Background: an optimization exercise with open tools, aiming at small area. Do not read the settings as production practice.
The RTL was checked by simulation tests, not by an equivalence proof against the original design.
The series may have gaps, and a smaller design here may also do less where the tests do not look.
Power figures rest on the tool's default switching activity, not on a simulated workload.

<file path="config.mk">
export PLATFORM = sky130hd
export DESIGN_NAME = M65C02A_Core
export DESIGN_NICKNAME = M65C02A_Core
export VERILOG_FILES = /design/flow/design.v
export SDC_FILE = /design/flow/constraint.sdc
export NUM_CORES = 4
export LEC_CHECK = 0
export CAP_MARGIN = 20
export CORE_MARGIN = 2
export CORE_UTILIZATION = 40
export SLEW_MARGIN = 20
export SYNTH_MEMORY_MAX_BITS = 32768
</file>
<file path="constraint.sdc">
create_clock -name core_clock -period 20.0 [get_ports {Clk}]
set_input_delay 4.0000 -clock core_clock [delete_from_list [all_inputs] [get_ports {Clk}]]
set_output_delay 4.0000 -clock core_clock [all_outputs]
set_load 0.01 [all_outputs]
</file>
<file path="design.v">
`timescale 1ns / 1ps
module M65C02A_Core #(
    parameter pSIZ          = 1'b0,  
    parameter pAddrWidth    = 8'd9,  
    parameter pMPC_Stk      = 8'd0,  
    parameter pRst_Addrs    = 8'd0,  
    parameter pInt_Hndlr    = 9'd9,  
    parameter pM65C02A_uPgm = "M65C02A_uPgm_ROM.mem",
    parameter pM65C02A_IDec = "M65C02A_IDecode_ROM.mem",
    parameter pDef_Page     = 8'h01, 
    parameter pSk_Rst       = 8'h02, 
    parameter pSu_Rst       = 8'hFF  
)(
    input   Rst,             
    input   Clk,             
    output  IRQ_Msk,         
    output  LE_Int,          
    input   xIRQ,            
    input   Int,             
    input   [15:0] Vector,   
    output  reg VP,          
    input   SO,              
    output  Clr_SO,          
    output  Kernel,          
    output  ADJ,             
    output  BRK,             
    output  COP,             
    output  FTH,             
    output  PFX,             
    output  SPC,             
    output  Done,            
    output  SC,              
    output  RMW,             
    input   Wait,            
    output  reg Rdy,         
    output  [ 1:0] IO_Op,    
    output  [15:0] AO,       
    input   [ 7:0] DI,       
    output  [ 7:0] DO,       
    output  reg IND,         
    output  reg SIZ,         
    output  reg OAX,         
    output  reg OAY,         
    output  reg OSX,         
    output  COP_En,          
    input   COP_SIZ,         
    output  [ 2:0] COP_Sel,  
    output  [ 1:0] COP_RA,   
    output  COP_Dir,         
    output  [15:0] COP_DI,   
    input   [15:0] COP_DO,   
    input   COP_Busy,        
    input   COP_Done,        
    output  COP_Start,       
    output  COP_Clear,       
    output  COP_Pulse,       
    output  [15:0] X,        
    output  [15:0] Y,        
    output  [15:0] A,        
    output  [15:0] IP,       
    output  [15:0] W,        
    output  [ 7:0] P,        
    output  [15:0] S,        
    output  [15:0] M,        
    output  [ 7:0] IR        
);
localparam  pROM_AddrWidth = 8'd9;
localparam  pROM_Width     = 8'd36;
localparam  pROM_Depth     = (2**pROM_AddrWidth);
localparam  pDEC_AddrWidth = 8'd8;
localparam  pDEC_Width     = 8'd36;
localparam  pDEC_Depth     = (2**pDEC_AddrWidth);
localparam  pBA_Fill = (pROM_AddrWidth - pDEC_AddrWidth);
localparam  pBRV1    = 2'b01;            
localparam  pBRV2    = 2'b10;            
localparam  pBRV3    = 2'b11;            
localparam  pFTCH    = 4'b0010;          
localparam  pBMW     = 4'b0011;          
localparam  pBMW0    = 4'b1100;          
localparam  pBMW1    = 4'b1101;          
localparam  pBMW2    = 4'b1110;          
localparam  pBMW3    = 4'b1111;          
localparam  pIO_WR   = 2'b01;            
localparam  pIO_RD   = 2'b10;            
localparam  pIO_IF   = 2'b11;            
localparam  pDO_ALU  = 2'b00;            
localparam  pDO_MDH  = 2'b01;            
localparam  pDO_MDL  = 2'b10;            
localparam  pDO_PSW  = 2'b11;            
localparam  pDI_Mem  = 2'b00;            
localparam  pDI_OP2  = 2'b01;            
localparam  pDI_OP1  = 2'b10;            
localparam  pDI_IR   = 2'b11;            
localparam  pNOP     = 8'hEA;            
localparam  pSTP     = 8'hDB;            
localparam  pMode    = 5;                
localparam  pIntMsk  = 2;                
localparam  pMd_WAI  = 7;                
localparam  pMd_PFX  = 6;                
localparam  pMd_SPC1 = 5;                
localparam  pMd_FTH  = 4;                
localparam  pMd_BRK  = 3;                
localparam  pMd_COP  = 2;                
localparam  pMd_SPC2 = 1;                
localparam  pMd_VAL  = 0;                
wire    [2:0] Mode;                      
wire    SPC1;                            
wire    SPC2;                            
wire    PSH;                             
wire    PHR;                             
wire    MOV;                             
wire    RTI;                             
wire    DUP;                             
wire    SWP;                             
wire    ROT;                             
wire    WRD;                             
wire    VEN;                             
wire    CEN;                             
wire    PHI;                             
wire    PLI;                             
wire    RSPX;                            
wire    iOSX;                            
wire    iOAY;                            
wire    iOAX;                            
wire    iSIZ;                            
wire    iIND;                            
wire    BRV1;                            
wire    BRV2;                            
wire    BRV3;                            
reg     [(pROM_Width - 1):0] uP_ROM [(pROM_Depth - 1):0];  
wire    [3:0] I;                         
wire    [3:0] T;                         
reg     [2:0] MW;                        
reg     [(pROM_AddrWidth - 1):0] BA;     
wire    [(pROM_AddrWidth - 1):0] MA;     
wire    [1:0] Via;                       
reg     [(pROM_Width - 1)    :0] uPL;    
wire    [(pROM_AddrWidth - 2):0] uP_BA;  
wire    [3:0] uPCntl;                    
wire    [8:0] NA_Op;                     
wire    [2:0] DI_Op;                     
wire    [3:0] DO_Op;                     
wire    Reg_WE;                          
wire    [2:0] uMCntl;                    
wire    Prv;                             
wire    TSiz;                            
wire    Mod;                             
wire    En;                              
wire    CE_IR, CE_OP2, CE_OP1;           
reg     [7:0] rIR, OP2, OP1;             
wire    [1:0] Stk_Op;                    
reg     [(pDEC_Width - 1):0] ID_ROM [(pDEC_Depth - 1):0];  
reg     [(pDEC_Width - 1):0] IDEC;       
wire    [7:0] IDEC_A;                    
wire    [5:0] FU_Sel;                    
wire    [1:0] Op;                        
wire    [1:0] QSel;                      
wire    [1:0] RSel;                      
wire    [1:0] CSel;                      
wire    [2:0] WSel;                      
wire    [2:0] OSel;                      
wire    [3:0] CCSel;                     
wire    [7:0] Opcode;                    
wire    [15:0] MAR;                      
wire    [15:0] PC;                       
wire    SelS;                            
wire    [15:0] ALU_DO;                   
wire    Valid;                           
wire    CC;                              
wire    ALU_Z;                           
reg     dTSZ;                            
wire    [15:0] VM;                       
wor     [15:0] MuxDat;                   
wor     [ 7:0] OutMux;                   
reg     rBRV2;                           
assign Done = Via[0];            
assign SC   = (&Via);            
always @(*)
begin
    case({Done, (FU_Sel[5] & Reg_WE), Valid, ~Wait})
        4'b0000 : Rdy <= 0;
        4'b0001 : Rdy <= 1;      
        4'b0010 : Rdy <= 0;
        4'b0011 : Rdy <= 1;      
        4'b0100 : Rdy <= 0;
        4'b0101 : Rdy <= 1;      
        4'b0110 : Rdy <= 0;
        4'b0111 : Rdy <= 1;      
        4'b1000 : Rdy <= 0;
        4'b1001 : Rdy <= 1;      
        4'b1010 : Rdy <= 0;
        4'b1011 : Rdy <= 1;      
        4'b1100 : Rdy <= 0;      
        4'b1101 : Rdy <= 0;      
        4'b1110 : Rdy <= 0;      
        4'b1111 : Rdy <= 1;      
    endcase
end
assign BRV1 = (Via == pBRV1);
assign BRV2 = (Via == pBRV2);
assign BRV3 = (Via == pBRV3);
always @(*)
begin
    if(&I[3:2])  
        case(I[1:0])
            2'b00 : MW <= {1'b0,  SIZ, 1'b0};    
            2'b01 : MW <= {1'b0, ~IND, ~SIZ};    
            2'b10 : MW <= {1'b0, ~IND, 1'b0};    
            2'b11 : MW <= {1'b0, 1'b0, ~IND};    
        endcase
    else         
        MW <= {2'b00, Int};
end
always @(*) BA <= ((Done) ? ((Int & SC) ? pInt_Hndlr
                                        : {{pBA_Fill{1'b1}}, DI[3:0], DI[7:4]})
                          : {{pBA_Fill{1'b0}}, uP_BA});
assign T = {xIRQ, Int, ALU_Z, CC};
assign TSZ = SIZ & TSiz;     
M65C02A_MPC     #(
                    .pAddrWidth(pAddrWidth),
                    .pMPC_Stk(pMPC_Stk),
                    .pRst_Addrs(pRst_Addrs)
                ) MPC (
                    .Rst(Rst), 
                    .Clk(Clk),
                    .Rdy(Rdy),               
                    .I(((TSZ & ~PSH) ? pFTCH : I)),  
                    .T(T),                   
                    .MW(MW),                 
                    .BA(BA),                 
                    .Via(Via),               
                    .MA(MA)                  
                );
initial
    $readmemb("M65C02A_uPgm_ROM.mem", uP_ROM, 0, (pROM_Depth - 1));
always @(posedge Clk)
begin
    if(Rdy | Rst)
        uPL <= uP_ROM[MA];
end
assign I      = uPL[35:32];      
assign uP_BA  = uPL[31:24];      
assign uPCntl = uPL[23:20];      
assign NA_Op  = uPL[19:11];      
assign IO_Op  = uPL[10: 9];      
assign DI_Op  = uPL[ 7: 5];      
assign DO_Op  = uPL[ 8: 5];      
assign Reg_WE = uPL[    4];      
assign ISR    = uPL[    3];      
assign uMCntl = uPL[ 2: 0];      
assign Mod    = uPCntl[0];       
assign TSiz   = uPCntl[1];       
assign Prv    = uPCntl[2];       
assign SPR    = uPCntl[3];       
assign Stk_Op = {NA_Op[6] & ~NA_Op[1], NA_Op[0]};    
assign Ld_OP1 = IO_Op[1] & DI_Op[2];
assign Ld_OP2 = IO_Op[1] & DI_Op[1];
assign SignDI = DI_Op[0];
assign CE_OP1 = Ld_OP1 & Rdy & ~CE_IR;
always @(posedge Clk)
begin
    if(Rst | BRV2)
        OP1 <= Vector[7:0];
    else if(CE_OP1)
        OP1 <= DI;      
end
assign CE_OP2 = Ld_OP2 & Rdy & ~CE_IR;
always @(posedge Clk)
begin
    if(Rst | BRV2)
        OP2 <= Vector[15:8];
    else if(CE_OP2)
        OP2 <= ((Ld_OP1) ? ((SignDI) ? {8{DI[7]}} : {8{1'b0}}) : DI);
end
assign CE_IR  = (BRV1 | (BRV3 & ~Int)) & Rdy;
assign IDEC_A = {DI[3:0], DI[7:4]}; 
always @(posedge Clk)
begin
    if(Rst | BRV2)
        rIR <= pNOP;
    else if(CE_IR)    
        rIR <= DI;
end
assign IR = rIR;
initial
    $readmemb("M65C02A_IDecode_ROM.mem", ID_ROM, 0, (pDEC_Depth - 1));
always @(posedge Clk)
begin
    if(Rst)
        IDEC <= 0;
    else if(CE_IR)
        IDEC <= ID_ROM[IDEC_A];  
end
assign  Mode   = IDEC[35:33];        
assign  RMW    = IDEC[32];           
assign  FU_Sel = IDEC[31:26];        
assign  Op     = IDEC[25:24];        
assign  QSel   = IDEC[23:22];        
assign  RSel   = IDEC[21:20];        
assign  CSel   = IDEC[19:18];        
assign  WSel   = IDEC[17:15];        
assign  OSel   = IDEC[14:12];        
assign  CCSel  = IDEC[11: 8];        
assign  Opcode = IDEC[ 7: 0];        
assign PFX  = (Mode == pMd_PFX);     
assign iOSX = (PFX) & Opcode[4];     
assign iOAY = (PFX) & Opcode[3];     
assign iOAX = (PFX) & Opcode[2];     
assign iSIZ = (PFX) & Opcode[1];     
assign iIND = (PFX) & Opcode[0];     
assign SPC1 = (Mode == pMd_SPC1);    
assign PSH  = (SPC1) & Opcode[7];    
assign PHR  = (SPC1) & Opcode[6];    
assign MOV  = (SPC1) & Opcode[5];    
assign RTI  = (SPC1) & Opcode[4];    
assign DUP  = (SPC1) & Opcode[3];    
assign SWP  = (SPC1) & Opcode[2];    
assign ROT  = (SPC1) & Opcode[1];    
assign WRD  = (SPC1) & Opcode[0] | (COP_En & COP_SIZ);   
assign SPC2 = (Mode == pMd_SPC2);    
assign ADJ  = (SPC2) & Opcode[7];                
assign LSCX = (SPC2) & Opcode[6];                
assign VEN  = (SPC2) & Opcode[1] & BRV3 & IND;   
assign CEN  = (SPC2) & Opcode[0] & BRV3 & IND;   
assign SPC  = SPC1 | SPC2;
assign FTH  = (Mode == pMd_FTH);     
assign PHI  = (FTH) & Opcode[5];     
assign PLI  = (FTH) & Opcode[4];     
assign RSPX = (FTH) & Opcode[3];     
assign BRK  = (Mode == pMd_BRK);     
assign COP  = (Mode == pMd_COP);     
always @(posedge Clk)
begin
    if(Rst | BRV1)
        rBRV2 <= 0;
    else if(BRV2)
        rBRV2 <= 1;
end
assign Kernel = (P[pMode] | ((BRV2 | rBRV2 | RTI) & ~Done));
always @(posedge Clk)
begin
    if(Rst) begin
        OSX <= 0;                   
        IND <= 0;
        SIZ <= pSIZ;
        OAX <= 0;
        OAY <= 0;
    end else if(CE_IR) begin
        OSX <= ((PFX) ? iOSX | OSX & ~iOAX         : 0);     
        IND <= ((PFX) ? iIND | IND                 : 0);     
        SIZ <= ((PFX) ? ((pSIZ ^ iSIZ) | SIZ)      : pSIZ);  
        OAX <= ((PFX) ? iOAX | OAX & ~iOSX & ~iOAY : 0);
        OAY <= ((PFX) ? iOAY | OAY &         ~iOAX : 0);
    end
end
M65C02A_AddrGen     #(
                        .pDef_Page(pDef_Page),
                        .pSk_Rst(pSk_Rst),
                        .pSu_Rst(pSu_Rst)
                    ) AddrGen (
                        .Rst(Rst),           
                        .Clk(Clk),           
                        .Kernel(Kernel),     
                        .Vector(Vector),     
                        .NA_Op(NA_Op),       
                        .IND(IND),           
                        .SIZ(SIZ),         
                        .OAX(OAX),
                        .OAY(OAY),
                        .OSX(OSX ^ RSPX),    
                        .SPR(SPR & ~LSCX),   
                        .Mod(Mod),           
                        .Prv(Prv),           
                        .CC(CC),             
                        .BRV3(BRV3),         
                        .Int(Int),           
                        .Rdy(Rdy),           
                        .Valid(Valid),       
                        .M(M),               
                        .IP(VM),             
                        .X(X),               
                        .Y(Y),               
                        .A(A),               
                        .AO(AO),             
                        .SelS(SelS),         
                        .Stk_Op(Stk_Op),     
                        .SDI(ALU_DO),        
                        .SDO(S),             
                        .MAR(MAR),           
                        .PC(PC)              
                    );
always @(posedge Clk)
begin
    if(Rst)
        VP <= 0;
    else if(ISR)
        VP <= Mod;
end
assign COP_En    = COP & Reg_WE;
assign COP_Sel   = COP & OP2[7:5];
assign COP_RA    = COP & OP2[2:1];
assign COP_Dir   = COP & OP2[0];
assign COP_DI    = COP & ALU_DO;
assign COP_Start = COP & (OP2[4:3] == 2'b01) & (OP2[2:1] == 2'b00);
assign COP_Clear = COP & (OP2[4:3] == 2'b10) & (OP2[2:1] == 2'b00);
assign COP_Pulse = COP & (OP2[4:3] == 2'b11) & (OP2[2:1] == 2'b00);
M65C02A_ForthVM FVM (
                    .Rst(Rst), 
                    .Clk(Clk),
                    .En(FTH | NA_Op[5]),
                    .Rdy(Rdy), 
                    .IND(IND), 
                    .PHI(PHI), 
                    .PLI(PLI),
                    .DUP(DUP),
                    .VMCntl(uMCntl), 
                    .A(A),
                    .M(M), 
                    .T(VM), 
                    .IP(IP), 
                    .W(W)
                );
assign En = Reg_WE;
assign M  = ((COP_En) ? COP_DO : {OP2, OP1});
M65C02A_ALUv2   ALUv2 (
                    .Rst(Rst),           
                    .Clk(Clk),           
                    .Rdy(Rdy),           
                    .En(En),             
                    .Reg_WE(Reg_WE),     
                    .ISR(ISR),           
                    .SO(SO),             
                    .Clr_SO(Clr_SO),     
                    .COP_SO(1'b0),       
                    .MOV(MOV),           
                    .uMCntl(uMCntl),     
                    .SrcMode(OP2[1:0]),  
                    .DstMode(OP2[3:2]),  
                    .IND(IND),           
                    .SIZ(SIZ | WRD | FTH | ADJ),     
                    .OAX(OAX),           
                    .OAY(OAY),           
                    .OSX(OSX ^ RSPX),    
                    .DUP(DUP),           
                    .SWP(SWP),           
                    .ROT(ROT),           
                    .SelS(SelS),         
                    .S(S),               
                    .Mod(Mod),           
                    .Stk_Op(Stk_Op),     
                    .ADJ(ADJ),           
                    .VEN(VEN),           
                    .CEN(CEN),           
                    .FU_Sel(FU_Sel[4:0]),    
                    .Op(Op),             
                    .QSel(QSel),         
                    .RSel(RSel),         
                    .CSel(CSel),         
                    .WSel(WSel),         
                    .OSel(OSel),         
                    .CCSel(CCSel),       
                    .K(((SPC2) ? 8'b0 : Opcode)),    
                    .T(VM),              
                    .M(M),               
                    .DO(ALU_DO),         
                    .Val(Valid),         
                    .CC_Out(CC),         
                    .ALU_C(),            
                    .ALU_Z(ALU_Z),       
                    .ALU_V(),            
                    .ALU_N(),            
                    .X(X),               
                    .Y(Y),               
                    .A(A),               
                    .P(P)                
                );
assign IRQ_Msk = P[pIntMsk];             
always @(posedge Clk)
begin
    if(Rst)
        dTSZ <= 0;
    else
        dTSZ <= TSZ;
end
reg     Sel_P, Sel_DL, Sel_DH;
assign HB = ((SIZ) ?  (^{dTSZ, PSH}) : 1'b0);
assign LB = ((SIZ) ? ~(^{dTSZ, PSH}) : 1'b1);
always @(*)
begin
    case(DO_Op)
        4'b0000 : {Sel_P, Sel_DL, Sel_DH} <= {1'b0, 1'b0, 1'b0};     
        4'b0001 : {Sel_P, Sel_DL, Sel_DH} <= {1'b0, LB,   HB  };     
        4'b0010 : {Sel_P, Sel_DL, Sel_DH} <= {1'b0, 1'b0, 1'b1};     
        4'b0011 : {Sel_P, Sel_DL, Sel_DH} <= {1'b0, 1'b0, 1'b1};     
        4'b0100 : {Sel_P, Sel_DL, Sel_DH} <= {1'b0, 1'b1, 1'b0};     
        4'b0101 : {Sel_P, Sel_DL, Sel_DH} <= {1'b0, 1'b1, 1'b0};     
        4'b0110 : {Sel_P, Sel_DL, Sel_DH} <= {1'b0, 1'b0, 1'b0};     
        4'b0111 : {Sel_P, Sel_DL, Sel_DH} <= {1'b0, 1'b0, 1'b0};     
        4'b1000 : {Sel_P, Sel_DL, Sel_DH} <= {1'b1, 1'b0, 1'b0};     
        4'b1001 : {Sel_P, Sel_DL, Sel_DH} <= {1'b0, 1'b0, 1'b0};     
        4'b1010 : {Sel_P, Sel_DL, Sel_DH} <= {1'b0, 1'b0, 1'b0};     
        4'b1011 : {Sel_P, Sel_DL, Sel_DH} <= {1'b0, 1'b0, 1'b0};     
        4'b1100 : {Sel_P, Sel_DL, Sel_DH} <= {1'b0, 1'b0, 1'b0};     
        4'b1101 : {Sel_P, Sel_DL, Sel_DH} <= {1'b0, 1'b0, 1'b0};     
        4'b1110 : {Sel_P, Sel_DL, Sel_DH} <= {1'b0, 1'b0, 1'b0};     
        4'b1111 : {Sel_P, Sel_DL, Sel_DH} <= {1'b0, 1'b0, 1'b0};     
    endcase
end
assign MuxDat = ((DO_Op[0]) ? ALU_DO : ((PHR) ? MAR : PC));
assign OutMux = ((Sel_DH) ? MuxDat[15:8] : 0);
assign OutMux = ((Sel_DL) ? MuxDat[ 7:0] : 0);
assign OutMux = ((Sel_P ) ? P            : 0);
assign DO = OutMux;
assign LE_Int = BRV2;
endmodule
`timescale 1ns / 1ps
module M65C02A_MPC #(
    parameter pAddrWidth = 10,           
    parameter pMPC_Stk   = 1'b0,         
    parameter pRst_Addrs = 0             
)(
    input   Rst,                         
    input   Clk,                         
    input   Rdy,                         
    input   [3:0] I,                     
    input   [3:0] T,                     
    input   [2:0] MW,                    
    input   [(pAddrWidth-1):0] BA,       
    output  [1:0] Via,                   
    output  [(pAddrWidth-1):0] MA        
);
localparam pRTS  =  0;   
localparam pBSR  =  1;   
localparam pFTCH =  2;   
localparam pBMW  =  3;   
localparam pBRV0 =  4;   
localparam pBRV1 =  5;   
localparam pBRV2 =  6;   
localparam pBRV3 =  7;   
localparam pBTH0 =  8;   
localparam pBTH1 =  9;   
localparam pBTH2 = 10;   
localparam pBTH3 = 11;   
localparam pBMW0 = 12;   
localparam pBMW1 = 13;   
localparam pBMW2 = 14;   
localparam pBMW3 = 15;   
reg     dRst;                              
wire    MPC_Rst;                           
wire    [(pAddrWidth - 1):0] Next;         
wire    [(pAddrWidth - 1):0] MWA;          
reg     [(pAddrWidth - 1):0] PC_In;        
reg     [(pAddrWidth - 1):0] PC;           
always @(posedge Clk)
begin
    if(Rst)
        dRst <= 1;
    else
        dRst <= 0;
end
assign MPC_Rst = (Rst | dRst);
reg [(pAddrWidth - 1):0] A;      
generate
    if(pMPC_Stk) begin                           
        reg [(pAddrWidth - 1):0] B, C, D;        
        always @(posedge Clk)
        begin
            if(MPC_Rst)
                {A, B, C, D} <= 0;
            else if(Rdy)
                if(I == pBSR)
                    {A, B, C, D} <= {Next, A, B, C};
                else if(I == pRTS)
                    {A, B, C, D} <= {B, C, D, {pAddrWidth{1'b0}}};
        end
    end else begin                               
        always @(posedge Clk)
        begin
            if(MPC_Rst)
                A <= 0;
            else if(Rdy)
                if(I == pBSR)
                    A <= Next;
                else if(I == pRTS)
                    A <= {pAddrWidth{1'b0}};
        end
    end
endgenerate
assign Next = PC + 1;
assign MWA = BA + MW;
assign Via = ((I[3:2] == 2'b01) ? I[1:0] : 0);
always @(*)
begin
    if(MPC_Rst)
        PC_In <= pRst_Addrs;
    else
        case(I)
            4'b0000 : PC_In <= A;                            
            4'b0001 : PC_In <= BA;                           
            4'b0010 : PC_In <= Next;                         
            4'b0011 : PC_In <= MWA;                          
            4'b0100 : PC_In <= BA;                           
            4'b0101 : PC_In <= BA;                           
            4'b0110 : PC_In <= BA;                           
            4'b0111 : PC_In <= BA;                           
            4'b1000 : PC_In <= (T[0] ? BA : Next);           
            4'b1001 : PC_In <= (T[1] ? BA : Next);           
            4'b1010 : PC_In <= (T[2] ? BA : Next);           
            4'b1011 : PC_In <= (T[3] ? BA : Next);           
            4'b1100 : PC_In <= MWA;                          
            4'b1101 : PC_In <= MWA;                          
            4'b1110 : PC_In <= MWA;                          
            4'b1111 : PC_In <= MWA;                          
        endcase
end
always @(posedge Clk)
begin
    if(MPC_Rst)
        PC <= pRst_Addrs;
    else if(Rdy)
        PC <= PC_In;
end
assign MA = PC_In;
endmodule
`timescale 1ns / 1ps
module M65C02A_AddrGen #(
    parameter pDef_Page = 1,         
    parameter pSk_Rst   = 2,         
    parameter pSu_Rst   = 255        
)(
    input   Rst,                     
    input   Clk,                     
    input   Kernel,                  
    input   [15:0] Vector,           
    input   [ 8:0] NA_Op,            
    input   IND,                     
    input   SIZ,                     
    input   OAX,                     
    input   OAY,                     
    input   OSX,                     
    input   SPR,                     
    input   Mod,                     
    input   Prv,                     
    input   CC,                      
    input   BRV3,                    
    input   Int,                     
    input   Rdy,                     
    input   Valid,                   
    input   [15:0] M,                
    input   [15:0] IP,               
    input   [15:0] X,                
    input   [15:0] Y,                
    input   [15:0] A,                
    output  reg [15:0] AO,           
    input   SelS,                    
    input   [ 1:0] Stk_Op,           
    input   [15:0] SDI,              
    output  [15:0] SDO,              
    output  reg [15:0] MAR,          
    output  reg [15:0] PC            
);
wire    [15:0] S;                    
wire    [15:0] Abs;                  
wor     [15:0] AL, AR;               
wire    [15:0] NA;                   
wire    CE_MAR;                      
wire    CE_PC;                       
assign Ld_PC   = NA_Op[8];
assign Sel_PC  = NA_Op[7];           
assign Sel_SP  = ((OSX) ? NA_Op[3] |  SPR : NA_Op[6]);    
assign Sel_IP  = NA_Op[5];           
assign Sel_MAR = NA_Op[4];           
assign Sel_X   = ((OSX) ? NA_Op[6]        : NA_Op[3]);    
assign Sel_Y   = NA_Op[2];
assign Sel_Abs = NA_Op[1];
assign Ci      = NA_Op[0];
assign Ld_MAR  = ~(NA_Op[6] & ~Sel_Abs);
assign Abs = ((CC | ~Ld_PC) ? M : 0);
assign AL = ((Sel_PC ) ? PC  : 0);
assign AL = ((Sel_SP ) ? S   : 0);
assign AL = ((Sel_IP ) ? IP  : 0);
assign AL = ((Sel_X  ) ? ((OAX) ? A : X) : 0);   
assign AL = ((Sel_Y  ) ? ((OAY) ? A : Y) : 0);   
assign AL = ((Sel_MAR) ? MAR : 0);
assign AR = ((Sel_Abs) ? Abs : 0);
assign NA = (AL + ((Prv) ? ~AR : AR) + Ci);
always @(*)
begin
    if(Rst)
        AO <= Vector;
    else
        AO <= ((Mod & ~|AL[15:9]) ? {AL[15:8], NA[7:0]} : NA);
end
assign CE_MAR = Rdy & Ld_MAR;
always @(posedge Clk)
begin
    if(Rst)
        MAR <= 0;
    else if(CE_MAR)
        MAR <= AO;
end
assign CE_PC = Rdy & ((BRV3) ? (Ld_PC & ~Int) : Ld_PC);
always @(posedge Clk)
begin
    if(Rst)
        PC <= 0;
    else if(CE_PC)
        PC <= AO;
end
M65C02A_StkPtrV2    #(
                        .pDef_Page(pDef_Page),
                        .pSk_Rst(pSk_Rst),
                        .pSu_Rst(pSu_Rst)
                    ) SysStk (
                        .Rst(Rst), 
                        .Clk(Clk),
                        .Mode(Kernel),
                        .Ind(IND),
                        .Size(SIZ),
                        .Mod(Mod & ~|S[15:9]),
                        .Rdy(Rdy), 
                        .Valid(Valid),
                        .Sel(SelS), 
                        .Stk_Op(((OSX) ? 2'b0 : Stk_Op)), 
                        .SDI(SDI),
                        .SDO(SDO),
                        .S(S)
                    );
endmodule
`timescale 1ns / 1ps
module M65C02A_StkPtrV2 #(
    parameter pDef_Page = 8'd1,
    parameter pSk_Rst   = 8'd2,
    parameter pSu_Rst   = 8'd255
)(
    input   Rst,
    input   Clk,
    input   Mode,                
    input   Ind,                 
    input   Size,                
    input   Mod,                 
    input   Rdy,
    input   Valid,
    input   Sel,                 
    input   [ 1:0] Stk_Op,       
    input   [15:0] SDI,          
    output  [15:0] SDO,          
    output  [15:0] S             
);
wire    [15:0] Sum, StkIn;
reg     [15:0] Sk, Su;
assign Sum   = S + ((Stk_Op[0]) ? ( 1) : (~0));      
assign StkIn = ((Mod) ? {S[15:8], Sum[7:0]} : Sum);  
assign Ld_Sk = (Mode & ~Ind) & Rdy & (Sel & Valid);
assign CE_Sk =  Mode         & Rdy & Stk_Op[1];
always @(posedge Clk)
begin
    if(Rst)
        Sk <= {pDef_Page, pSk_Rst};
    else if(Ld_Sk)
        Sk <= ((Size) ? SDI : {pDef_Page, SDI[7:0]});
    else if(CE_Sk)
        Sk <= StkIn;    
end
assign Ld_Su = (~Mode | Mode & Ind) & Rdy & (Sel & Valid);
assign CE_Su =  ~Mode               & Rdy & Stk_Op[1];
always @(posedge Clk)
begin
    if(Rst)
        Su <= {pDef_Page, pSu_Rst};
    else if(Ld_Su)
        Su <= ((Size) ? SDI : {pDef_Page, SDI[7:0]});
    else if(CE_Su)
        Su <= StkIn;    
end
assign S   = (( Mode)              ? Sk : Su);  
assign SDO = ((~Mode | Mode & Ind) ? Su : Sk);  
endmodule
`timescale 1ns / 1ps
module M65C02A_ForthVM (
    input   Rst,
    input   Clk,
    input   En,
    input   Rdy,
    input   IND,                 
    input   PHI,                 
    input   PLI,                 
    input   DUP,                 
    input   [ 2:0] VMCntl, 
    input   [15:0] A,
    input   [15:0] M,
    output  [15:0] T,
    output  reg [15:0] IP,
    output  reg [15:0] W
);
localparam pSTW = 3'b001;    
localparam pIP1 = 3'b010;    
localparam pWP2 = 3'b011;    
localparam pM2W = 3'b100;    
localparam pM2I = 3'b101;    
localparam pA2I = 3'b110;    
localparam pW2I = 3'b111;    
wire    [15:0] X, Y, S;
wor     [15:0] iIP, iW;
assign X =(((VMCntl == pWP2) | ((VMCntl == pIP1) &  IND)) ? W : IP);
assign Y = ((VMCntl == pWP2) ? 16'h2 : 16'h1);
assign S = X + Y;
assign SelI_S = ((VMCntl == pIP1) & ~IND        );
assign SelI_M = ((VMCntl == pM2I) & ~(PLI & IND));
assign SelI_A = ((VMCntl == pA2I) |  (IND & DUP));
assign SelI_W = ((VMCntl == pW2I)               );
assign SelW_S = ((VMCntl == pWP2) | (VMCntl == pIP1) &  IND       );
assign SelW_M = ((VMCntl == pM2W) | (VMCntl == pM2I) & (IND & PLI));
assign iIP = ((SelI_S) ? S : 0);
assign iIP = ((SelI_M) ? M : 0);
assign iIP = ((SelI_A) ? A : 0);
assign iIP = ((SelI_W) ? W : 0);
assign iW  = ((SelW_S) ? S : 0);
assign iW  = ((SelW_M) ? M : 0);
always @(posedge Clk)
begin
    if(Rst)
        {IP, W} <= 0;
    else if(En & Rdy) begin
        IP <= ((SelI_S | SelI_M | SelI_W) ? iIP : IP);
        W  <= ((SelW_S | SelW_M         ) ? iW  : W );
    end
end
assign T = (((VMCntl == pSTW) | (PHI & IND)) ? W : IP);
endmodule
`timescale 1ns / 1ps
module M65C02A_ALUv2 (
    input   Rst,             
    input   Clk,             
    input   Rdy,             
    input   En,              
    input   Reg_WE,          
    input   ISR,             
    input   SO,              
    output  Clr_SO,          
    input   COP_SO,          
    input   MOV,             
    input   [2:0] uMCntl,    
    input   [1:0] SrcMode,   
    input   [1:0] DstMode,   
    input   IND,             
    input   SIZ,             
    input   OAX,             
    input   OAY,             
    input   OSX,             
    input   DUP,             
    input   SWP,             
    input   ROT,             
    output  SelS,            
    input   [15:0] S,        
    input   Mod,             
    input   [1:0] Stk_Op,    
    input   ADJ,             
    input   VEN,             
    input   CEN,             
    input   [4:0] FU_Sel,    
    input   [1:0] Op,        
    input   [1:0] QSel,      
    input   [1:0] RSel,      
    input   [1:0] CSel,      
    input   [2:0] WSel,      
    input   [2:0] OSel,      
    input   [3:0] CCSel,     
    input   [ 7:0] K,        
    input   [15:0] T,        
    input   [15:0] M,        
    output  [15:0] DO,       
    output  Val,             
    output  CC_Out,          
    output  ALU_C,           
    output  ALU_Z,           
    output  ALU_V,           
    output  ALU_N,           
    output  [15:0] X,        
    output  [15:0] Y,        
    output  [15:0] A,        
    output  [ 7:0] P         
);
localparam pLST  = 5'd16;    
localparam pIDC  = 5'd01;    
localparam pINC  = 2'd0;     
localparam pDEC  = 2'd1;     
localparam pQ_M  = 2'd0;     
localparam pQ_A  = 2'd3;     
localparam pR_M  = 2'd0;     
localparam pR_K  = 2'd1;     
localparam pCi_C = 2'd0;     
localparam pCi_0 = 2'd1;     
localparam pWS_0 = 3'd0;     
localparam pWS_A = 3'd3;     
localparam pOS_A = 3'd3;     
localparam pOS_M = 3'd7;     
localparam pNE   = 4'd10;    
localparam pNZ   = 4'd5;     
localparam pNZC  = 4'd6;     
localparam pNVZC = 4'd7;     
wire    CMP;
wire    iSIZ;
wire    [7:0] iK;
wire    [4:0] iFU_Sel;
wire    [1:0] iOp;
wire    [1:0] iQSel, iRSel, iCSel;
wire    [2:0] iWSel, iOSel;
wire    [3:0] iCCSel;
wire    [1:0] Stk_OpX, Stk_OpY;
wire    iCC_Out;
assign CMP = Op[1] & FU_Sel[0];
assign Stk_OpY = ((MOV) ? ((uMCntl[2]) ? DstMode : 0)
                        :                          0 );
assign Stk_OpX = ((MOV) ? ((uMCntl[1]) ? SrcMode : 0) 
                        : ((OSX)       ? Stk_Op  : 0));
assign iSIZ    = ((MOV) ? 1 : SIZ);
assign iK      = ((MOV) ? 0 : K  );
assign iFU_Sel = ((MOV) ? ((uMCntl[0])       ? pIDC  : pLST)  : FU_Sel        );
assign iOp     = ((MOV) ? ((uMCntl[0])       ? pDEC  : pINC)  : Op            );
assign iQSel   = ((MOV) ? ((uMCntl[0])       ? pQ_A  : pQ_M)  : QSel          );
assign iRSel   = ((MOV) ? ((uMCntl[0])       ? pR_K  : pR_M)  : RSel          );
assign iCSel   = ((MOV) ? ((uMCntl[0])       ? pCi_0 : pCi_C) : CSel          );
assign iWSel   = ((MOV) ? ((uMCntl[0])       ? pWS_A : pWS_0) : WSel          );
assign iOSel   = ((MOV) ? ((uMCntl[0])       ? pOS_A : pOS_M) : OSel          );
assign iCCSel  = ((MOV) ? ((uMCntl[0])       ? pNZ   : pNE                   )
                        : ((SIZ & CMP | VEN) ? pNVZC : ((CEN) ? pNZC : CCSel)));         
M65C02A_ALU    ALU (
                    .Rst(Rst),           
                    .Clk(Clk),           
                    .Rdy(Rdy),           
                    .En(En),             
                    .Reg_WE(Reg_WE),     
                    .ISR(ISR),           
                    .SO(SO),             
                    .Clr_SO(Clr_SO),     
                    .COP_SO(COP_SO),     
                    .IND(IND),           
                    .SIZ(iSIZ),          
                    .OAX(OAX),           
                    .OAY(OAY),           
                    .OSX(OSX),           
                    .DUP(DUP),           
                    .SWP(SWP),           
                    .ROT(ROT),           
                    .SelS(SelS),         
                    .S(S),               
                    .Mod(Mod),           
                    .Stk_OpX(Stk_OpX),   
                    .Stk_OpY(Stk_OpY),   
                    .ADJ(ADJ),           
                    .FU_Sel(iFU_Sel),    
                    .Op(iOp),            
                    .QSel(iQSel),        
                    .RSel(iRSel),        
                    .CSel(iCSel),        
                    .WSel(iWSel),        
                    .OSel(iOSel),        
                    .CCSel(iCCSel),      
                    .K(iK),              
                    .T(T),               
                    .M(M),               
                    .DO(DO),             
                    .Val(Val),           
                    .CC_Out(iCC_Out),    
                    .ALU_C(ALU_C),       
                    .ALU_Z(ALU_Z),       
                    .ALU_V(ALU_V),       
                    .ALU_N(ALU_N),       
                    .X(X),               
                    .Y(Y),               
                    .A(A),               
                    .P(P)                
                );
assign CC_Out = ((MOV) ? ((M[15]) ? 0 : ~P[1]) : iCC_Out);
endmodule
`timescale 1ns / 1ps
module M65C02A_ALU (
    input   Rst,             
    input   Clk,             
    input   Rdy,             
    input   En,              
    input   Reg_WE,          
    input   ISR,             
    input   SO,              
    output  Clr_SO,          
    input   COP_SO,          
    input   IND,             
    input   SIZ,             
    input   OAX,             
    input   OAY,             
    input   OSX,             
    input   DUP,             
    input   SWP,             
    input   ROT,             
    output  SelS,            
    input   [15:0] S,        
    input   Mod,             
    input   [1:0] Stk_OpX,   
    input   [1:0] Stk_OpY,   
    input   ADJ,             
    input   [4:0] FU_Sel,    
    input   [1:0] Op,        
    input   [1:0] QSel,      
    input   [1:0] RSel,      
    input   [1:0] CSel,      
    input   [2:0] WSel,      
    input   [2:0] OSel,      
    input   [3:0] CCSel,     
    input   [ 7:0] K,        
    input   [15:0] T,        
    input   [15:0] M,        
    output  [15:0] DO,       
    output  Val,             
    output  reg CC_Out,      
    output  ALU_C,           
    output  ALU_Z,           
    output  ALU_V,           
    output  ALU_N,           
    output  [15:0] X,        
    output  [15:0] Y,        
    output  [15:0] A,        
    output  [ 7:0] P         
);
localparam pTRUE = 4'd0;     
localparam pCC   = 4'd8;     
localparam pCS   = 4'd9;     
localparam pNE   = 4'd10;    
localparam pEQ   = 4'd11;    
localparam pVC   = 4'd12;    
localparam pVS   = 4'd13;    
localparam pPL   = 4'd14;    
localparam pMI   = 4'd15;    
localparam pPSW  = 4'd0;     
localparam pBRK  = 4'd1;     
localparam pZ    = 4'd2;     
localparam pNVZ  = 4'd3;     
localparam pPHP  = 4'd4;     
localparam pNZ   = 4'd5;     
localparam pNZC  = 4'd6;     
localparam pNVZC = 4'd7;     
wire    En_LST;                  
wire    En_LU;                   
wire    En_SU;                   
wire    En_AU;                   
wire    En_DU;                   
wire    [15:0] B;                
wire    [15:0] J;                
wire    [15:0] G, H, L;          
wire    [15:0] W, U, Q;          
wire    [15:0] E, F, R;          
reg     Ci;                      
wire    [16:0] Out;              
wire    OV;                      
wire    Valid;                   
wire    [16:0] LST_Out, LU_Out, SU_Out, AU_Out;  
wire    SU_OV, AU_OV;                            
wire    LST_Val, LU_Val, SU_Val, AU_Val;         
wire    LU_Z;                    
wire    SelA, SelX, SelY, SelP;  
wire    N, V, D, Z, C;           
assign En_LST = En & FU_Sel[4];      
assign En_LU  = En & FU_Sel[3];      
assign En_SU  = En & FU_Sel[2];                        
assign En_AU  = En & ((FU_Sel[1] & ~D) | FU_Sel[0]);   
assign En_DU  = En &  (FU_Sel[1] &  D);                
assign Valid = (~|FU_Sel) | LST_Val | LU_Val | SU_Val | AU_Val;
assign Out   = LST_Out | LU_Out | SU_Out | AU_Out;
assign OV    = SU_OV | AU_OV;
assign B = ((OAX) ? X : ((OAY) ? Y : A));
assign J = ((ADJ) ? ((OSX) ? X : S) : ((OSX) ? S : X));
assign G = ((QSel[0]) ? K : M);      
assign H = ((QSel[0]) ? B : P);      
assign L = ((QSel[1]) ? H : G);
assign W = ((QSel[0]) ? J : M);      
assign U = ((QSel[0]) ? B : Y);      
assign Q = ((QSel[1]) ? U : W);
assign E = ((RSel[0]) ? K : M);      
assign F = ((RSel[0]) ? B : P);      
assign R = ((RSel[1]) ? F : E);
always @(*)
begin
    case(CSel)
        2'b00 : Ci <= C;             
        2'b01 : Ci <= 0;             
        2'b10 : Ci <= 1;             
        2'b11 : Ci <= N;             
    endcase
end
M65C02A_LST LST (
                .En(En_LST), 
                .OAX(OAX),           
                .OAY(OAY),           
                .OSX(OSX),           
                .OSel(OSel),
                .X(X),
                .Y(Y),
                .A(A),
                .T(T),
                .S(S), 
                .P({8'b0, P}), 
                .M(M), 
                .Out(LST_Out), 
                .Val(LST_Val)
            );
M65C02A_LU  LU (
                .En(En_LU),
                .SIZ(SIZ),
                .Op(Op),
                .L(L),
                .M(R),
                .Out(LU_Out),
                .Z(LU_Z),
                .Val(LU_Val)
            );
assign En_ASR = Op[0] & IND & (SelX | SelY | SelA);
M65C02A_SU  SU (
                .En(En_SU),
                .SIZ(SIZ),
                .Op(Op[0]),
                .SU(Q),
                .Ci((En_ASR) ? (V ^ ((SIZ) ? Q[15] : Q[7])) : Ci),
                .Out(SU_Out),
                .OV(SU_OV),
                .Val(SU_Val)
            );
M65C02A_Add AU (
                .Rst(Rst), 
                .Clk(Clk),
                .SIZ(SIZ),
                .En_AU(En_AU), 
                .En_DU(En_DU), 
                .Op(Op[0]), 
                .Q(Q), 
                .R(R), 
                .Ci(Ci), 
                .Out(AU_Out),
                .OV(AU_OV),
                .Val(AU_Val)
            );
assign DO    = ((SIZ) ? Out : {8'h00, Out[7:0]});
assign ALU_C = Out[16];
assign ALU_Z = ~|DO;
assign ALU_V = OV;
assign ALU_N = ((SIZ) ? Out[15] : Out[7]);
assign Val   = Valid;
always @(posedge Clk)
begin
    if(Rst)
        CC_Out <= 1;
    else
        case(CCSel)
            pCC     : CC_Out <= ~C;
            pCS     : CC_Out <= C;
            pNE     : CC_Out <= ((SIZ) ? ~(C | Z) : ((En_LU) ? ~LU_Z : ~Z));
            pEQ     : CC_Out <= ((SIZ) ?  (C | Z) : ((En_LU) ?  LU_Z :  Z));
            pVC     : CC_Out <= ((SIZ) ? ~((N ^ V)    ) : ~V);
            pVS     : CC_Out <= ((SIZ) ?  ((N ^ V)    ) :  V);
            pPL     : CC_Out <= ((SIZ) ? ~((N ^ V) | Z) : ~N);
            pMI     : CC_Out <= ((SIZ) ?  ((N ^ V) | Z) :  N);
            default : CC_Out <= 1;
        endcase 
end
M65C02A_WrSel   WrSel (
                    .Rst(Rst),
                    .Clk(Clk),
                    .OAX(OAX),
                    .OAY(OAY),
                    .OSX(OSX),
                    .WE(Reg_WE), 
                    .WSel(WSel),
                    .SelA(SelA), 
                    .SelX(SelX), 
                    .SelY(SelY), 
                    .SelP(SelP),
                    .SelS(SelS) 
                );
M65C02A_RegStkV2    RegX (
                        .Rst(Rst),
                        .Clk(Clk),
                        .Rdy(Rdy),
                        .Valid(Valid),
                        .Sel(SelX),
                        .DUP((OAX ? DUP : 1'b0)),
                        .SWP((OAX ? SWP : 1'b0)),
                        .ROT((OAX ? ROT : 1'b0)),
                        .D(DO),
                        .Q(X),
                        .Page(1'b0),
                        .Size(SIZ),
                        .Mod(Mod),
                        .Stk_Op(Stk_OpX),
                        .TOS(),
                        .NOS(),
                        .BOS()
                    );
M65C02A_RegStkV2    RegY (
                        .Rst(Rst),
                        .Clk(Clk),
                        .Rdy(Rdy),
                        .Valid(Valid),
                        .Sel(SelY),
                        .DUP((OAY ? DUP : 1'b0)),
                        .SWP((OAY ? SWP : 1'b0)),
                        .ROT((OAY ? ROT : 1'b0)),
                        .D(DO),
                        .Q(Y),
                        .Page(1'b0),
                        .Size(1'b1),
                        .Mod(1'b0),
                        .Stk_Op(Stk_OpY),
                        .TOS(),
                        .NOS(),
                        .BOS()
                    );
M65C02A_RegStk  RegA (
                    .Rst(Rst),
                    .Clk(Clk),
                    .Rdy(Rdy),
                    .Valid(Valid),
                    .Sel(SelA),
                    .IND(IND),
                    .SIZ(SIZ),
                    .DUP((~(OAX | OAY) ? DUP : 1'b0)),
                    .SWP((~(OAX | OAY) ? SWP : 1'b0)),
                    .ROT((~(OAX | OAY) ? ROT : 1'b0)),
                    .D(DO),
                    .T(T),
                    .Q(A),
                    .TOS(),
                    .NOS(),
                    .BOS()
                );
wire    iD;      
M65C02A_PSW     PSW (
                    .Rst(Rst),
                    .Clk(Clk),
                    .SO(SO), 
                    .Clr_SO(Clr_SO),
                    .COP_SO(COP_SO),
                    .SelP(SelP), 
                    .Valid(Valid), 
                    .Rdy(Rdy),
                    .ISR(ISR), 
                    .CCSel(CCSel), 
                    .ALU_C(ALU_C), 
                    .ALU_Z(ALU_Z),
                    .ALU_V(ALU_V),
                    .ALU_N(ALU_N),
                    .LU_Z(LU_Z),
                    .M(((SIZ) ? M[15:14] : M[7:6])),
                    .DO(DO),
                    .P(P),
                    .N(N),
                    .V(V),
                    .K(),
                    .B(),
                    .D(iD),
                    .I(),
                    .Z(Z),
                    .C(C)
                );
assign D = iD & ~SIZ;    
endmodule
`timescale 1ns / 1ps
module M65C02A_LST(
    input   En,
    input   OAX,             
    input   OAY,             
    input   OSX,             
    input   [2:0] OSel,
    input   [15:0] X,
    input   [15:0] Y,
    input   [15:0] A,
    input   [15:0] T,
    input   [15:0] S,
    input   [15:0] P,
    input   [15:0] M,
    output  [16:0] Out,
    output  Val
);
wor     [16:0] Mux;
wire    [ 7:1] Sel;
assign Sel[1] = En & (  ((OSel == 3) &  OAX)             
                      | ((OSel == 5) &  OSX)
                      | ((OSel == 1) & ~(OAX | OSX)));
assign Sel[2] = En & (  ((OSel == 3) &  OAY)             
                      | ((OSel == 2) & ~OAY));
assign Sel[3] = En & (  ((OSel == 1) &  OAX)             
                      | ((OSel == 2) &  OAY)
                      | ((OSel == 3) & ~(OAX | OAY)));
assign Sel[4] = En & (OSel == 4);                        
assign Sel[5] = En & (  ((OSel == 1) &  OSX)             
                      | ((OSel == 5) & ~OSX));
assign Sel[6] = En & (OSel == 6);                        
assign Sel[7] = En & (OSel == 7);                        
assign Mux = ((Sel[1]) ? {1'b0, X}   : 0);       
assign Mux = ((Sel[2]) ? {1'b0, Y}   : 0);       
assign Mux = ((Sel[3]) ? {1'b0, A}   : 0);       
assign Mux = ((Sel[4]) ? {1'b0, T}   : 0);       
assign Mux = ((Sel[5]) ? {1'b0, S}   : 0);       
assign Mux = ((Sel[6]) ? {1'b0, P}   : 0);       
assign Mux = ((Sel[7]) ? {1'b0, M}   : 0);       
assign Out = Mux;
assign Val = En;
endmodule
`timescale 1ns / 1ps
module M65C02A_LU(
    input   En,
    input   SIZ,
    input   [ 1:0] Op,
    input   [15:0] L,
    input   [15:0] M,
    output  [16:0] Out,
    output  Z,
    output  Val
);
reg     [15:0] DO;
always @(*)
begin
    if(En)
        case(Op)
            2'b00 : DO <= (~L & M);     
            2'b01 : DO <= ( L & M);     
            2'b10 : DO <= ( L | M);     
            2'b11 : DO <= ( L ^ M);     
        endcase
    else
        DO <= 0;
end
assign Out = ((En) ? ((SIZ) ? {1'b0, DO} : {9'h00, DO[7:0]}   ) : 0);
assign Z   = ((En) ? ((SIZ) ? ~|(L & M)  : ~|((L & M) & 8'hFF)) : 0);
assign Val = En;
endmodule
`timescale 1ns / 1ps
module M65C02A_SU (
    input   En,
    input   SIZ,
    input   Op,
    input   [15:0] SU,
    input   Ci,
    output  reg [16:0] Out,
    output  reg OV,
    output  Val
);
always @(*)
begin
    if(En)
        if(SIZ)
            {OV, Out} <= ((Op) ? {^SU[15:14],                    
                                 { SU[ 0],                       
                                 { Ci, SU[15:1]}}}               
                               : {^SU[15:14],                    
                                 { SU[15],                       
                                 { SU[14:0], Ci}}});             
        else
            {OV, Out} <= ((Op) ? {^SU[ 7: 6],                    
                                 { SU[ 0],                       
                                 { 8'h00, {Ci, SU[7:1]}}}}       
                               : {^SU[ 7: 6],                    
                                 { SU[ 7],                       
                                 { 8'h00, {SU[6:0], Ci}}}});     
    else
        {OV, Out} <= 0;
end
assign Val = En;
endmodule
`timescale 1ns / 1ps
module M65C02A_Add (
    input   Rst,                 
    input   Clk,                 
    input   SIZ,                 
    input   En_AU,               
    input   En_DU,               
    input   Op,                  
    input   [15:0] Q,            
    input   [15:0] R,            
    input   Ci,                  
    output  [16:0] Out,
    output  OV,
    output  Val
);
wire    [15:0] M;                
reg     rEn_DU;                  
reg     rOp;
wire    [15:0] S;                
wire    C15, C14, C7, C6, C3;    
wire    [15:0] AU_Sum;           
wire    AU_OV, AU_Co;            
reg     [ 7:0] rS;               
reg     rC7, rC3;                
reg     MSN_GT9, MSN_GT8, LSN_GT9;   
reg     [1:0] DA;                
reg     [7:0] Adj;               
reg     [7:0] BCD;               
reg     BCD_Co, BCD_OV, BCD_Val;
wor     [16:0] Sum;
wor     V;
wor     Valid;
assign Rst_Add = (Rst | (~(En_AU ^ En_DU))); 
always @(*)
begin
    if(Rst_Add)
        {rEn_DU, rOp} = 0;
    else
        {rEn_DU, rOp} = {En_DU, Op};
end        
assign M = ((Op) ? ~R : R);
assign {C3,  S[ 3:0]} = Q[ 3:0] + M[ 3:0] + Ci;
assign {C6,  S[ 6:4]} = Q[ 6:4] + M[ 6:4] + C3;
assign {C7,  S[ 7]  } = Q[ 7]   + M[ 7]   + C6;
assign {C14, S[14:8]} = Q[14:8] + M[14:8] + C7;
assign {C15, S[15]  } = Q[15]   + M[15]   + C14;
assign AU_OV  = ((SIZ) ? C15 ^ C14 : C7 ^ C6        );
assign AU_Co  = ((SIZ) ? C15       : C7             );
assign AU_Sum = ((SIZ) ? S         : {8'h00, S[7:0]}); 
assign {Valid, V, Sum} = ((En_AU) ? {En_AU, AU_OV, {AU_Co, AU_Sum}} : 0);
always @(*)
begin
    if(Rst_Add)
        {rC7, rC3, rS} = 0;
    else
        {rC7, rC3, rS} = {C7, C3, S[7:0]};
end
always @(*)
begin
    case(rS[7:4])
        4'b0000 : {MSN_GT9, MSN_GT8} <= 2'b00;
        4'b0001 : {MSN_GT9, MSN_GT8} <= 2'b00;
        4'b0010 : {MSN_GT9, MSN_GT8} <= 2'b00;
        4'b0011 : {MSN_GT9, MSN_GT8} <= 2'b00;
        4'b0100 : {MSN_GT9, MSN_GT8} <= 2'b00;
        4'b0101 : {MSN_GT9, MSN_GT8} <= 2'b00;
        4'b0110 : {MSN_GT9, MSN_GT8} <= 2'b00;
        4'b0111 : {MSN_GT9, MSN_GT8} <= 2'b00;
        4'b1000 : {MSN_GT9, MSN_GT8} <= 2'b00;
        4'b1001 : {MSN_GT9, MSN_GT8} <= 2'b01;
        4'b1010 : {MSN_GT9, MSN_GT8} <= 2'b11;
        4'b1011 : {MSN_GT9, MSN_GT8} <= 2'b11;
        4'b1100 : {MSN_GT9, MSN_GT8} <= 2'b11;
        4'b1101 : {MSN_GT9, MSN_GT8} <= 2'b11;
        4'b1110 : {MSN_GT9, MSN_GT8} <= 2'b11;
        4'b1111 : {MSN_GT9, MSN_GT8} <= 2'b11;
    endcase
end
always @(*)
begin
    case(rS[3:0])
        4'b0000 : LSN_GT9 <= 0;
        4'b0001 : LSN_GT9 <= 0;
        4'b0010 : LSN_GT9 <= 0;
        4'b0011 : LSN_GT9 <= 0;
        4'b0100 : LSN_GT9 <= 0;
        4'b0101 : LSN_GT9 <= 0;
        4'b0110 : LSN_GT9 <= 0;
        4'b0111 : LSN_GT9 <= 0;
        4'b1000 : LSN_GT9 <= 0;
        4'b1001 : LSN_GT9 <= 0;
        4'b1010 : LSN_GT9 <= 1;
        4'b1011 : LSN_GT9 <= 1;
        4'b1100 : LSN_GT9 <= 1;
        4'b1101 : LSN_GT9 <= 1;
        4'b1110 : LSN_GT9 <= 1;
        4'b1111 : LSN_GT9 <= 1;
    endcase
end
always @(*)
begin
    if(rEn_DU)   
        if(rOp) begin    
            DA[1] <= ~rC7 | (~rC3 & MSN_GT9);
            DA[0] <= ~rC3;
        end else begin   
            DA[1] <= (rC7 | MSN_GT9 | (MSN_GT8 & ~rC3 & LSN_GT9));
            DA[0] <=  rC3 | LSN_GT9;
        end
    else
        DA <= 0;
end
always @(*)
begin
     case({rOp, DA})
        3'b000 : Adj <= 8'h00;   
        3'b001 : Adj <= 8'h06;   
        3'b010 : Adj <= 8'h60;   
        3'b011 : Adj <= 8'h66;   
        3'b100 : Adj <= 8'h00;   
        3'b101 : Adj <= 8'hFA;   
        3'b110 : Adj <= 8'hA0;   
        3'b111 : Adj <= 8'h9A;   
    endcase
end
always @(*)
begin
    {BCD, BCD_Val, BCD_OV, BCD_Co} <= {(rS[7:0] + Adj),
                                       rEn_DU,
                                       DA[1],
                                       (rOp ^ DA[1])    };
end
assign {Valid, V, Sum} = ((BCD_Val) ? {BCD_Val, BCD_OV, {BCD_Co, {8'b0, BCD}}}
                                    : 0);
assign Out = Sum;
assign OV  = V;
assign Val = Valid;
endmodule
`timescale 1ns / 1ps
module M65C02A_WrSel(
    input   Rst,
    input   Clk,
    input   OAX,             
    input   OAY,             
    input   OSX,             
    input   WE,
    input   [2:0] WSel,
    output  reg SelA,
    output  reg SelX,
    output  reg SelY,
    output  reg SelP,
    output  reg SelS
);
reg     iD_A, iD_X, iD_Y, iD_P, iD_S;
always @(*)
begin
    casex({WE, WSel})
        4'b0xxx : {iD_X, iD_Y, iD_A, iD_P, iD_S} <= 5'b000_0_0;
        4'b1000 : {iD_X, iD_Y, iD_A, iD_P, iD_S} <= 5'b000_0_0;
        4'b1001 : {iD_X, iD_Y, iD_A, iD_P, iD_S} <= 5'b100_1_0;
        4'b1010 : {iD_X, iD_Y, iD_A, iD_P, iD_S} <= 5'b010_1_0;
        4'b1011 : {iD_X, iD_Y, iD_A, iD_P, iD_S} <= 5'b001_1_0;
        4'b1100 : {iD_X, iD_Y, iD_A, iD_P, iD_S} <= 5'b000_0_0;
        4'b1101 : {iD_X, iD_Y, iD_A, iD_P, iD_S} <= 5'b000_0_1;
        4'b1110 : {iD_X, iD_Y, iD_A, iD_P, iD_S} <= 5'b000_1_0;
        4'b1111 : {iD_X, iD_Y, iD_A, iD_P, iD_S} <= 5'b000_1_0;
    endcase
end
always @(*)
begin
    if(Rst)
        {SelX, SelY, SelA, SelP, SelS} = 0;
    else begin
        SelX = (  (iD_A &  OAX)
                    | (iD_S &  OSX)
                    | (iD_X & ~(OAX | OSX)));
        SelY = (  (iD_A &  OAY)
                    | (iD_Y & ~OAY));
        SelA = (  (iD_X &   OAX)
                    | (iD_Y &   OAY)
                    | (iD_A & ~(OAX | OAY)));
        SelP = (iD_P);
        SelS = (  (iD_X &  OSX)
                    | (iD_S & ~OSX));
    end
end
endmodule
`timescale 1ns / 1ps
module M65C02A_RegStkV2 #(
    parameter pWidth = 16,
    parameter pTOS   = 16'h0000,
    parameter pNOS   = 16'h0000,
    parameter pBOS   = 16'h0000
)(
    input   Rst,
    input   Clk,
    input   Rdy,
    input   Valid,
    input   Sel,
    input   DUP,
    input   SWP,
    input   ROT,
    input   [(pWidth - 1):0] D,
    output  [(pWidth - 1):0] Q,
    input   Page,
    input   Size,
    input   Mod,
    input   [1:0] Stk_Op,
    output      [(pWidth - 1):0] TOS,
    output  reg [(pWidth - 1):0] NOS,
    output  reg [(pWidth - 1):0] BOS
);
reg    [15:0] iTOS, iNOS, iBOS;
always @(*)
begin
    if(Rst)
        {iTOS, iNOS, iBOS} <= {pTOS, pNOS, pBOS};
    else if(Rdy & Valid)
        case({Sel, DUP, SWP, ROT})   
            4'b1000 : {iTOS, iNOS, iBOS} <= {D,   NOS, BOS};     
            4'b0100 : {iTOS, iNOS, iBOS} <= {TOS, TOS, NOS};     
            4'b0010 : {iTOS, iNOS, iBOS} <= {NOS, TOS, BOS};     
            4'b0001 : {iTOS, iNOS, iBOS} <= {NOS, BOS, TOS};     
            default : {iTOS, iNOS, iBOS} <= {TOS, NOS, BOS};     
        endcase
    else
        {iTOS, iNOS, iBOS} <= {TOS, NOS, BOS};
end
always @(posedge Clk)
begin
    if(Rst)
        {NOS, BOS} <= {pNOS, pBOS};
    else
        {NOS, BOS} <= {iNOS, iBOS};
end
M65C02A_StkPtr  #(
                    .pStkPtr_Rst(0)
                ) AuxStk (
                    .Rst(Rst), 
                    .Clk(Clk),
                    .Rdy(Rdy), 
                    .Valid(Valid),
                    .Sel(Sel | DUP | SWP | ROT), 
                    .Page(Page),
                    .Size(Size),
                    .Mod(Mod),
                    .Stk_Op(Stk_Op), 
                    .D(iTOS),
                    .Q(TOS)
                );
assign Q = TOS;
endmodule
`timescale 1ns / 1ps
module M65C02A_RegStk #(
    parameter pWidth = 16,
    parameter pTOS   = 16'h0000,
    parameter pNOS   = 16'h0000,
    parameter pBOS   = 16'h0000
)(
    input   Rst,
    input   Clk,
    input   Rdy,
    input   Valid,
    input   Sel,
    input   IND,
    input   SIZ,
    input   DUP,
    input   SWP,
    input   ROT,
    input   [(pWidth - 1):0] D,
    input   [(pWidth - 1):0] T,
    output  [(pWidth - 1):0] Q,
    output  reg [(pWidth - 1):0] TOS,
    output  reg [(pWidth - 1):0] NOS,
    output  reg [(pWidth - 1):0] BOS
);
wire    [15:0] BSW;
assign BSW = {TOS[7:0], TOS[15:8]};
wire    [15:0] Rev;
assign Rev = {TOS[ 0], TOS[ 1], TOS[ 2], TOS[ 3],
              TOS[ 4], TOS[ 5], TOS[ 6], TOS[ 7],
              TOS[ 8], TOS[ 9], TOS[10], TOS[11],
              TOS[12], TOS[13], TOS[14], TOS[15]};
always @(posedge Clk)
begin
    if(Rst)
        {TOS, NOS, BOS} <= {pTOS, pNOS, pBOS};
    else
        if(Rdy & Valid)
            case({Sel, DUP, SWP, ROT})   
                4'b1000 : {TOS, NOS, BOS} <= {  D, NOS, BOS};     
                4'b0100 : {TOS, NOS, BOS} <= 
                            ((SIZ) ? {  T, NOS, BOS}                 
                                   : {TOS, TOS, NOS});               
                4'b0010 : {TOS, NOS, BOS} <= 
                            ((IND) ? {BSW, NOS, BOS}                 
                                   : {NOS, TOS, BOS});               
                4'b0001 : {TOS, NOS, BOS} <= 
                            ((IND) ? {Rev, NOS, BOS}                 
                                   : {NOS, BOS, TOS});               
                default : {TOS, NOS, BOS} <= {TOS, NOS, BOS};     
            endcase
end
assign Q = TOS;
endmodule
`timescale 1ns / 1ps
module M65C02A_StkPtr #(
    parameter pStkPtr_Rst = 0
)(
    input   Rst,
    input   Clk,
    input   Page,                
    input   Size,                
    input   Mod,                 
    input   Rdy,
    input   Valid,
    input   Sel,
    input   [ 1:0] Stk_Op,
    input   [15:0] D,
    output  reg [15:0] Q
);
wire    [15:0] Sum;
assign Ld = Rdy & (Sel & Valid);
assign CE = Rdy & Stk_Op[1];
assign Sum = Q + ((Stk_Op[0]) ? ( 1) : (~0));   
always @(posedge Clk)
begin
    if(Rst)
        Q <= {{7{1'b0}}, Page, pStkPtr_Rst};
    else if(Ld)
        Q <= ((Size) ? D : {{7{1'b0}}, Page, D[7:0]});
    else if(CE)
        Q <= ((Mod) ? {Q[15:8], Sum[7:0]} : Sum);    
end
endmodule
`timescale 1ns / 1ps
module M65C02A_PSW (
    input   Rst,
    input   Clk,
    input   SO,
    output  Clr_SO,
    input   COP_SO,
    input   SelP,
    input   Valid,
    input   Rdy,
    input   ISR,
    input   [3:0] CCSel,
    input   ALU_C,
    input   ALU_Z,
    input   ALU_V,
    input   ALU_N,
    input   LU_Z,
    input   [ 7:6] M,
    input   [15:0] DO,
    output  [ 7:0] P,
    output  N,
    output  V,
    output  K,
    output  B,
    output  D,
    output  I,
    output  Z,
    output  C
);
localparam pPSW  = 3'b000;   
localparam pBRK  = 3'b001;   
localparam pZ    = 3'b010;   
localparam pNVZ  = 3'b011;   
localparam pPHP  = 3'b100;   
localparam pNZ   = 3'b101;   
localparam pNZC  = 3'b110;   
localparam pNVZC = 3'b111;   
reg     [6:0] PSW;
wire    SV;
assign WE_P = ((SelP | SO | COP_SO) & Valid & Rdy);  
assign SV   = (        SO | COP_SO);                 
always @(posedge Clk)
begin
    if(Rst)
        PSW <= 7'b0010100;
    else if(ISR & Rdy)
        PSW <= {N, V, 1'b1, 1'b0, 1'b1, Z, C};
    else if(WE_P) 
        case(CCSel[2:0])
            pPSW  : PSW <= {DO[7], (DO[6] | SV), K    , DO[3:0]           };
            pBRK  : PSW <= {DO[7], (DO[6] | SV), DO[5], DO[3:0]           };
            pZ    : PSW <= {    N, (V     | SV), K    , D, I,  LU_Z,     C};
            pNVZ  : PSW <= { M[7], (M[6]  | SV), K    , D, I,  LU_Z,     C};
            pPHP  : PSW <= {DO[7], (V     | SV), K    , D, I, ALU_Z,     C};
            pNZ   : PSW <= {ALU_N, (V     | SV), K    , D, I, ALU_Z,     C};
            pNZC  : PSW <= {ALU_N, (V     | SV), K    , D, I, ALU_Z, ALU_C};
            pNVZC : PSW <= {ALU_N, (ALU_V | SV), K    , D, I, ALU_Z, ALU_C};
        endcase
end
assign BRK = ((CCSel[3]) ? 1'b0 : (CCSel[2:0] == pBRK));
assign PHP = ((CCSel[3]) ? 1'b0 : (CCSel[2:0] == pPHP));
assign N = PSW[6];   
assign V = PSW[5];   
assign K = PSW[4];   
assign B = (BRK | PHP);  
assign D = PSW[3];   
assign I = PSW[2];   
assign Z = PSW[1];   
assign C = PSW[0];   
assign P = {N, V, K, B, D, I, Z, C};
assign Clr_SO = SO & Valid & Rdy;
endmodule
</file>
<file path="M65C02A_IDecode_ROM.mem">
011011000000000000000000000100000000
000011000000000000000000111000010000
000011000000000000000000000000100000
000011000000000000000000111100110000
101011000000000000110111000100010000
000011000000000000000000110001010000
000011000000000000000000000001100000
000011000000000000000000110101110000
000011000000000000000000000010000000
000011000000000000000000100010010000
000011000000000000010111010110100000
000011000000000000000000100110110000
000010000111100010110000011011000000
000011000000000000000000101011010000
001010000111010010110000011001000000
000011000000000000000000101111110000
000010100010110000011000010100000001
000010100010110000011000010100010001
000010100001110000011000010100100001
000010100001110000011000010100110001
000010100011110000011000010101000001
000010100011110000011000010101010001
000010001000110000011000011101100001
000010001000110000011000011101110001
000011000000000000000011000010000001
000011000000000000000011000010010001
000011000000000000011111010110100001
000011000000000000011111010110110001
000010000111110010110000011011000001
000010000111110010110000011011010001
000010001001110000011000011111100001
000010001001110000011000011111110001
010011000000000000000111000000000010
000010100010110000011000010100010010
000000000000000000000000000000100010
000010100001110000011000010100110010
000000000000000000000000000001000010
000010100011110000011000010101010010
000000000000000000000000000001100010
000010001000110000011000011101110010
000000000000000000000000000010000010
000011000000000000000011000010010010
001011000000000000001111010101000000
000011000000000000011111010110110010
001010001000010001101000000010000000
000010000111110010110000011011010010
101011000000000000000111000010000000
000010001001110000011000011111110010
000010100010110000011000010100000011
000110010000000001110000011000010011
000010100001110000011000010100100011
000110010000000000110000011000110011
000010100011110000011000010101000011
000110010001000001110000011001010011
000010001000110001011000011101100011
000110010001000000110000011001110011
000011000000000000000011000010000011
000110100010110000110000001010010011
000011000000000000011111010110100011
000110100000110000110000001010110011
000010000111110010110000011011000011
000110000101000101110000010100000000
000010001001110010011000011111100011
000110000100000110110000010100000000
000110100010110000110000001000000100
000110100000110000110000001000010100
000010100001110000110000001100100100
000010100001110000110000001100110100
000011000000110000000011000001000100
101000000000000000000000000000100000
000011000000000000000000000001100100
000011000000000000000000000001110100
000011000000000000000010000010000100
000011000000000000000010000010010100
000011000000000000010111010110100100
000011000000000000010111010110110100
000010000111100010110000011011000100
101011000000000000000111000010000000
001010000111010010110000011001000000
101011000000000000000111010100000000
000010100010110000011000010100000101
000010100010110000011000010100010101
000010100001110000011000010100100101
000010100001110000011000010100110101
000010100011110000011000010101000101
000010100011110000011000010101010101
000010001000110000011000011101100101
000010001000110000011000011101110101
000011000000000000000011000010000101
000011000000000000000011000010010101
000011000000000000011111010110100101
000011000000000000011111010110110101
000010000111110010110000011011000101
000010000111110010110000011011010101
000010001001110000011000011111100101
000010001001110000011000011111110101
000110010000000001110000011000000110
000110010000000001110000011000010110
000110010000000000110000011000100110
000110010000000000110000011000110110
000110010001000001110000011001000110
000110010001000001110000011001010110
000110010001000000110000011001100110
000110010001000000110000011001110110
001011000000000000000001000001000000
001011000000000000000001000001000000
001011000000000000001111010101000000
001011000000000000001111010101000000
000110000101000101110000010100000000
000110000101000101110000010100000000
000110000100000110110000010100000000
000110000100000110110000010100000000
000110100000010000000000000000000001
000110100000010000000000000000000010
000110100000010000000000000000000100
000110100000010000000000000000001000
000110100000010000000000000000010000
000110100000010000000000000000100000
000110100000010000000000000001000000
000110100000010000000000000010000000
000110100010010000000000000000000001
000110100010010000000000000000000010
000110100010010000000000000000000100
000110100010010000000000000000001000
000110100010010000000000000000010000
000110100010010000000000000000100000
000110100010010000000000000001000000
000110100010010000000000000010000000
000011000000000000000110010000001000
000010100000011000110000000000000001
000011000000000000110111000000101000
000010100010011000110000000000000001
101011000000000000000011000010000000
000010100000011000110000000000000100
000011000000000000011111010101101000
000010100010011000110000000000000100
000010000101100101010000010100000000
000011000000110000011010010110011000
000011000000110000010011010110101000
000010100000011000110000000001000000
000010000100100110010000010100000000
000010100000011000110000000000001000
000010000100010110001000010100000000
000010100010011000110000000000001000
000010100010110000011000010100001001
000010100010110000011000010100011001
000010100001110000011000010100101001
000010100001110000011000010100111001
000010100011110000011000010101001001
000010100011110000011000010101011001
000010001000110000011000011101101001
000010001000110000011000011101111001
000010100001110000110000001010001001
000011000000110000000011000010011001
000011000000110000011111010110101001
000011000000110000011111010110111001
000010000111110010110000011011001001
000010000111110010110000011011011001
000010001001110000011000011111101001
000010001001110000011000011111111001
001010010000110001011000011000001010
001010000100110110011000010100000000
001010010000110000011000011000101010
001010000101110101011000010100000000
001010010001110001011000011000000100
101011000000000000000010000010000000
000010010001110000011000011001101010
000011000000000000010111010101111010
000011000000000000011001010110001010
000011000000000000101001000010011010
000011000000000000001011010110101010
000011000000000000001101010110111010
000010000101010101001000010100000000
101011000000000000000001000010000000
000000000000000000000000000011101010
000011000000000000001111010111111010
101000000000000000000000000000001000
101000000000000000000000000000000100
101000000000000000000000000000000010
100000000000000000000000000010000000
100011000000000000000100000000101000
100000000000000000000000000000000001
100000000000000000000000000000011000
100011000000000000000100000001001000
110000000000000000000000000000010000
110000000000000000000000000000000001
110000000000000000000000000000000010
110000000000000000000000000000000011
110000000000000000000000000000010010
110000000000000000000000000000010011
110000000000000000000000000000000100
110000000000000000000000000000001000
000110100010110000110000001000001100
000110100000110000110000001000011100
000010100001110000110000001100101100
000010100001110000110000001100111100
000000000000000000000000000001001100
101000000000000000000000000001000000
000000000000000000000000000001101100
000000000000000000000000000001111100
000011000000000000000010000010001100
000011000000000000000000000010011100
000011000000000000010111010110101100
000011000000000000010111010110111100
000010000111100010110000011011001100
101011000000000000000111000010000000
001010000111010010110000011001000000
101011000000000000000111010100000000
000010100010110000011000010100001101
000010100010110000011000010100011101
000010100001110000011000010100101101
000010100001110000011000010100111101
000010100011110000011000010101001101
000010100011110000011000010101011101
000010001000110000011000011101101101
000010001000110000011000011101111101
000011000000000000000011000010001101
000011000000000000000011000010011101
000011000000000000011111010110101101
000011000000000000011111010110111101
000010000111110010110000011011001101
000010000111110010110000011011011101
000010001001110000011000011111101101
000010001001110000011000011111111101
000110010000000001110000011000001110
000110010000000001110000011000011110
000110010000000000110000011000101110
000110010000000000110000011000111110
000110010001000001110000011001001110
000110010001000001110000011001011110
000110010001000000110000011001101110
000110010001000000110000011001111110
001011000000000000000001000001000000
000011000000000000000000000010011110
001011000000000000001111010101000000
001011000000000000001111010101000000
000110000101000101110000010100000000
000110000101000101110000010100000000
000110000100000110110000010100000000
000110000100000110110000010100000000
000010100001010000000000101100000001
000010100001010000000000101100000010
000010100001010000000000101100000100
000010100001010000000000101100001000
000010100001010000000000101100010000
000010100001010000000000101100100000
000010100001010000000000101101000000
000010100001010000000000101110000000
000010100001010000000000101000000001
000010100001010000000000101000000010
000010100001010000000000101000000100
000010100001010000000000101000001000
000010100001010000000000101000010000
000010100001010000000000101000100000
000010100001010000000000101001000000
000010100001010000000000101010000000
</file>
<file path="M65C02A_uPgm_ROM.mem">
011000000001000000000000000000000000
001000000001000100100000001001010000
001000000010000100100000001010010000
001000000011000100100000001100011000
001000000100000000000001010011000000
001000000101000000001000110001001000
010100000110000010000001010100000000
000000000000000000000000000000000000
010100001000000011000000110100010000
011000001011000100100000001001010000
011000001011000100100000001001010000
001000001011000100100000001010010000
001000001100000100100000001100011000
001000001101000010000001010011000000
001000001110000000001000110001001000
010100001111000010000001010100000000
001000010000000011000000110001000000
010100010001000011000001110100000000
001000010010000011000000110001000000
001000010011000100100000001001000000
111000010101000100100000001010000000
001000010101000000000001010011000000
001000010110000000001000110001000000
010100010111000010000001010100000000
001000011000000100100000110011010000
001000011001000100100000110001000000
010100011010000010000001110100000000
111000011100000011000000110001000000
001000011100000000000101010011000000
010000100100000000001000110001000000
001000011110000000000101010011000000
001000100110000000001000110001000000
111000100100000000001000110001000000
111000100010000011000000110001000000
001000100010000000000001010011000000
001000100011000000001000110001000000
001000100100000000000001010011000000
001000100101000000001000110001000000
010100100110000010000001010100000000
010100001000000011000000110100010000
011000001011000100100000001001010000
001100100111000011000000110001000000
010100001000000011000000110100010000
011000001011000100100000001001010000
001100101010000100100000110001000000
010100001000000011000000110100010000
011000001011000100100000001001010000
001100101101000100100000001000110000
001000110000100100000001010011000000
010001010101000100001000110001000000
001000110010100100000001010011000000
010001010111000100001000110001000000
001100001000101100000001010011000000
001100001000000100001000110001000000
001000110110000100000101010011000000
010001010101000100001000110001000000
001000111000000100000101010011000000
010001010111000100001000110001000000
001100001000001100000101010011000000
001100001000000100001000110001000000
001000111100100100000001010011000000
010001011111000100001000110001000000
001000111110100100000001010011000000
010001100001000100001000110001000000
001100001000001100000011010011000000
001100001000000100001000110001000000
001001000010100100000001010011000000
010001100100000100001000110001000000
001001000100100100000001010011000000
010001100110000100001000110001000000
001100001000101100000001001000110000
001100001000000100001000101000110000
001001001000000100000101010011000000
010001100100000100001000110001000000
001001001010000100000101010011000000
010001100110000100001000110001000000
001100001000001100000101001000110000
001100001000000100001000101000110000
001001001110100100000001010011000000
010001101110000100001000110001000000
001001010000100100000001010011000000
010001110000000100001000110001000000
001100001000001100000011001000110000
001100001000000100001000101000110000
111001010101000011000000110001000000
001001010101100000000001010011000000
001001010110000000001000110001000000
001100001000101000000001010011000000
001100001000000000001000110001000000
111001011010000011000000110001000000
001001011010000000000101010011000000
010001010111000000001000110001000000
001100001000001000000101010011000000
001100001000000000001000110001000000
111001011111000011000000110001000000
001001011111100000000001010011000000
001001100000000000001000110001000000
001100001000001000000011010011000000
001100001000000000001000110001000000
111001100100000011000000110001000000
001001100100100000000001010011000000
001001100101000000001000110001000000
001100001000101000000001001000110000
001100001000000000001000101000110000
111001101001000011000000110001000000
001001101001000000000101010011000000
010001100110000000001000110001000000
001100001000001000000101001000110000
001100001000000000001000101000110000
111001101110000011000000110001000000
001001101110100000000001010011000000
001001101111000000001000110001000000
001100001000001000000011001000110000
001100001000000000001000101000110000
010101110010000011000000110100000000
011000001010000100100000001001000000
110101110110100100000101010011000000
110101110110100100000001010011000000
010010000010000100001000110001000000
010010000110000100001000110001000000
010010000100000100001000110001000000
001101110010000000001000001000110000
001001111010000011000000110001000000
110101111110000000000101010011000000
001001111100000011000000110001000000
110101111110100000000001010011000000
010010000010000000001000110001000000
010010000110000000001000110001000000
010010000100000000001000110001000000
001101110010000000001000001000110000
001010000010000000000001010011000000
001010000011000000001000110001000000
001010000100011000001000001000110000
001101110010000000001000101000110000
001010000110000000000001010011000000
001101110010000000001000001000110000
111010001001100100000001010011000000
001010001001000100001000110001000000
001010001010000000000001010011000000
001101110010000000001000001000110000
111010001101100100000001010011000000
001010001101000100001000110001000000
001010001110000000000001010011000000
001010001111000011000000110011110000
010110010000000011000001110100000000
010010010001000011000000000000000000
101100001000000011000000000000000000
101000001001000011000000000000000000
001110010010000011000000000000000000
001010010101000011000000110001000000
010010011010000001000001100000000000
001010010111000100100000001001010000
001010011000000100100000001010010000
010110011001000011000001110100000000
001010011010000100100000001001010000
001100001000000100100000001010010000
001010011100000011000000110001000000
001010011101000100100000001001110000
001100001000000100100000001010110000
110110100010000100000001010011000000
001010100000000011000000110001000000
110110100010000000000001010011000000
010010100111000100001000110001000000
010010100110000100001000110001000000
010010101001000100001000110001000000
001100001000000100100000001010110000
010010100101000000000001010011000000
001010100111000000000001010011000000
001010101000000000001000110001000000
010010100101000100100000001001110000
001010101010000100000001010011000000
010010110000000100001000110001000000
110010110001000100000001000000000000
111010101110000011000000110001000000
001010101110000000000001010011000000
110010110001000000001000110001000000
110010110001000000000001000000000000
001010110001000100100000110011000000
001100001000000000001000001010110000
001010110011000100100000110011000000
001010110100000100100000110001000000
001010110101000000001000001010110000
001100001000000000001000101001110000
001010110111001100100000001010110111
001010111000000000010000010011000010
111010111010000000010000010001000010
001010111010000000000001010011000100
010010111101000000001000110001000000
010110111100000010000001010100000100
010110111101000010000001010100000000
001100001000000100100000001010110000
001111000000000100100000110001000000
010111000000000000001000110100000101
011000001011000100100000001001010101
001011000010000000010000010011000010
010001010111000000010000010001000010
001100001000001000010000010011000010
001100001000000000010000010001000010
001011000110000000010000010011000010
010001100110000000010000010001000010
001100001000001000010000001000110010
001100001000000000010000001000110010
110111001011000100010000010011000010
010010000010000100001000110001000010
010010000110000100001000110001000010
010010000100000100001000110001000010
001101110010000000001000001000110000
001011001111000000000100010010010001
100011001111000000000010001000110110
010111010001000011000000110100000000
110111010011000100000101010011000000
010011010111000100001000110001000000
010011011011000100001000110001000000
010011011001000100001000110001000000
001100001000000000001000001000110000
001011010111000000000001010011000000
001011011000000000001000110001000000
010011011001011000001000001000110000
001100001000000000001000101000110000
001011011011000000000001010011000000
001100001000000000001000001000110000
000000000000000000000000000000000000
000000000000000000000000000000000000
000000000000000000000000000000000000
000000000000000000000000000000000000
000000000000000000000000000000000000
000000000000000000000000000000000000
000000000000000000000000000000000000
000000000000000000000000000000000000
000000000000000000000000000000000000
000000000000000000000000000000000000
000000000000000000000000000000000000
000000000000000000000000000000000000
000000000000000000000000000000000000
000000000000000000000000000000000000
000000000000000000000000000000000000
000000000000000000000000000000000000
000000000000000000000000000000000000
000000000000000000000000000000000000
000000000000000000000000000000000000
000000000000000000000000000000000000
000000000000000000000000000000000000
000000000000000000000000000000000000
000000000000000000000000000000000000
000000000000000000000000000000000000
000000000000000000000000000000000000
000000000000000000000000000000000000
000000000000000000000000000000000000
000000000000000000000000000000000000
000000000000000000000000000000000000
000000000000000000000000000000000000
000000000000000000000000000000000000
000000000000000000000000000000000000
000000000000000000000000000000000000
000000000000000000000000000000000000
000000000000000000000000000000000000
010000001010000011000000110011000000
111100010000000011000000110011100000
010000010010000011000000110011000000
111100010000000011000000110011100000
010000011000000100100000110011000000
111100010000000011000000110011100000
010000011001000100100000110011000000
111100010000000011000000110011100000
111100010000000011000000110011100000
111100010000000011000000110011100000
110000100111000011000000110011000000
111100010000000011000000110011100000
110000100111000011000000110011000000
111100010000000011000000110011100000
110000100111000011000000110011000000
111100010000000011000000110011100000
111000110110000011000000110011100000
111000111100000011000000110011000000
111000110110000011000000110011100000
111000111100000011000000110011000000
111000110110000011000000110011100000
111000111100000011000000110011000000
111000110110000011000000110011100000
111000111100000011000000110011000000
111001001000000011000000110011100000
111001001110000011000000110011000000
111000110110000011000000110011100000
111000111100000011000000110011000000
111000110110000011000000110011100000
111000111100000011000000110011000000
111000110110000011000000110011100000
111000111100000011000000110011000000
001100001000000011000000110001000000
111000110000000011000000110011000000
011100100010000011000000110100000000
111000110000000011000000110011000000
011100100100000011000000110100000000
111000110000000011000000110011000000
011100100110000011000000110100000000
111000110000000011000000110011000000
011100101000000011000000110100000000
010001000100000011000000110011000000
110000100111000011000000110011000000
111000110000000011000000110011000000
110000100111000011000000110011100000
111000110000000011000000110011000000
110010011100000011000000110011000000
111000110000000011000000110011000000
111011000010000011000000110011100000
010011001010000011000000110011100000
111011000010000011000000110011100000
010011001010000011000000110011100000
111011000010000011000000110011100000
010011001010000011000000110011100000
111011000010000011000000110011100000
010011001010000011000000110011100000
111011000110000011000000110011100000
010011001010000011000000110011100000
111011000010000011000000110011100000
010011001010000011000000110011100000
111011000010000011000000110011100000
010011001010000011000000110011100000
111011000010000011000000110011100000
010011001010000011000000110011100000
010001110101000011000000110011000000
010001110101000011000000110011000000
111000110010000011000000110011000000
111000111000000011000000110011100000
010011010010000011000000110011100000
010011001111000011000000110001000000
111001000100000011000000110011000000
111001001010000011000000110011100000
111001000100000011000000110011000000
111001001010000011000000110011100000
111000110010000011000000110011000000
111000111000000011000000110011100000
111000110010000011000000110011000000
111010011111000011000000110011000000
111000110010000011000000110011000000
111010101100000011000000110011000000
111000110010000011000000110011000000
111000111000000011000000110011100000
111000110010000011000000110011000000
111000111000000011000000110011100000
111000110010000011000000110011000000
111000111000000011000000110011100000
111000110010000011000000110011000000
111000111000000011000000110011100000
111001000100000011000000110011000000
111001001010000011000000110011100000
111000110010000011000000110011000000
111000111000000011000000110011100000
111000110010000011000000110011000000
111000111000000011000000110011100000
111000110010000011000000110011000000
111000111000000011000000110011100000
010001110101000011000000110011000000
010001110100000011000000110011100000
010001110101000011000000110011000000
010001110100000011000000110011100000
010001110101000011000000110011000000
010001110100000011000000110011100000
010001110101000011000000110011000000
010001110100000011000000110011100000
111001000100000011000000110011000000
111001010000000011000000110011000000
111000110010000011000000110011000000
111000111110000011000000110011000000
010001110101000011000000110011000000
010001110100000011000000110011100000
010001110101000011000000110011000000
010001110100000011000000110011100000
010010001000000011000000110011000000
010010001000000011000000110011000000
010010001000000011000000110011000000
010010001000000011000000110011000000
010010001000000011000000110011000000
010010001000000011000000110011000000
010010001000000011000000110011000000
010010001000000011000000110011000000
010010001000000011000000110011000000
010010001000000011000000110011000000
010010001000000011000000110011000000
010010001000000011000000110011000000
010010001000000011000000110011000000
010010001000000011000000110011000000
010010001000000011000000110011000000
010010001000000011000000110011000000
001100001000000100100000001000110000
011110000001000011000000110100010000
001100001000000100100000110011000000
011110000011000011000000110100010000
110000101101001100100000001000110000
010110000101000011000000110100010000
110000101010000100100000110011000000
010110000111000011000000110100010000
011110001000000011000000110100010000
011110001001000011000000110100010000
011110001010000011000000110100010000
011110001011000011000000110100010000
011110001100000011000000110100010000
011110001101000011000000110100010000
011110001110000011000000110100010000
011110001111000011000000110100010000
110000100111000011000000110011000000
010001011110000011000000110011000000
110000100111000011000000110011000000
010001011110000011000000110011000000
110000100111000011000000110011000000
010001011110000011000000110011000000
110000100111000011000000110011000000
010001011110000011000000110011000000
110000100111000011000000110011000000
010001101101000011000000110011000000
110000100111000011000000110011000000
010001011110000011000000110011000000
110000100111000011000000110011000000
010001011110000011000000110011000000
110000100111000011000000110011000000
010001011110000011000000110011000000
011110100000000011000000110100010000
011110100001000011000000110100010000
011110100010000011000000110100010000
011110100011000011000000110100010000
011110100100000011000000110100010000
110000101101001100100000001000110000
011110100110000011000000110100010000
110000101010000100100000110011000000
011110101000000011000000110100010000
011110101001000011000000110100010000
011110101010000011000000110100010000
011110101011000011000000110100010000
011110101100000011000000110100010000
110000101101001100100000001000110000
011110101110000011000000110100000000
110000101010000100100000110011000000
011110110000000011000000110100010000
011110110001000011000000110100010000
011110110010000011000000110100010000
010010111001000000010000010011000010
010010111110000100100000001001110000
011110110101000011000000110100000010
010010111111000100100000110011000000
010010110111001100100000001001110011
010110111000000011000000110100000000
010110111001000011000000110100000000
010110111010000011000000110100000000
010110111011000011000000110100000000
010110111100000011000000110100000000
010110111101000011000000110100000000
010110111110000011000000110100000000
010110111111000011000000110100000000
010001111100000011000000110011000000
010001111100000011000000110011000000
010001010100000011000000110011000000
010001011001000011000000110011000000
010000100000000011000000110011000000
111010010101000011000000110011000000
010000100001000011000000110011000000
010000011011000011000000110011000000
010001100011000011000000110011000000
010001100011000011000000110011000000
010001010100000011000000110011000000
010001011001000011000000110011000000
010001010100000011000000110011000000
010010100000000011000000110011000000
010001010100000011000000110011000000
010010101101000011000000110011000000
010001010100000011000000110011000000
010001011001000011000000110011000000
010001010100000011000000110011000000
010001011001000011000000110011000000
010001010100000011000000110011000000
010001011001000011000000110011000000
010001010100000011000000110011000000
010001011001000011000000110011000000
010001100011000011000000110011000000
010001101000000011000000110011000000
010001010100000011000000110011000000
010001011001000011000000110011000000
010001010100000011000000110011000000
010001011001000011000000110011000000
010001010100000011000000110011000000
010001011001000011000000110011000000
010001111100000011000000110011000000
010001111010000011000000110011000000
010001111100000011000000110011000000
010001111010000011000000110011000000
010001111100000011000000110011000000
010001111010000011000000110011000000
010001111100000011000000110011000000
010001111010000011000000110011000000
010001100011000011000000110011000000
010001101000000011000000110011000000
010001010100000011000000110011000000
010001011110000011000000110011000000
010001111100000011000000110011000000
010001111010000011000000110011000000
010001111100000011000000110011000000
010001111010000011000000110011000000
010010001100000011000000110011000000
010010001100000011000000110011000000
010010001100000011000000110011000000
010010001100000011000000110011000000
010010001100000011000000110011000000
010010001100000011000000110011000000
010010001100000011000000110011000000
010010001100000011000000110011000000
010010001100000011000000110011000000
010010001100000011000000110011000000
010010001100000011000000110011000000
010010001100000011000000110011000000
010010001100000011000000110011000000
010010001100000011000000110011000000
010010001100000011000000110011000000
010010001100000011000000110011000000
</file>
<file path="run.sh">
#!/bin/bash
# synth_recipe.tcl (not shown) runs the flow's synth.tcl, then flattens the netlist and writes it again
# the make line also repeats each setting of config.mk as NAME=value (left out here)
make -C /OpenROAD-flow-scripts/flow DESIGN_CONFIG=/design/flow/config.mk WORK_HOME=/design/flow/orfs CLKGATE_MAP_FILE= SYNTH_SCRIPT=/design/flow/synth_recipe.tcl finish
</file>
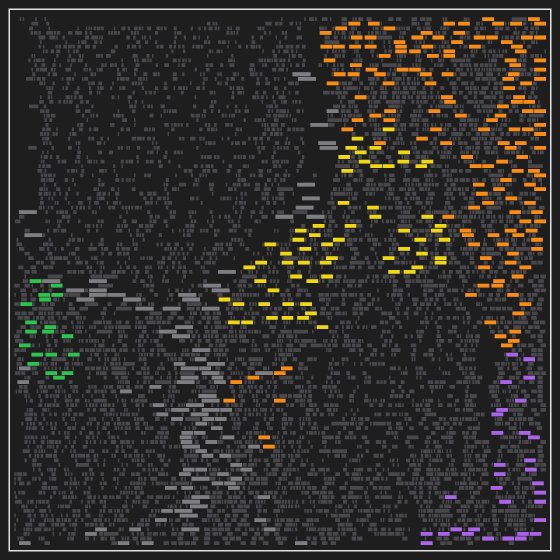
Figure 1: run 1, flops by top-level scope.
Other sequential cells in the stronger grey, the rest of the logic in the fainter grey.
- `ALUv2`: orange (sequential cells 152)
- `MPC`: green (sequential cells 19; where left middle)
- `FVM`: purple (sequential cells 32; where bottom right)
- `AddrGen`: yellow (sequential cells 64)
- not coloured: 104
DIE AREA: 102000 um2
Finished Layout Cells: 7117
post-layout util: 0.460

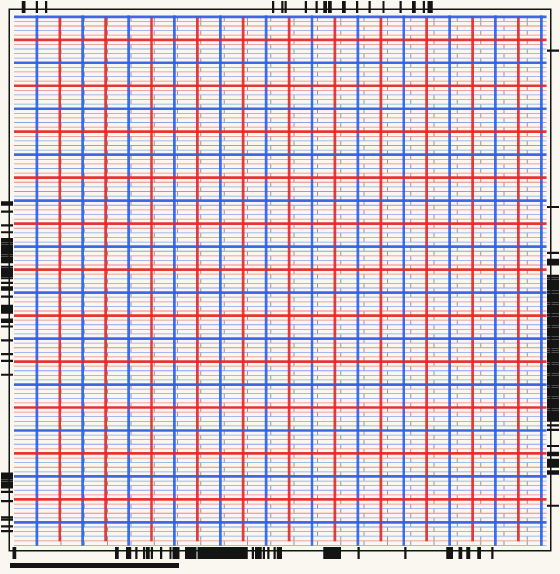
Figure 2: run 1, power grid.
Bar = 100 um. Pins as bars on the die edge. Tap cells in grey.
- VSS: blue
- VDD: red
- tap cells: 1287
- met5 straps: 23
- rows: 115
- signal pins: 249
- met4 straps: 23
Die X-Extent: 320 um
core box area: 98600 um2
Max IR drop VDD: 0.0818 mV

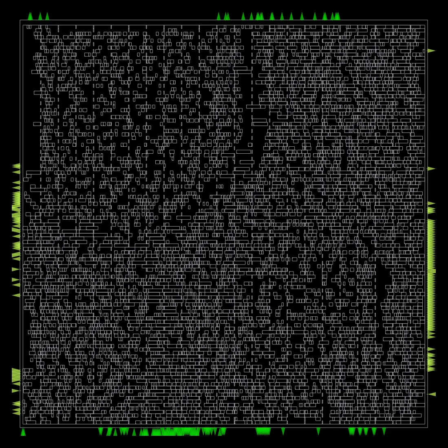
Figure 3: run 1, cell outlines without signal wires.
Core Rows: 115
seq_cells: 371
Tapcells: 1287
sequential share of cell area: 0.175
# fillers: 10228

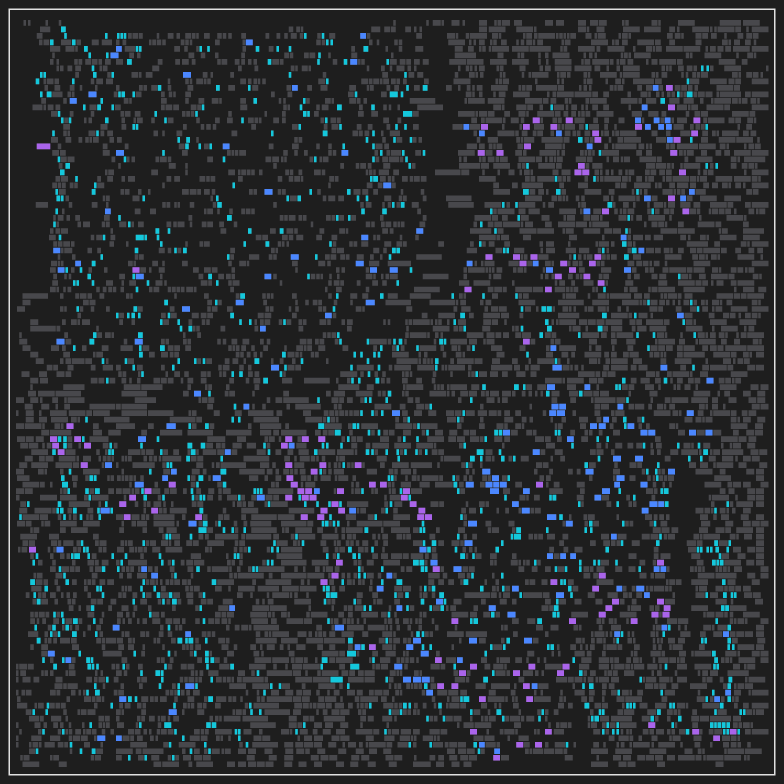
Figure 4: run 1, gate-type map.
- AND-OR and OR-AND gates: blue (cells 178; most used o21a_1; where all over the die)
- NAND gates: cyan (cells 867; most used nand2_1; where all over the die)
- XOR/XNOR gates: purple (cells 125; most used xnor2_1; where all over the die)
commonest non-fill, non-tap cell in the layout: nor2_1
multi-input gate share of total cell area: 0.644

==> metrics.md, run 1 <==
| Metric | Value |
|---|---|
| Fin Hold WS | `0.454 ns` |
| Netlist cell types | `117` |
| Reg2reg setup slack | `4.87 ns` |
| Most instantiated library cell after synthesis | `nor2_1` |
| Seq/Total Area, Yosys | `0.200` |
| Setup bufs post-CTS | `0` |
| Biggest regs | `IDEC x36, uPL x36` |
| Worst hold path class | `flop to flop` |
| Routed Antenna Nets | `0` |
| Crit start category | `input pin` |
| CTS root buffer | `clkbuf_16` |
| Crit path DAT | `17.68 ns` |
| Worst Skew | `0.0600 ns` |
| Worst flop-to-flop path endpoint | `uPL[26]$_DFFE_PP_` |
| Largest net degree at the start of global routing | `104` |
| Total GRT Usage | `0.482` |
| Post-synth EDFFs | `52` |
| Initial antenna violation count | `13` |
| Final Slew Violations | `0` |
| R2R depth | `36` |
| Post-synth top cells | `766 x nor2_1, 620 x nand2_1, 544 x a21oi_1, 377 x o21ai_0, 361 x clkbuf_1` |
| GP Congestion | `1.11` |
| Global-route wire length before repair | `358000 um` |
| Leak | `16.1 nW` |
| Fmax | `57.5 MHz` |
| Critical path endpoint category | `flop` |
| CTS Buf Count | `47` |
| RR Startpoint | `IDEC[34]$_SDFFE_PP0P_` |
| Cell mode on critical path | `fa_1` |
| Clk Latency, worst-skew pair | `0.68 ns` |
| Post-Syn Area per Cell | `6.92 um2` |
| Worst Setup EP | `uPL[26]$_DFFE_PP_` |
| Yosys top cell by area | `dfxtp_1` |
| Mapped Cells | `5753` |
| Main flop type after synthesis | `dfxtp_1` |
| Crit Path Max Fanout | `15` |
| Final #Nets | `6017` |
| Final setup margin | `2.61 ns` |
| Crit Path Class | `input pin to flop` |
| Post-cts hold buffer count | `0` |
| WL/cell | `36.3 um` |
| Clock Tree Buf Depth | `3` |
| Critical-path top delay cell | `a41oi_1` |
| Number of global-route vias before repair | `46470` |
| Top-area cell type share of the netlist area | `0.160` |
| Area delta synth->final | `13.9%` |
| Status | `finished clean` |
| DR vias | `51755` |
| Total grt overflow | `0` |
-- run 1: area by class of cell --
| class | count | area (um2) | area share |
|---|---|---|---|
| Multi-Input combinational cell | 4696 | 29200 | 0.644 |
| Timing Repair Buffer | 500 | 4340 | 0.0956 |
| Tap cell | 1287 | 1610 | 0.0355 |
| Clock buffer | 74 | 1470 | 0.0324 |
| Sequential cell | 371 | 7950 | 0.175 |
| Antenna cell | 7 | 17.5 | 0.000386 |
| Inverter | 168 | 633 | 0.0140 |
| Clock inverter | 14 | 150 | 0.00331 |
-- run 1: cells by family after synthesis --
logic type                 synth area share
AOI/OAI and AO/OA                     0.361
xor gates and xnor gates             0.0277
adders and majority gates            0.0608
buffers and inverters                0.0741
DFF                                   0.200
muxes                                0.0458
other                             0.0000942
and+or+nand+nor                       0.231
-- run 1: metrics by stage --
step | utilization | total power, mW | area [um2] | cells
global placement | 0.443 | 4.26 | 43700 | 7020
detailed placement | 0.443 | 4.23 | 43700 | 7021
CTS | 0.460 | 5.15 | 45300 | 7109
finish | 0.460 | 5.40 | 45400 | 7117
floorplan | - | 2.82 | 39900 | 5770
global route | 0.460 | 5.49 | 45400 | 7110
-- run 1: report_power, final --
part           internal, mW  total, mW  switching [mW]
sequential            0.854      0.976           0.122
combinational          1.01       3.52            2.51
clock                 0.521      0.910           0.389
total                  2.38       5.40            3.02
-- run 1: worst min-delay path by stage --
| stage | from | to | cells past startpoint |
|---|---|---|---|
| after floorplan | MPC.A[0]$_SDFFE_PP0P_ | MPC.A[0]$_SDFFE_PP0P_ | 2 |
| after global placement | MPC.A[4]$_SDFFE_PP0P_ | MPC.A[4]$_SDFFE_PP0P_ | 2 |
| after detailed placement | rIR[4]$_SDFFE_PN0P_ | rIR[4]$_SDFFE_PN0P_ | 2 |
| after CTS | rIR[4]$_SDFFE_PN0P_ | rIR[4]$_SDFFE_PN0P_ | 2 |
| after global routing | rIR[0]$_SDFFE_PN0P_ | rIR[0]$_SDFFE_PN0P_ | 2 |
| final | rIR[0]$_SDFFE_PN0P_ | rIR[0]$_SDFFE_PN0P_ | 2 |
-- run 1: critical path, delay by kind of cell --
kind / cells / cell delay (ns)
adders and majority gates: 7 / 3.67
buffers and inverters: 5 / 1.38
xor gates and xnor gates: 2 / 0.32
muxes: 2 / 0.82
and+or+nand+nor: 7 / 2.48
AOI/OAI and AO/OA: 13 / 4.98
-- run 1: layer usage --
layer | wire [um] | up-vias | share of wire | track usage
met5 | 122 | - | 0.00047 | 0
met3 | 36600 | 1220 | 0.14 | 0.163
met4 | 23900 | 18 | 0.092 | 0.349
li1 | - | 21550 | - | -
met1 | 95600 | 24482 | 0.37 | 0.607
met2 | 102000 | 4485 | 0.40 | 0.682
-- run 1: placed cells by master, fill, tap and decap left out, types with 27 or more instances in the layout --
cell             count
nor2_1             756
nand2_1            619
a21oi_1            543
o21ai_0            373
dfxtp_1            317
buf_4              268
clkdlybuf4s50_1    221
a22oi_1            185
a211oi_1           174
ha_1               166
inv_1              159
nand3_1            157
nor3_1             156
xnor2_1             96
o211ai_1            88
a31oi_1             86
mux2i_1             82
mux2_2              69
a222oi_1            67
o22ai_1             65
a221oi_1            59
edfxtp_1            52
clkbuf_16           49
nor4_1              43
a311oi_1            41
o221ai_1            40
and3_1              39
nand2b_1            37
o31ai_1             37
nor2b_1             35
o21a_1              32
a21o_1              31
o21bai_1            30
or3_1               29
xor2_1              28
o2111ai_1           28
and2_1              27
==> run 2: too many edits to list; what changed since run 1 <==
design.v: 1774 -> 4937 lines; modules unchanged: 5
  M65C02A_Core: edited, 514 -> 514 lines
  M65C02A_IDec_Logic: new, 746 lines
  M65C02A_MPC: edited, 108 -> 45 lines
  M65C02A_uPgm_Logic: new, 2412 lines
  M65C02A_AddrGen: edited, 104 -> 106 lines
  M65C02A_StkPtrV2: edited, 48 -> 47 lines
  M65C02A_ForthVM: edited, 51 -> 61 lines
  M65C02A_ALU: edited, 287 -> 295 lines
  M65C02A_LU: edited, 27 -> 19 lines
  M65C02A_Add: edited, 137 -> 142 lines
  M65C02A_IncDec: new, 20 lines
  M65C02A_RAdd: new, 18 lines
  M65C02A_RegStkV2: edited, 64 -> 60 lines
  M65C02A_RegStk: edited, 52 -> 70 lines
  M65C02A_StkPtr: edited, 29 -> 29 lines
==> module M65C02A_RegStkV2 as of run 2 <==
module M65C02A_RegStkV2 #(
    parameter pWidth = 16,
    parameter pTOS   = 16'h0000,
    parameter pNOS   = 16'h0000,
    parameter pBOS   = 16'h0000
)(
    input   Rst,
    input   Clk,
    input   Rdy,
    input   Valid,
    input   Sel,
    input   DUP,
    input   SWP,
    input   ROT,
    input   [(pWidth - 1):0] D,
    output  [(pWidth - 1):0] Q,
    input   Page,
    input   Size,
    input   Mod,
    input   [1:0] Stk_Op,
    output  reg [(pWidth - 1):0] TOS,
    output  reg [(pWidth - 1):0] NOS,
    output  reg [(pWidth - 1):0] BOS
);
wire    WE  = Rdy & Valid;
wire    Ld  = WE &  Sel & ~DUP & ~SWP & ~ROT;
wire    Dup = WE & ~Sel &  DUP & ~SWP & ~ROT;
wire    Swp = WE & ~Sel & ~DUP &  SWP & ~ROT;
wire    Rot = WE & ~Sel & ~DUP & ~SWP &  ROT;
wire    Ld_TOS = WE & (Sel | DUP | SWP | ROT);
wire    CE_TOS = Rdy & Stk_Op[1];
wire    [15:0] TSrc = ((Ld) ? D : ((Swp | Rot) ? NOS : TOS));
wire    [15:0] TVal = ((Size) ? TSrc : {7'b0, Page, TSrc[7:0]});
wire    [15:0] Sum;
M65C02A_IncDec #(.pW(16), .pCut(8)) QAdd (.a(TOS), .dec(~Stk_Op[0]), .cut(Mod), .y(Sum));
always @(posedge Clk)
begin
    if(Rst)
        TOS <= pTOS;
    else if(Ld_TOS)
        TOS <= TVal;
    else if(CE_TOS)
        TOS <= Sum;
end
always @(posedge Clk)
begin
    if(Rst)
        NOS <= pNOS;
    else if(Dup | Swp | Rot)
        NOS <= ((Rot) ? BOS : TOS);
end
always @(posedge Clk)
begin
    if(Rst)
        BOS <= pBOS;
    else if(Dup | Rot)
        BOS <= ((Rot) ? TOS : NOS);
end
assign Q = TOS;
endmodule
==> module M65C02A_AddrGen as of run 2 <==
module M65C02A_AddrGen #(
    parameter pDef_Page = 1,         
    parameter pSk_Rst   = 2,         
    parameter pSu_Rst   = 255        
)(
    input   Rst,                     
    input   Clk,                     
    input   Kernel,                  
    input   [15:0] Vector,           
    input   [ 8:0] NA_Op,            
    input   IND,                     
    input   SIZ,                     
    input   OAX,                     
    input   OAY,                     
    input   OSX,                     
    input   SPR,                     
    input   Mod,                     
    input   Prv,                     
    input   CC,                      
    input   BRV3,                    
    input   Int,                     
    input   Rdy,                     
    input   Valid,                   
    input   [15:0] M,                
    input   [15:0] IP,               
    input   [15:0] X,                
    input   [15:0] Y,                
    input   [15:0] A,                
    output  reg [15:0] AO,           
    input   SelS,                    
    input   [ 1:0] Stk_Op,           
    input   [15:0] SDI,              
    output  [15:0] SDO,              
    output  reg [15:0] MAR,          
    output  reg [15:0] PC            
);
wire    [15:0] S;                    
wire    [15:0] Abs;                  
wor     [15:0] AL, AR;               
wire    [15:0] NA;                   
wire    CE_MAR;                      
wire    CE_PC;                       
assign Ld_PC   = NA_Op[8];
assign Sel_PC  = NA_Op[7];           
assign Sel_SP  = ((OSX) ? NA_Op[3] |  SPR : NA_Op[6]);    
assign Sel_IP  = NA_Op[5];           
assign Sel_MAR = NA_Op[4];           
assign Sel_X   = ((OSX) ? NA_Op[6]        : NA_Op[3]);    
assign Sel_Y   = NA_Op[2];
assign Sel_Abs = NA_Op[1];
assign Ci      = NA_Op[0];
assign Ld_MAR  = ~(NA_Op[6] & ~Sel_Abs);
assign Abs = ((CC | ~Ld_PC) ? M : 0);
assign AL = ((Sel_PC ) ? PC  : 0);
assign AL = ((Sel_SP ) ? S   : 0);
assign AL = ((Sel_IP ) ? IP  : 0);
assign AL = ((Sel_X & ~OAX) ? X : 0);
assign AL = ((Sel_Y & ~OAY) ? Y : 0);
assign AL = (((Sel_X & OAX) | (Sel_Y & OAY)) ? A : 0);   
assign AL = ((Sel_MAR) ? MAR : 0);
assign AR = ((Sel_Abs) ? Abs : 0);
wire    [16:0] NA_C;
M65C02A_RAdd #(.pW(16)) NAAdd (.a(AL), .b(((Prv) ? ~AR : AR)), .ci(Ci), .y(NA), .c(NA_C));
always @(*)
begin
    if(Rst)
        AO <= Vector;
    else
        AO <= ((Mod & ~|AL[15:9]) ? {AL[15:8], NA[7:0]} : NA);
end
assign CE_MAR = Rdy & Ld_MAR;
always @(posedge Clk)
begin
    if(Rst)
        MAR <= 0;
    else if(CE_MAR)
        MAR <= AO;
end
assign CE_PC = Rdy & ((BRV3) ? (Ld_PC & ~Int) : Ld_PC);
always @(posedge Clk)
begin
    if(Rst)
        PC <= 0;
    else if(CE_PC)
        PC <= AO;
end
M65C02A_StkPtrV2    #(
                        .pDef_Page(pDef_Page),
                        .pSk_Rst(pSk_Rst),
                        .pSu_Rst(pSu_Rst)
                    ) SysStk (
                        .Rst(Rst), 
                        .Clk(Clk),
                        .Mode(Kernel),
                        .Ind(IND),
                        .Size(SIZ),
                        .Mod(Mod & ~|S[15:9]),
                        .Rdy(Rdy), 
                        .Valid(Valid),
                        .Sel(SelS), 
                        .Stk_Op(((OSX) ? 2'b0 : Stk_Op)), 
                        .SDI(SDI),
                        .SDO(SDO),
                        .S(S)
                    );
endmodule
==> module M65C02A_RAdd as of run 2 <==
module M65C02A_RAdd #(
    parameter pW = 16
)(
    input   [(pW - 1):0] a,
    input   [(pW - 1):0] b,
    input   ci,
    output  [(pW - 1):0] y,
    output  [pW:0] c
);
assign c[0] = ci;
genvar i;
generate
    for(i = 0; i < pW; i = i + 1) begin : gBit
        assign y[i]     = a[i] ^ b[i] ^ c[i];
        assign c[i + 1] = (a[i] & b[i]) | (a[i] & c[i]) | (b[i] & c[i]);
    end
endgenerate
endmodule
==> module M65C02A_MPC as of run 2 <==
module M65C02A_MPC #(
    parameter pAddrWidth = 10,           
    parameter pMPC_Stk   = 1'b0,         
    parameter pRst_Addrs = 0             
)(
    input   Rst,                         
    input   Clk,                         
    input   Rdy,                         
    input   [3:0] I,                     
    input   [3:0] T,                     
    input   [2:0] MW,                    
    input   [(pAddrWidth-1):0] BA,       
    output  [1:0] Via,                   
    output  [(pAddrWidth-1):0] MA,       
    output  [(pAddrWidth-1):0] uPC       
);
reg     dRst;                            
wire    MPC_Rst;                         
wire    [(pAddrWidth - 1):0] Next;       
wire    [(pAddrWidth - 1):0] MWA;        
wire    [pAddrWidth:0] MWA_C;
wire    [(pAddrWidth - 1):0] PC_In;      
reg     [(pAddrWidth - 1):0] PC;         
always @(posedge Clk) dRst <= Rst;
assign MPC_Rst = (Rst | dRst);
M65C02A_IncDec #(.pW(pAddrWidth), .pCut(pAddrWidth)) PCInc (
                    .a(PC), .dec(1'b0), .cut(1'b0), .y(Next));
M65C02A_RAdd #(.pW(pAddrWidth)) MWAdd (
                    .a(BA), .b({{(pAddrWidth - 3){1'b0}}, MW}), .ci(1'b0),
                    .y(MWA), .c(MWA_C));
assign Via = ((I[3:2] == 2'b01) ? I[1:0] : 0);
wire    Sel_MWA = (I[3] & I[2]) | (~I[3] & ~I[2] & I[1] & I[0]);
wire    Sel_BA  = (~I[3] & I[2]) | (I[3] & ~I[2] & T[0]);
assign PC_In = ((MPC_Rst) ? pRst_Addrs
                          : ((Sel_MWA) ? MWA : ((Sel_BA) ? BA : Next)));
always @(posedge Clk)
begin
    if(MPC_Rst)
        PC <= pRst_Addrs;
    else if(Rdy)
        PC <= PC_In;
end
assign MA  = PC_In;
assign uPC = PC;
endmodule
==> module M65C02A_LU as of run 2 <==
module M65C02A_LU(
    input   En,
    input   SIZ,
    input   [ 1:0] Op,
    input   [15:0] L,
    input   [15:0] M,
    output  [16:0] Out,
    output  Z,
    output  Val
);
wire    [15:0] LaM  = L & M;
wire    [15:0] LoM  = L | M;
wire    [15:0] DO   = ((Op[1]) ? (LoM & ~({16{Op[0]}} & LaM))
                               : (M & ~(L ^ {16{Op[0]}})));
wire    [15:0] Mask = {{8{SIZ}}, 8'hFF};
assign Out = {1'b0, DO & Mask & {16{En}}};
assign Z   = En & ~|(LaM & Mask);
assign Val = En;
endmodule
==> flow/run.sh (new file) <==
#!/bin/bash
# The standard layout (standard.sh, unchanged synthesis), with two changes:
# port buffers use the smallest buffer cell, and CTS inserts no dummy loads.
# make's full output goes to flow_make.log; each ORFS step keeps its own log
# under orfs/logs.
set -euo pipefail
CTS="-sink_clustering_enable -repair_clock_nets -dont_use_dummy_load"
CTS="$CTS -buf_list sky130_fd_sc_hd__clkbuf_8"
CTS="$CTS -sink_clustering_size 12 -sink_clustering_max_diameter 60"
bash standard.sh \
    "BUFFER_PORTS_ARGS=-buffer_cell sky130_fd_sc_hd__buf_1" \
    "CTS_ARGS=$CTS" \
    finish > flow_make.log 2>&1
==> standard.sh (new file) <==
#!/bin/bash
# synth_recipe.tcl (not shown) runs the flow's synth.tcl, then flattens the netlist and writes it again
# the make line also repeats each setting of config.mk as NAME=value (left out here)
make -C /OpenROAD-flow-scripts/flow DESIGN_CONFIG=/design/flow/config.mk WORK_HOME=/design/flow/orfs CLKGATE_MAP_FILE= SYNTH_SCRIPT=/design/flow/synth_recipe.tcl "${@:-finish}"
--- a/config.mk
+++ b/config.mk
@@ -6,7 +6,11 @@
 export NUM_CORES = 4
 export LEC_CHECK = 0
-export CAP_MARGIN = 20
+export ABC_AREA = 1
+export CAP_MARGIN = 40
 export CORE_MARGIN = 2
-export CORE_UTILIZATION = 40
-export SLEW_MARGIN = 20
+export CORE_UTILIZATION = 50
+export CTS_BUF_LIST = sky130_fd_sc_hd__clkbuf_8
+export CTS_CLUSTER_DIAMETER = 60
+export CTS_CLUSTER_SIZE = 12
+export SLEW_MARGIN = 30
 export SYNTH_MEMORY_MAX_BITS = 32768
removed: M65C02A_IDecode_ROM.mem
removed: M65C02A_uPgm_ROM.mem
removed: run.sh
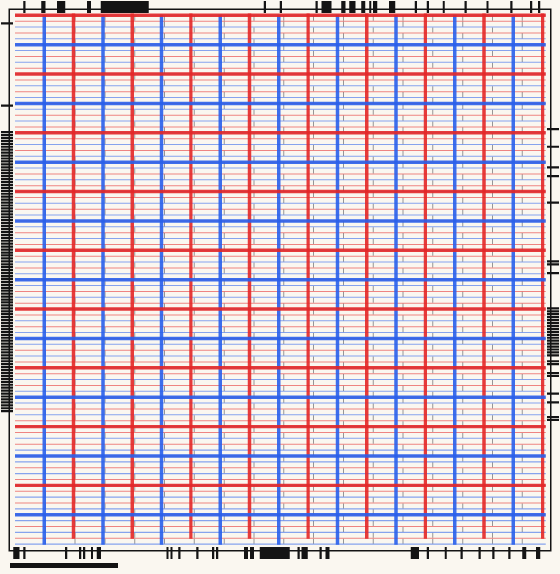
Figure 5: run 2, power grid.
Bar = 50 um. Pins as bars on the die edge. Tap cells in grey.
- VSS: blue
- VDD: red
- tap cells: 782
- met1 rails: 91
- signal pins: 249
Die X-Extent: 250 um
Max IR drop VDD: 0.103 mV

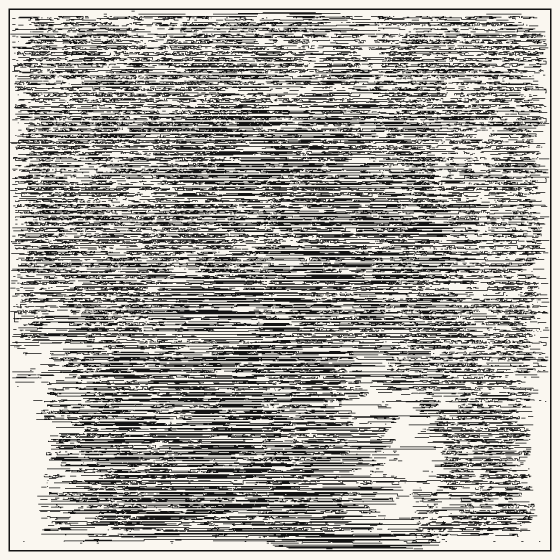
Figure 6: run 2, M1 wires.
- share of all routed wire: 34%
- main direction: horizontal
- wire length on this layer: 67.4 mm
- longest straight run: 118 um
DR vias: 43567
grt met1 use: 0.709
Post-Route WL: 198000 um

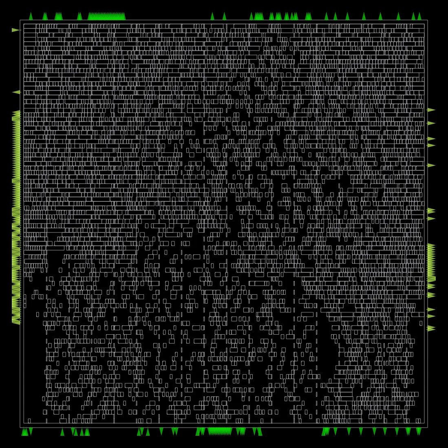
Figure 7: run 2, cell outlines without signal wires.
seq_cells: 291
post-layout util: 0.543

==> run 2 against run 1 <==
Synthesized area down 24%. First-iteration DRC count up 2.3%. Maximum frequency down 9.2%. Non-clock buffer count down 123. Largest power group unchanged. Highest routed layer unchanged.
==> metrics.md, run 2 <==
| Metric | Value |
|---|---|
| Cell mode on critical path | `fa_1` |
| Fmax | `52.2 MHz` |
| Setup TNS | `0 ns` |
| Psw | `2.22 mW` |
| Leak | `14.0 nW` |
| Area delta synth->final | `7.99%` |
| Layout cells sized above 1 | `0.0702` |
| Sw frac | `0.614` |
| WP data required | `16.00 ns` |
| Post-Syn Area per Cell | `5.93 um2` |
| CTS tree | `yes` |
| Core Rows | `90` |
| Final setup margin | `0.842 ns` |
| Setup bufs post-CTS | `0` |
| Netlist cell types | `76` |
| Post-synth EDFFs | `16` |
| Yosys top cell by area | `dfxtp_1` |
| Final #Nets | `5409` |
| GP Congestion | `1.21` |
| Drt drc | `0` |
| Status | `finished clean` |
| Largest net degree at the start of global routing | `78` |
| Crit start category | `flop` |
| Total grt overflow | `0` |
| Final Critical Period | `19.16 ns` |
| Critical-path top delay cell | `dfxtp_1` |
| Worst rel slew slack | `0.236` |
| # fillers | `6102` |
| Crit Path Class | `flop to primary output` |
| Top-area cell type share of the netlist area | `0.182` |
| Main flop type after synthesis | `dfxtp_1` |
| Initial Util | `0.503` |
| Seq/Total Area, Yosys | `0.198` |
| Most instantiated library cell after synthesis | `nand2_1` |
| Routed Antenna Nets | `0` |
| Mapped Cells | `5103` |
| Post-synth top cells | `1128 x nand2_1, 634 x inv_1, 534 x nor2_1, 391 x o21ai_0, 383 x a21oi_1` |
| Int Power | `1.40 mW` |
| Crit path DAT | `15.16 ns` |
| Clock Tree Buf Depth | `3` |
| Post-synth ARST share | `0` |
| Post-CTS sizing | `0` |
| DP Wirelength | `153000 um` |
| Crit Path Max Fanout | `29` |
| Synth warn | `46` |
| Core box area | `60100 um2` |
| FF/Latch Area | `5990 um2` |
| Num Clock Sinks | `291` |
| Post-cts hold buffer count | `0` |
| Placed standard-cell area | `32000 um2` |
| Combinational power share | `0.691` |
| Global-route wire length before repair | `273000 um` |
| Post-route cell area | `32700 um2` |
| Tot Pwr | `3.62 mW` |
| Footprint of the multi-input gates | `20500 um2` |
| Final Slew Violations | `0` |
| Number of global-route vias before repair | `38375` |
| Ranking of synthesized cells by area | `dfxtp_1 18%, nand2_1 14%, inv_1 7.9%` |
| Worst hold path class | `flop to flop` |
| Via-to-Cell Ratio | `7.18` |
| Unrepaired setup endpoints after global routing | `false` |
| Worst slew pin tran | `1.13 ns` |
| Commonest non-fill, non-tap cell in the layout | `nand2_1` |
| Initial antenna violation count | `36` |
| CTS root buffer | `clkbuf_8` |
| Max Cap Violations | `0` |
| Clk pwr share | `0.108` |
| WL/cell | `32.7 um` |
| CTS Buf Count | `34` |
| Sequential group share of total power | `0.200` |
| Critical path endpoint category | `primary output` |
| Worst Skew | `0.126 ns` |
| Total GRT Usage | `0.601` |
| Clk Latency, worst-skew pair | `0.67 ns` |
| Mapped Area | `30200 um2` |
| Worst-path clk slew | `0.09 ns` |
| DIE AREA | `62500 um2` |
| Most frequent cells in the layout | `1127 x nand2_1, 632 x inv_1, 531 x nor2_1` |
==> run 2: final timing paths <==
path	from	end	slack, ns	depth (start not counted)
worst max register to register	dIR[5]$_SDFFE_PP1P_	AddrGen.SysStk.Su[14]$_SDFFE_PP0P_	5.20	65
worst min register to register	ALUv2.ALU.RegY.BOS[10]$_SDFFE_PP0P_	ALUv2.ALU.RegY.BOS[10]$_SDFFE_PP0P_	0.47	2
worst max-delay path	MPC.PC[3]$_SDFFE_PP0P_	AO[15]	0.84	50
worst min-delay path	ALUv2.ALU.RegY.BOS[10]$_SDFFE_PP0P_	ALUv2.ALU.RegY.BOS[10]$_SDFFE_PP0P_	0.47	2
==> run 2: cells by family (layout without fill, tap and decap cells) <==
| group | after synthesis | count (layout) | synth area share |
|---|---|---|---|
| buffers and inverters | 981 | 1115 | 0.130 |
| other | 1 | 49 | 0.000124 |
| adder cells (fa/ha/maj) | 104 | 104 | 0.0522 |
| AND/OR/NAND/NOR | 2277 | 2277 | 0.325 |
| flip-flops | 291 | 291 | 0.198 |
| AO/OA/AOI/OAI | 1377 | 1377 | 0.273 |
| XOR/XNOR | 71 | 71 | 0.0206 |
| multiplexers | 1 | 1 | 0.000331 |
==> run 2: critical path: cells and delay by family, from the launching register on <==
family | cells | cell delay [ns]
fa+ha+maj | 16 | 6.72
simple gates | 14 | 2.47
compound gates | 9 | 2.19
buf+inv | 8 | 1.91
flops | 1 | 0.66
xor+xnor | 3 | 0.53
==> run 2: stage by stage <==
step,std cells,hold WS (ns)
after global placement,5977,0.451
final,6067,0.470
after global routing,6040,0.484
after detailed placement,5987,0.456
after CTS,6021,0.468
after floorplan,5120,0.434
==> run 2: final cells by class <==
cell class,instances,share of cell area
multi-input combinational,3848,0.627
tap,782,0.0300
timing repair buffer,377,0.0620
inverter,704,0.0810
antenna,31,0.00237
clock buffer,34,0.0143
sequential,291,0.183
==> run 2: layer usage <==
metal / vias up / track usage / part of all wire
met4: 31 / 0.418 / 0.097
met2: 4866 / 0.779 / 0.36
met5: - / 0.0201 / 0.0028
met1: 19712 / 0.709 / 0.34
li1: 17512 / - / -
met3: 1446 / 0.384 / 0.20
==> run 2: power groups by stage <==
stage	Combinational (mW)	Sequential (mW)	Clock, mW
floorplan	1.39	0.686	0
global placement	2.21	0.725	0
detailed placement	2.23	0.725	0
CTS	2.25	0.713	0.375
global route	2.53	0.721	0.395
finish	2.50	0.724	0.392

-- afterwards: timing with drivers on the ports --
No port has a modelled driver above. Below, the same layouts with a new extraction and two added sets of constraints.
Step 1, drivers: a clkbuf_16 drives Clk and a buf_2 each remaining input, both assumed.
Step 2, shift: input delay + t, output delay - t, t = (earliest + latest rising clock arrival at the registers) / 2. This alone moves slack from input paths to output paths.
Slacks: ideal / step 1 / step 2; pairs: ideal / step 1.
| run | shift t [ns] | slack for setup (ns) | worst setup path after step 2 | clock arrival spread, ns |
|---|---|---|---|---|
| run 1 | 0.737 | 2.605 / 2.589 / 1.916 | input to register | 0.060 / 0.060 |
| run 2 | 0.676 | 0.842 / 0.778 / 1.454 | register to output | 0.126 / 0.126 |
After both steps setup and hold are still met in every run listed. The setup slack of run 1, which loses most, moves by -0.016 ns with the drivers and by -0.689 ns with both steps.
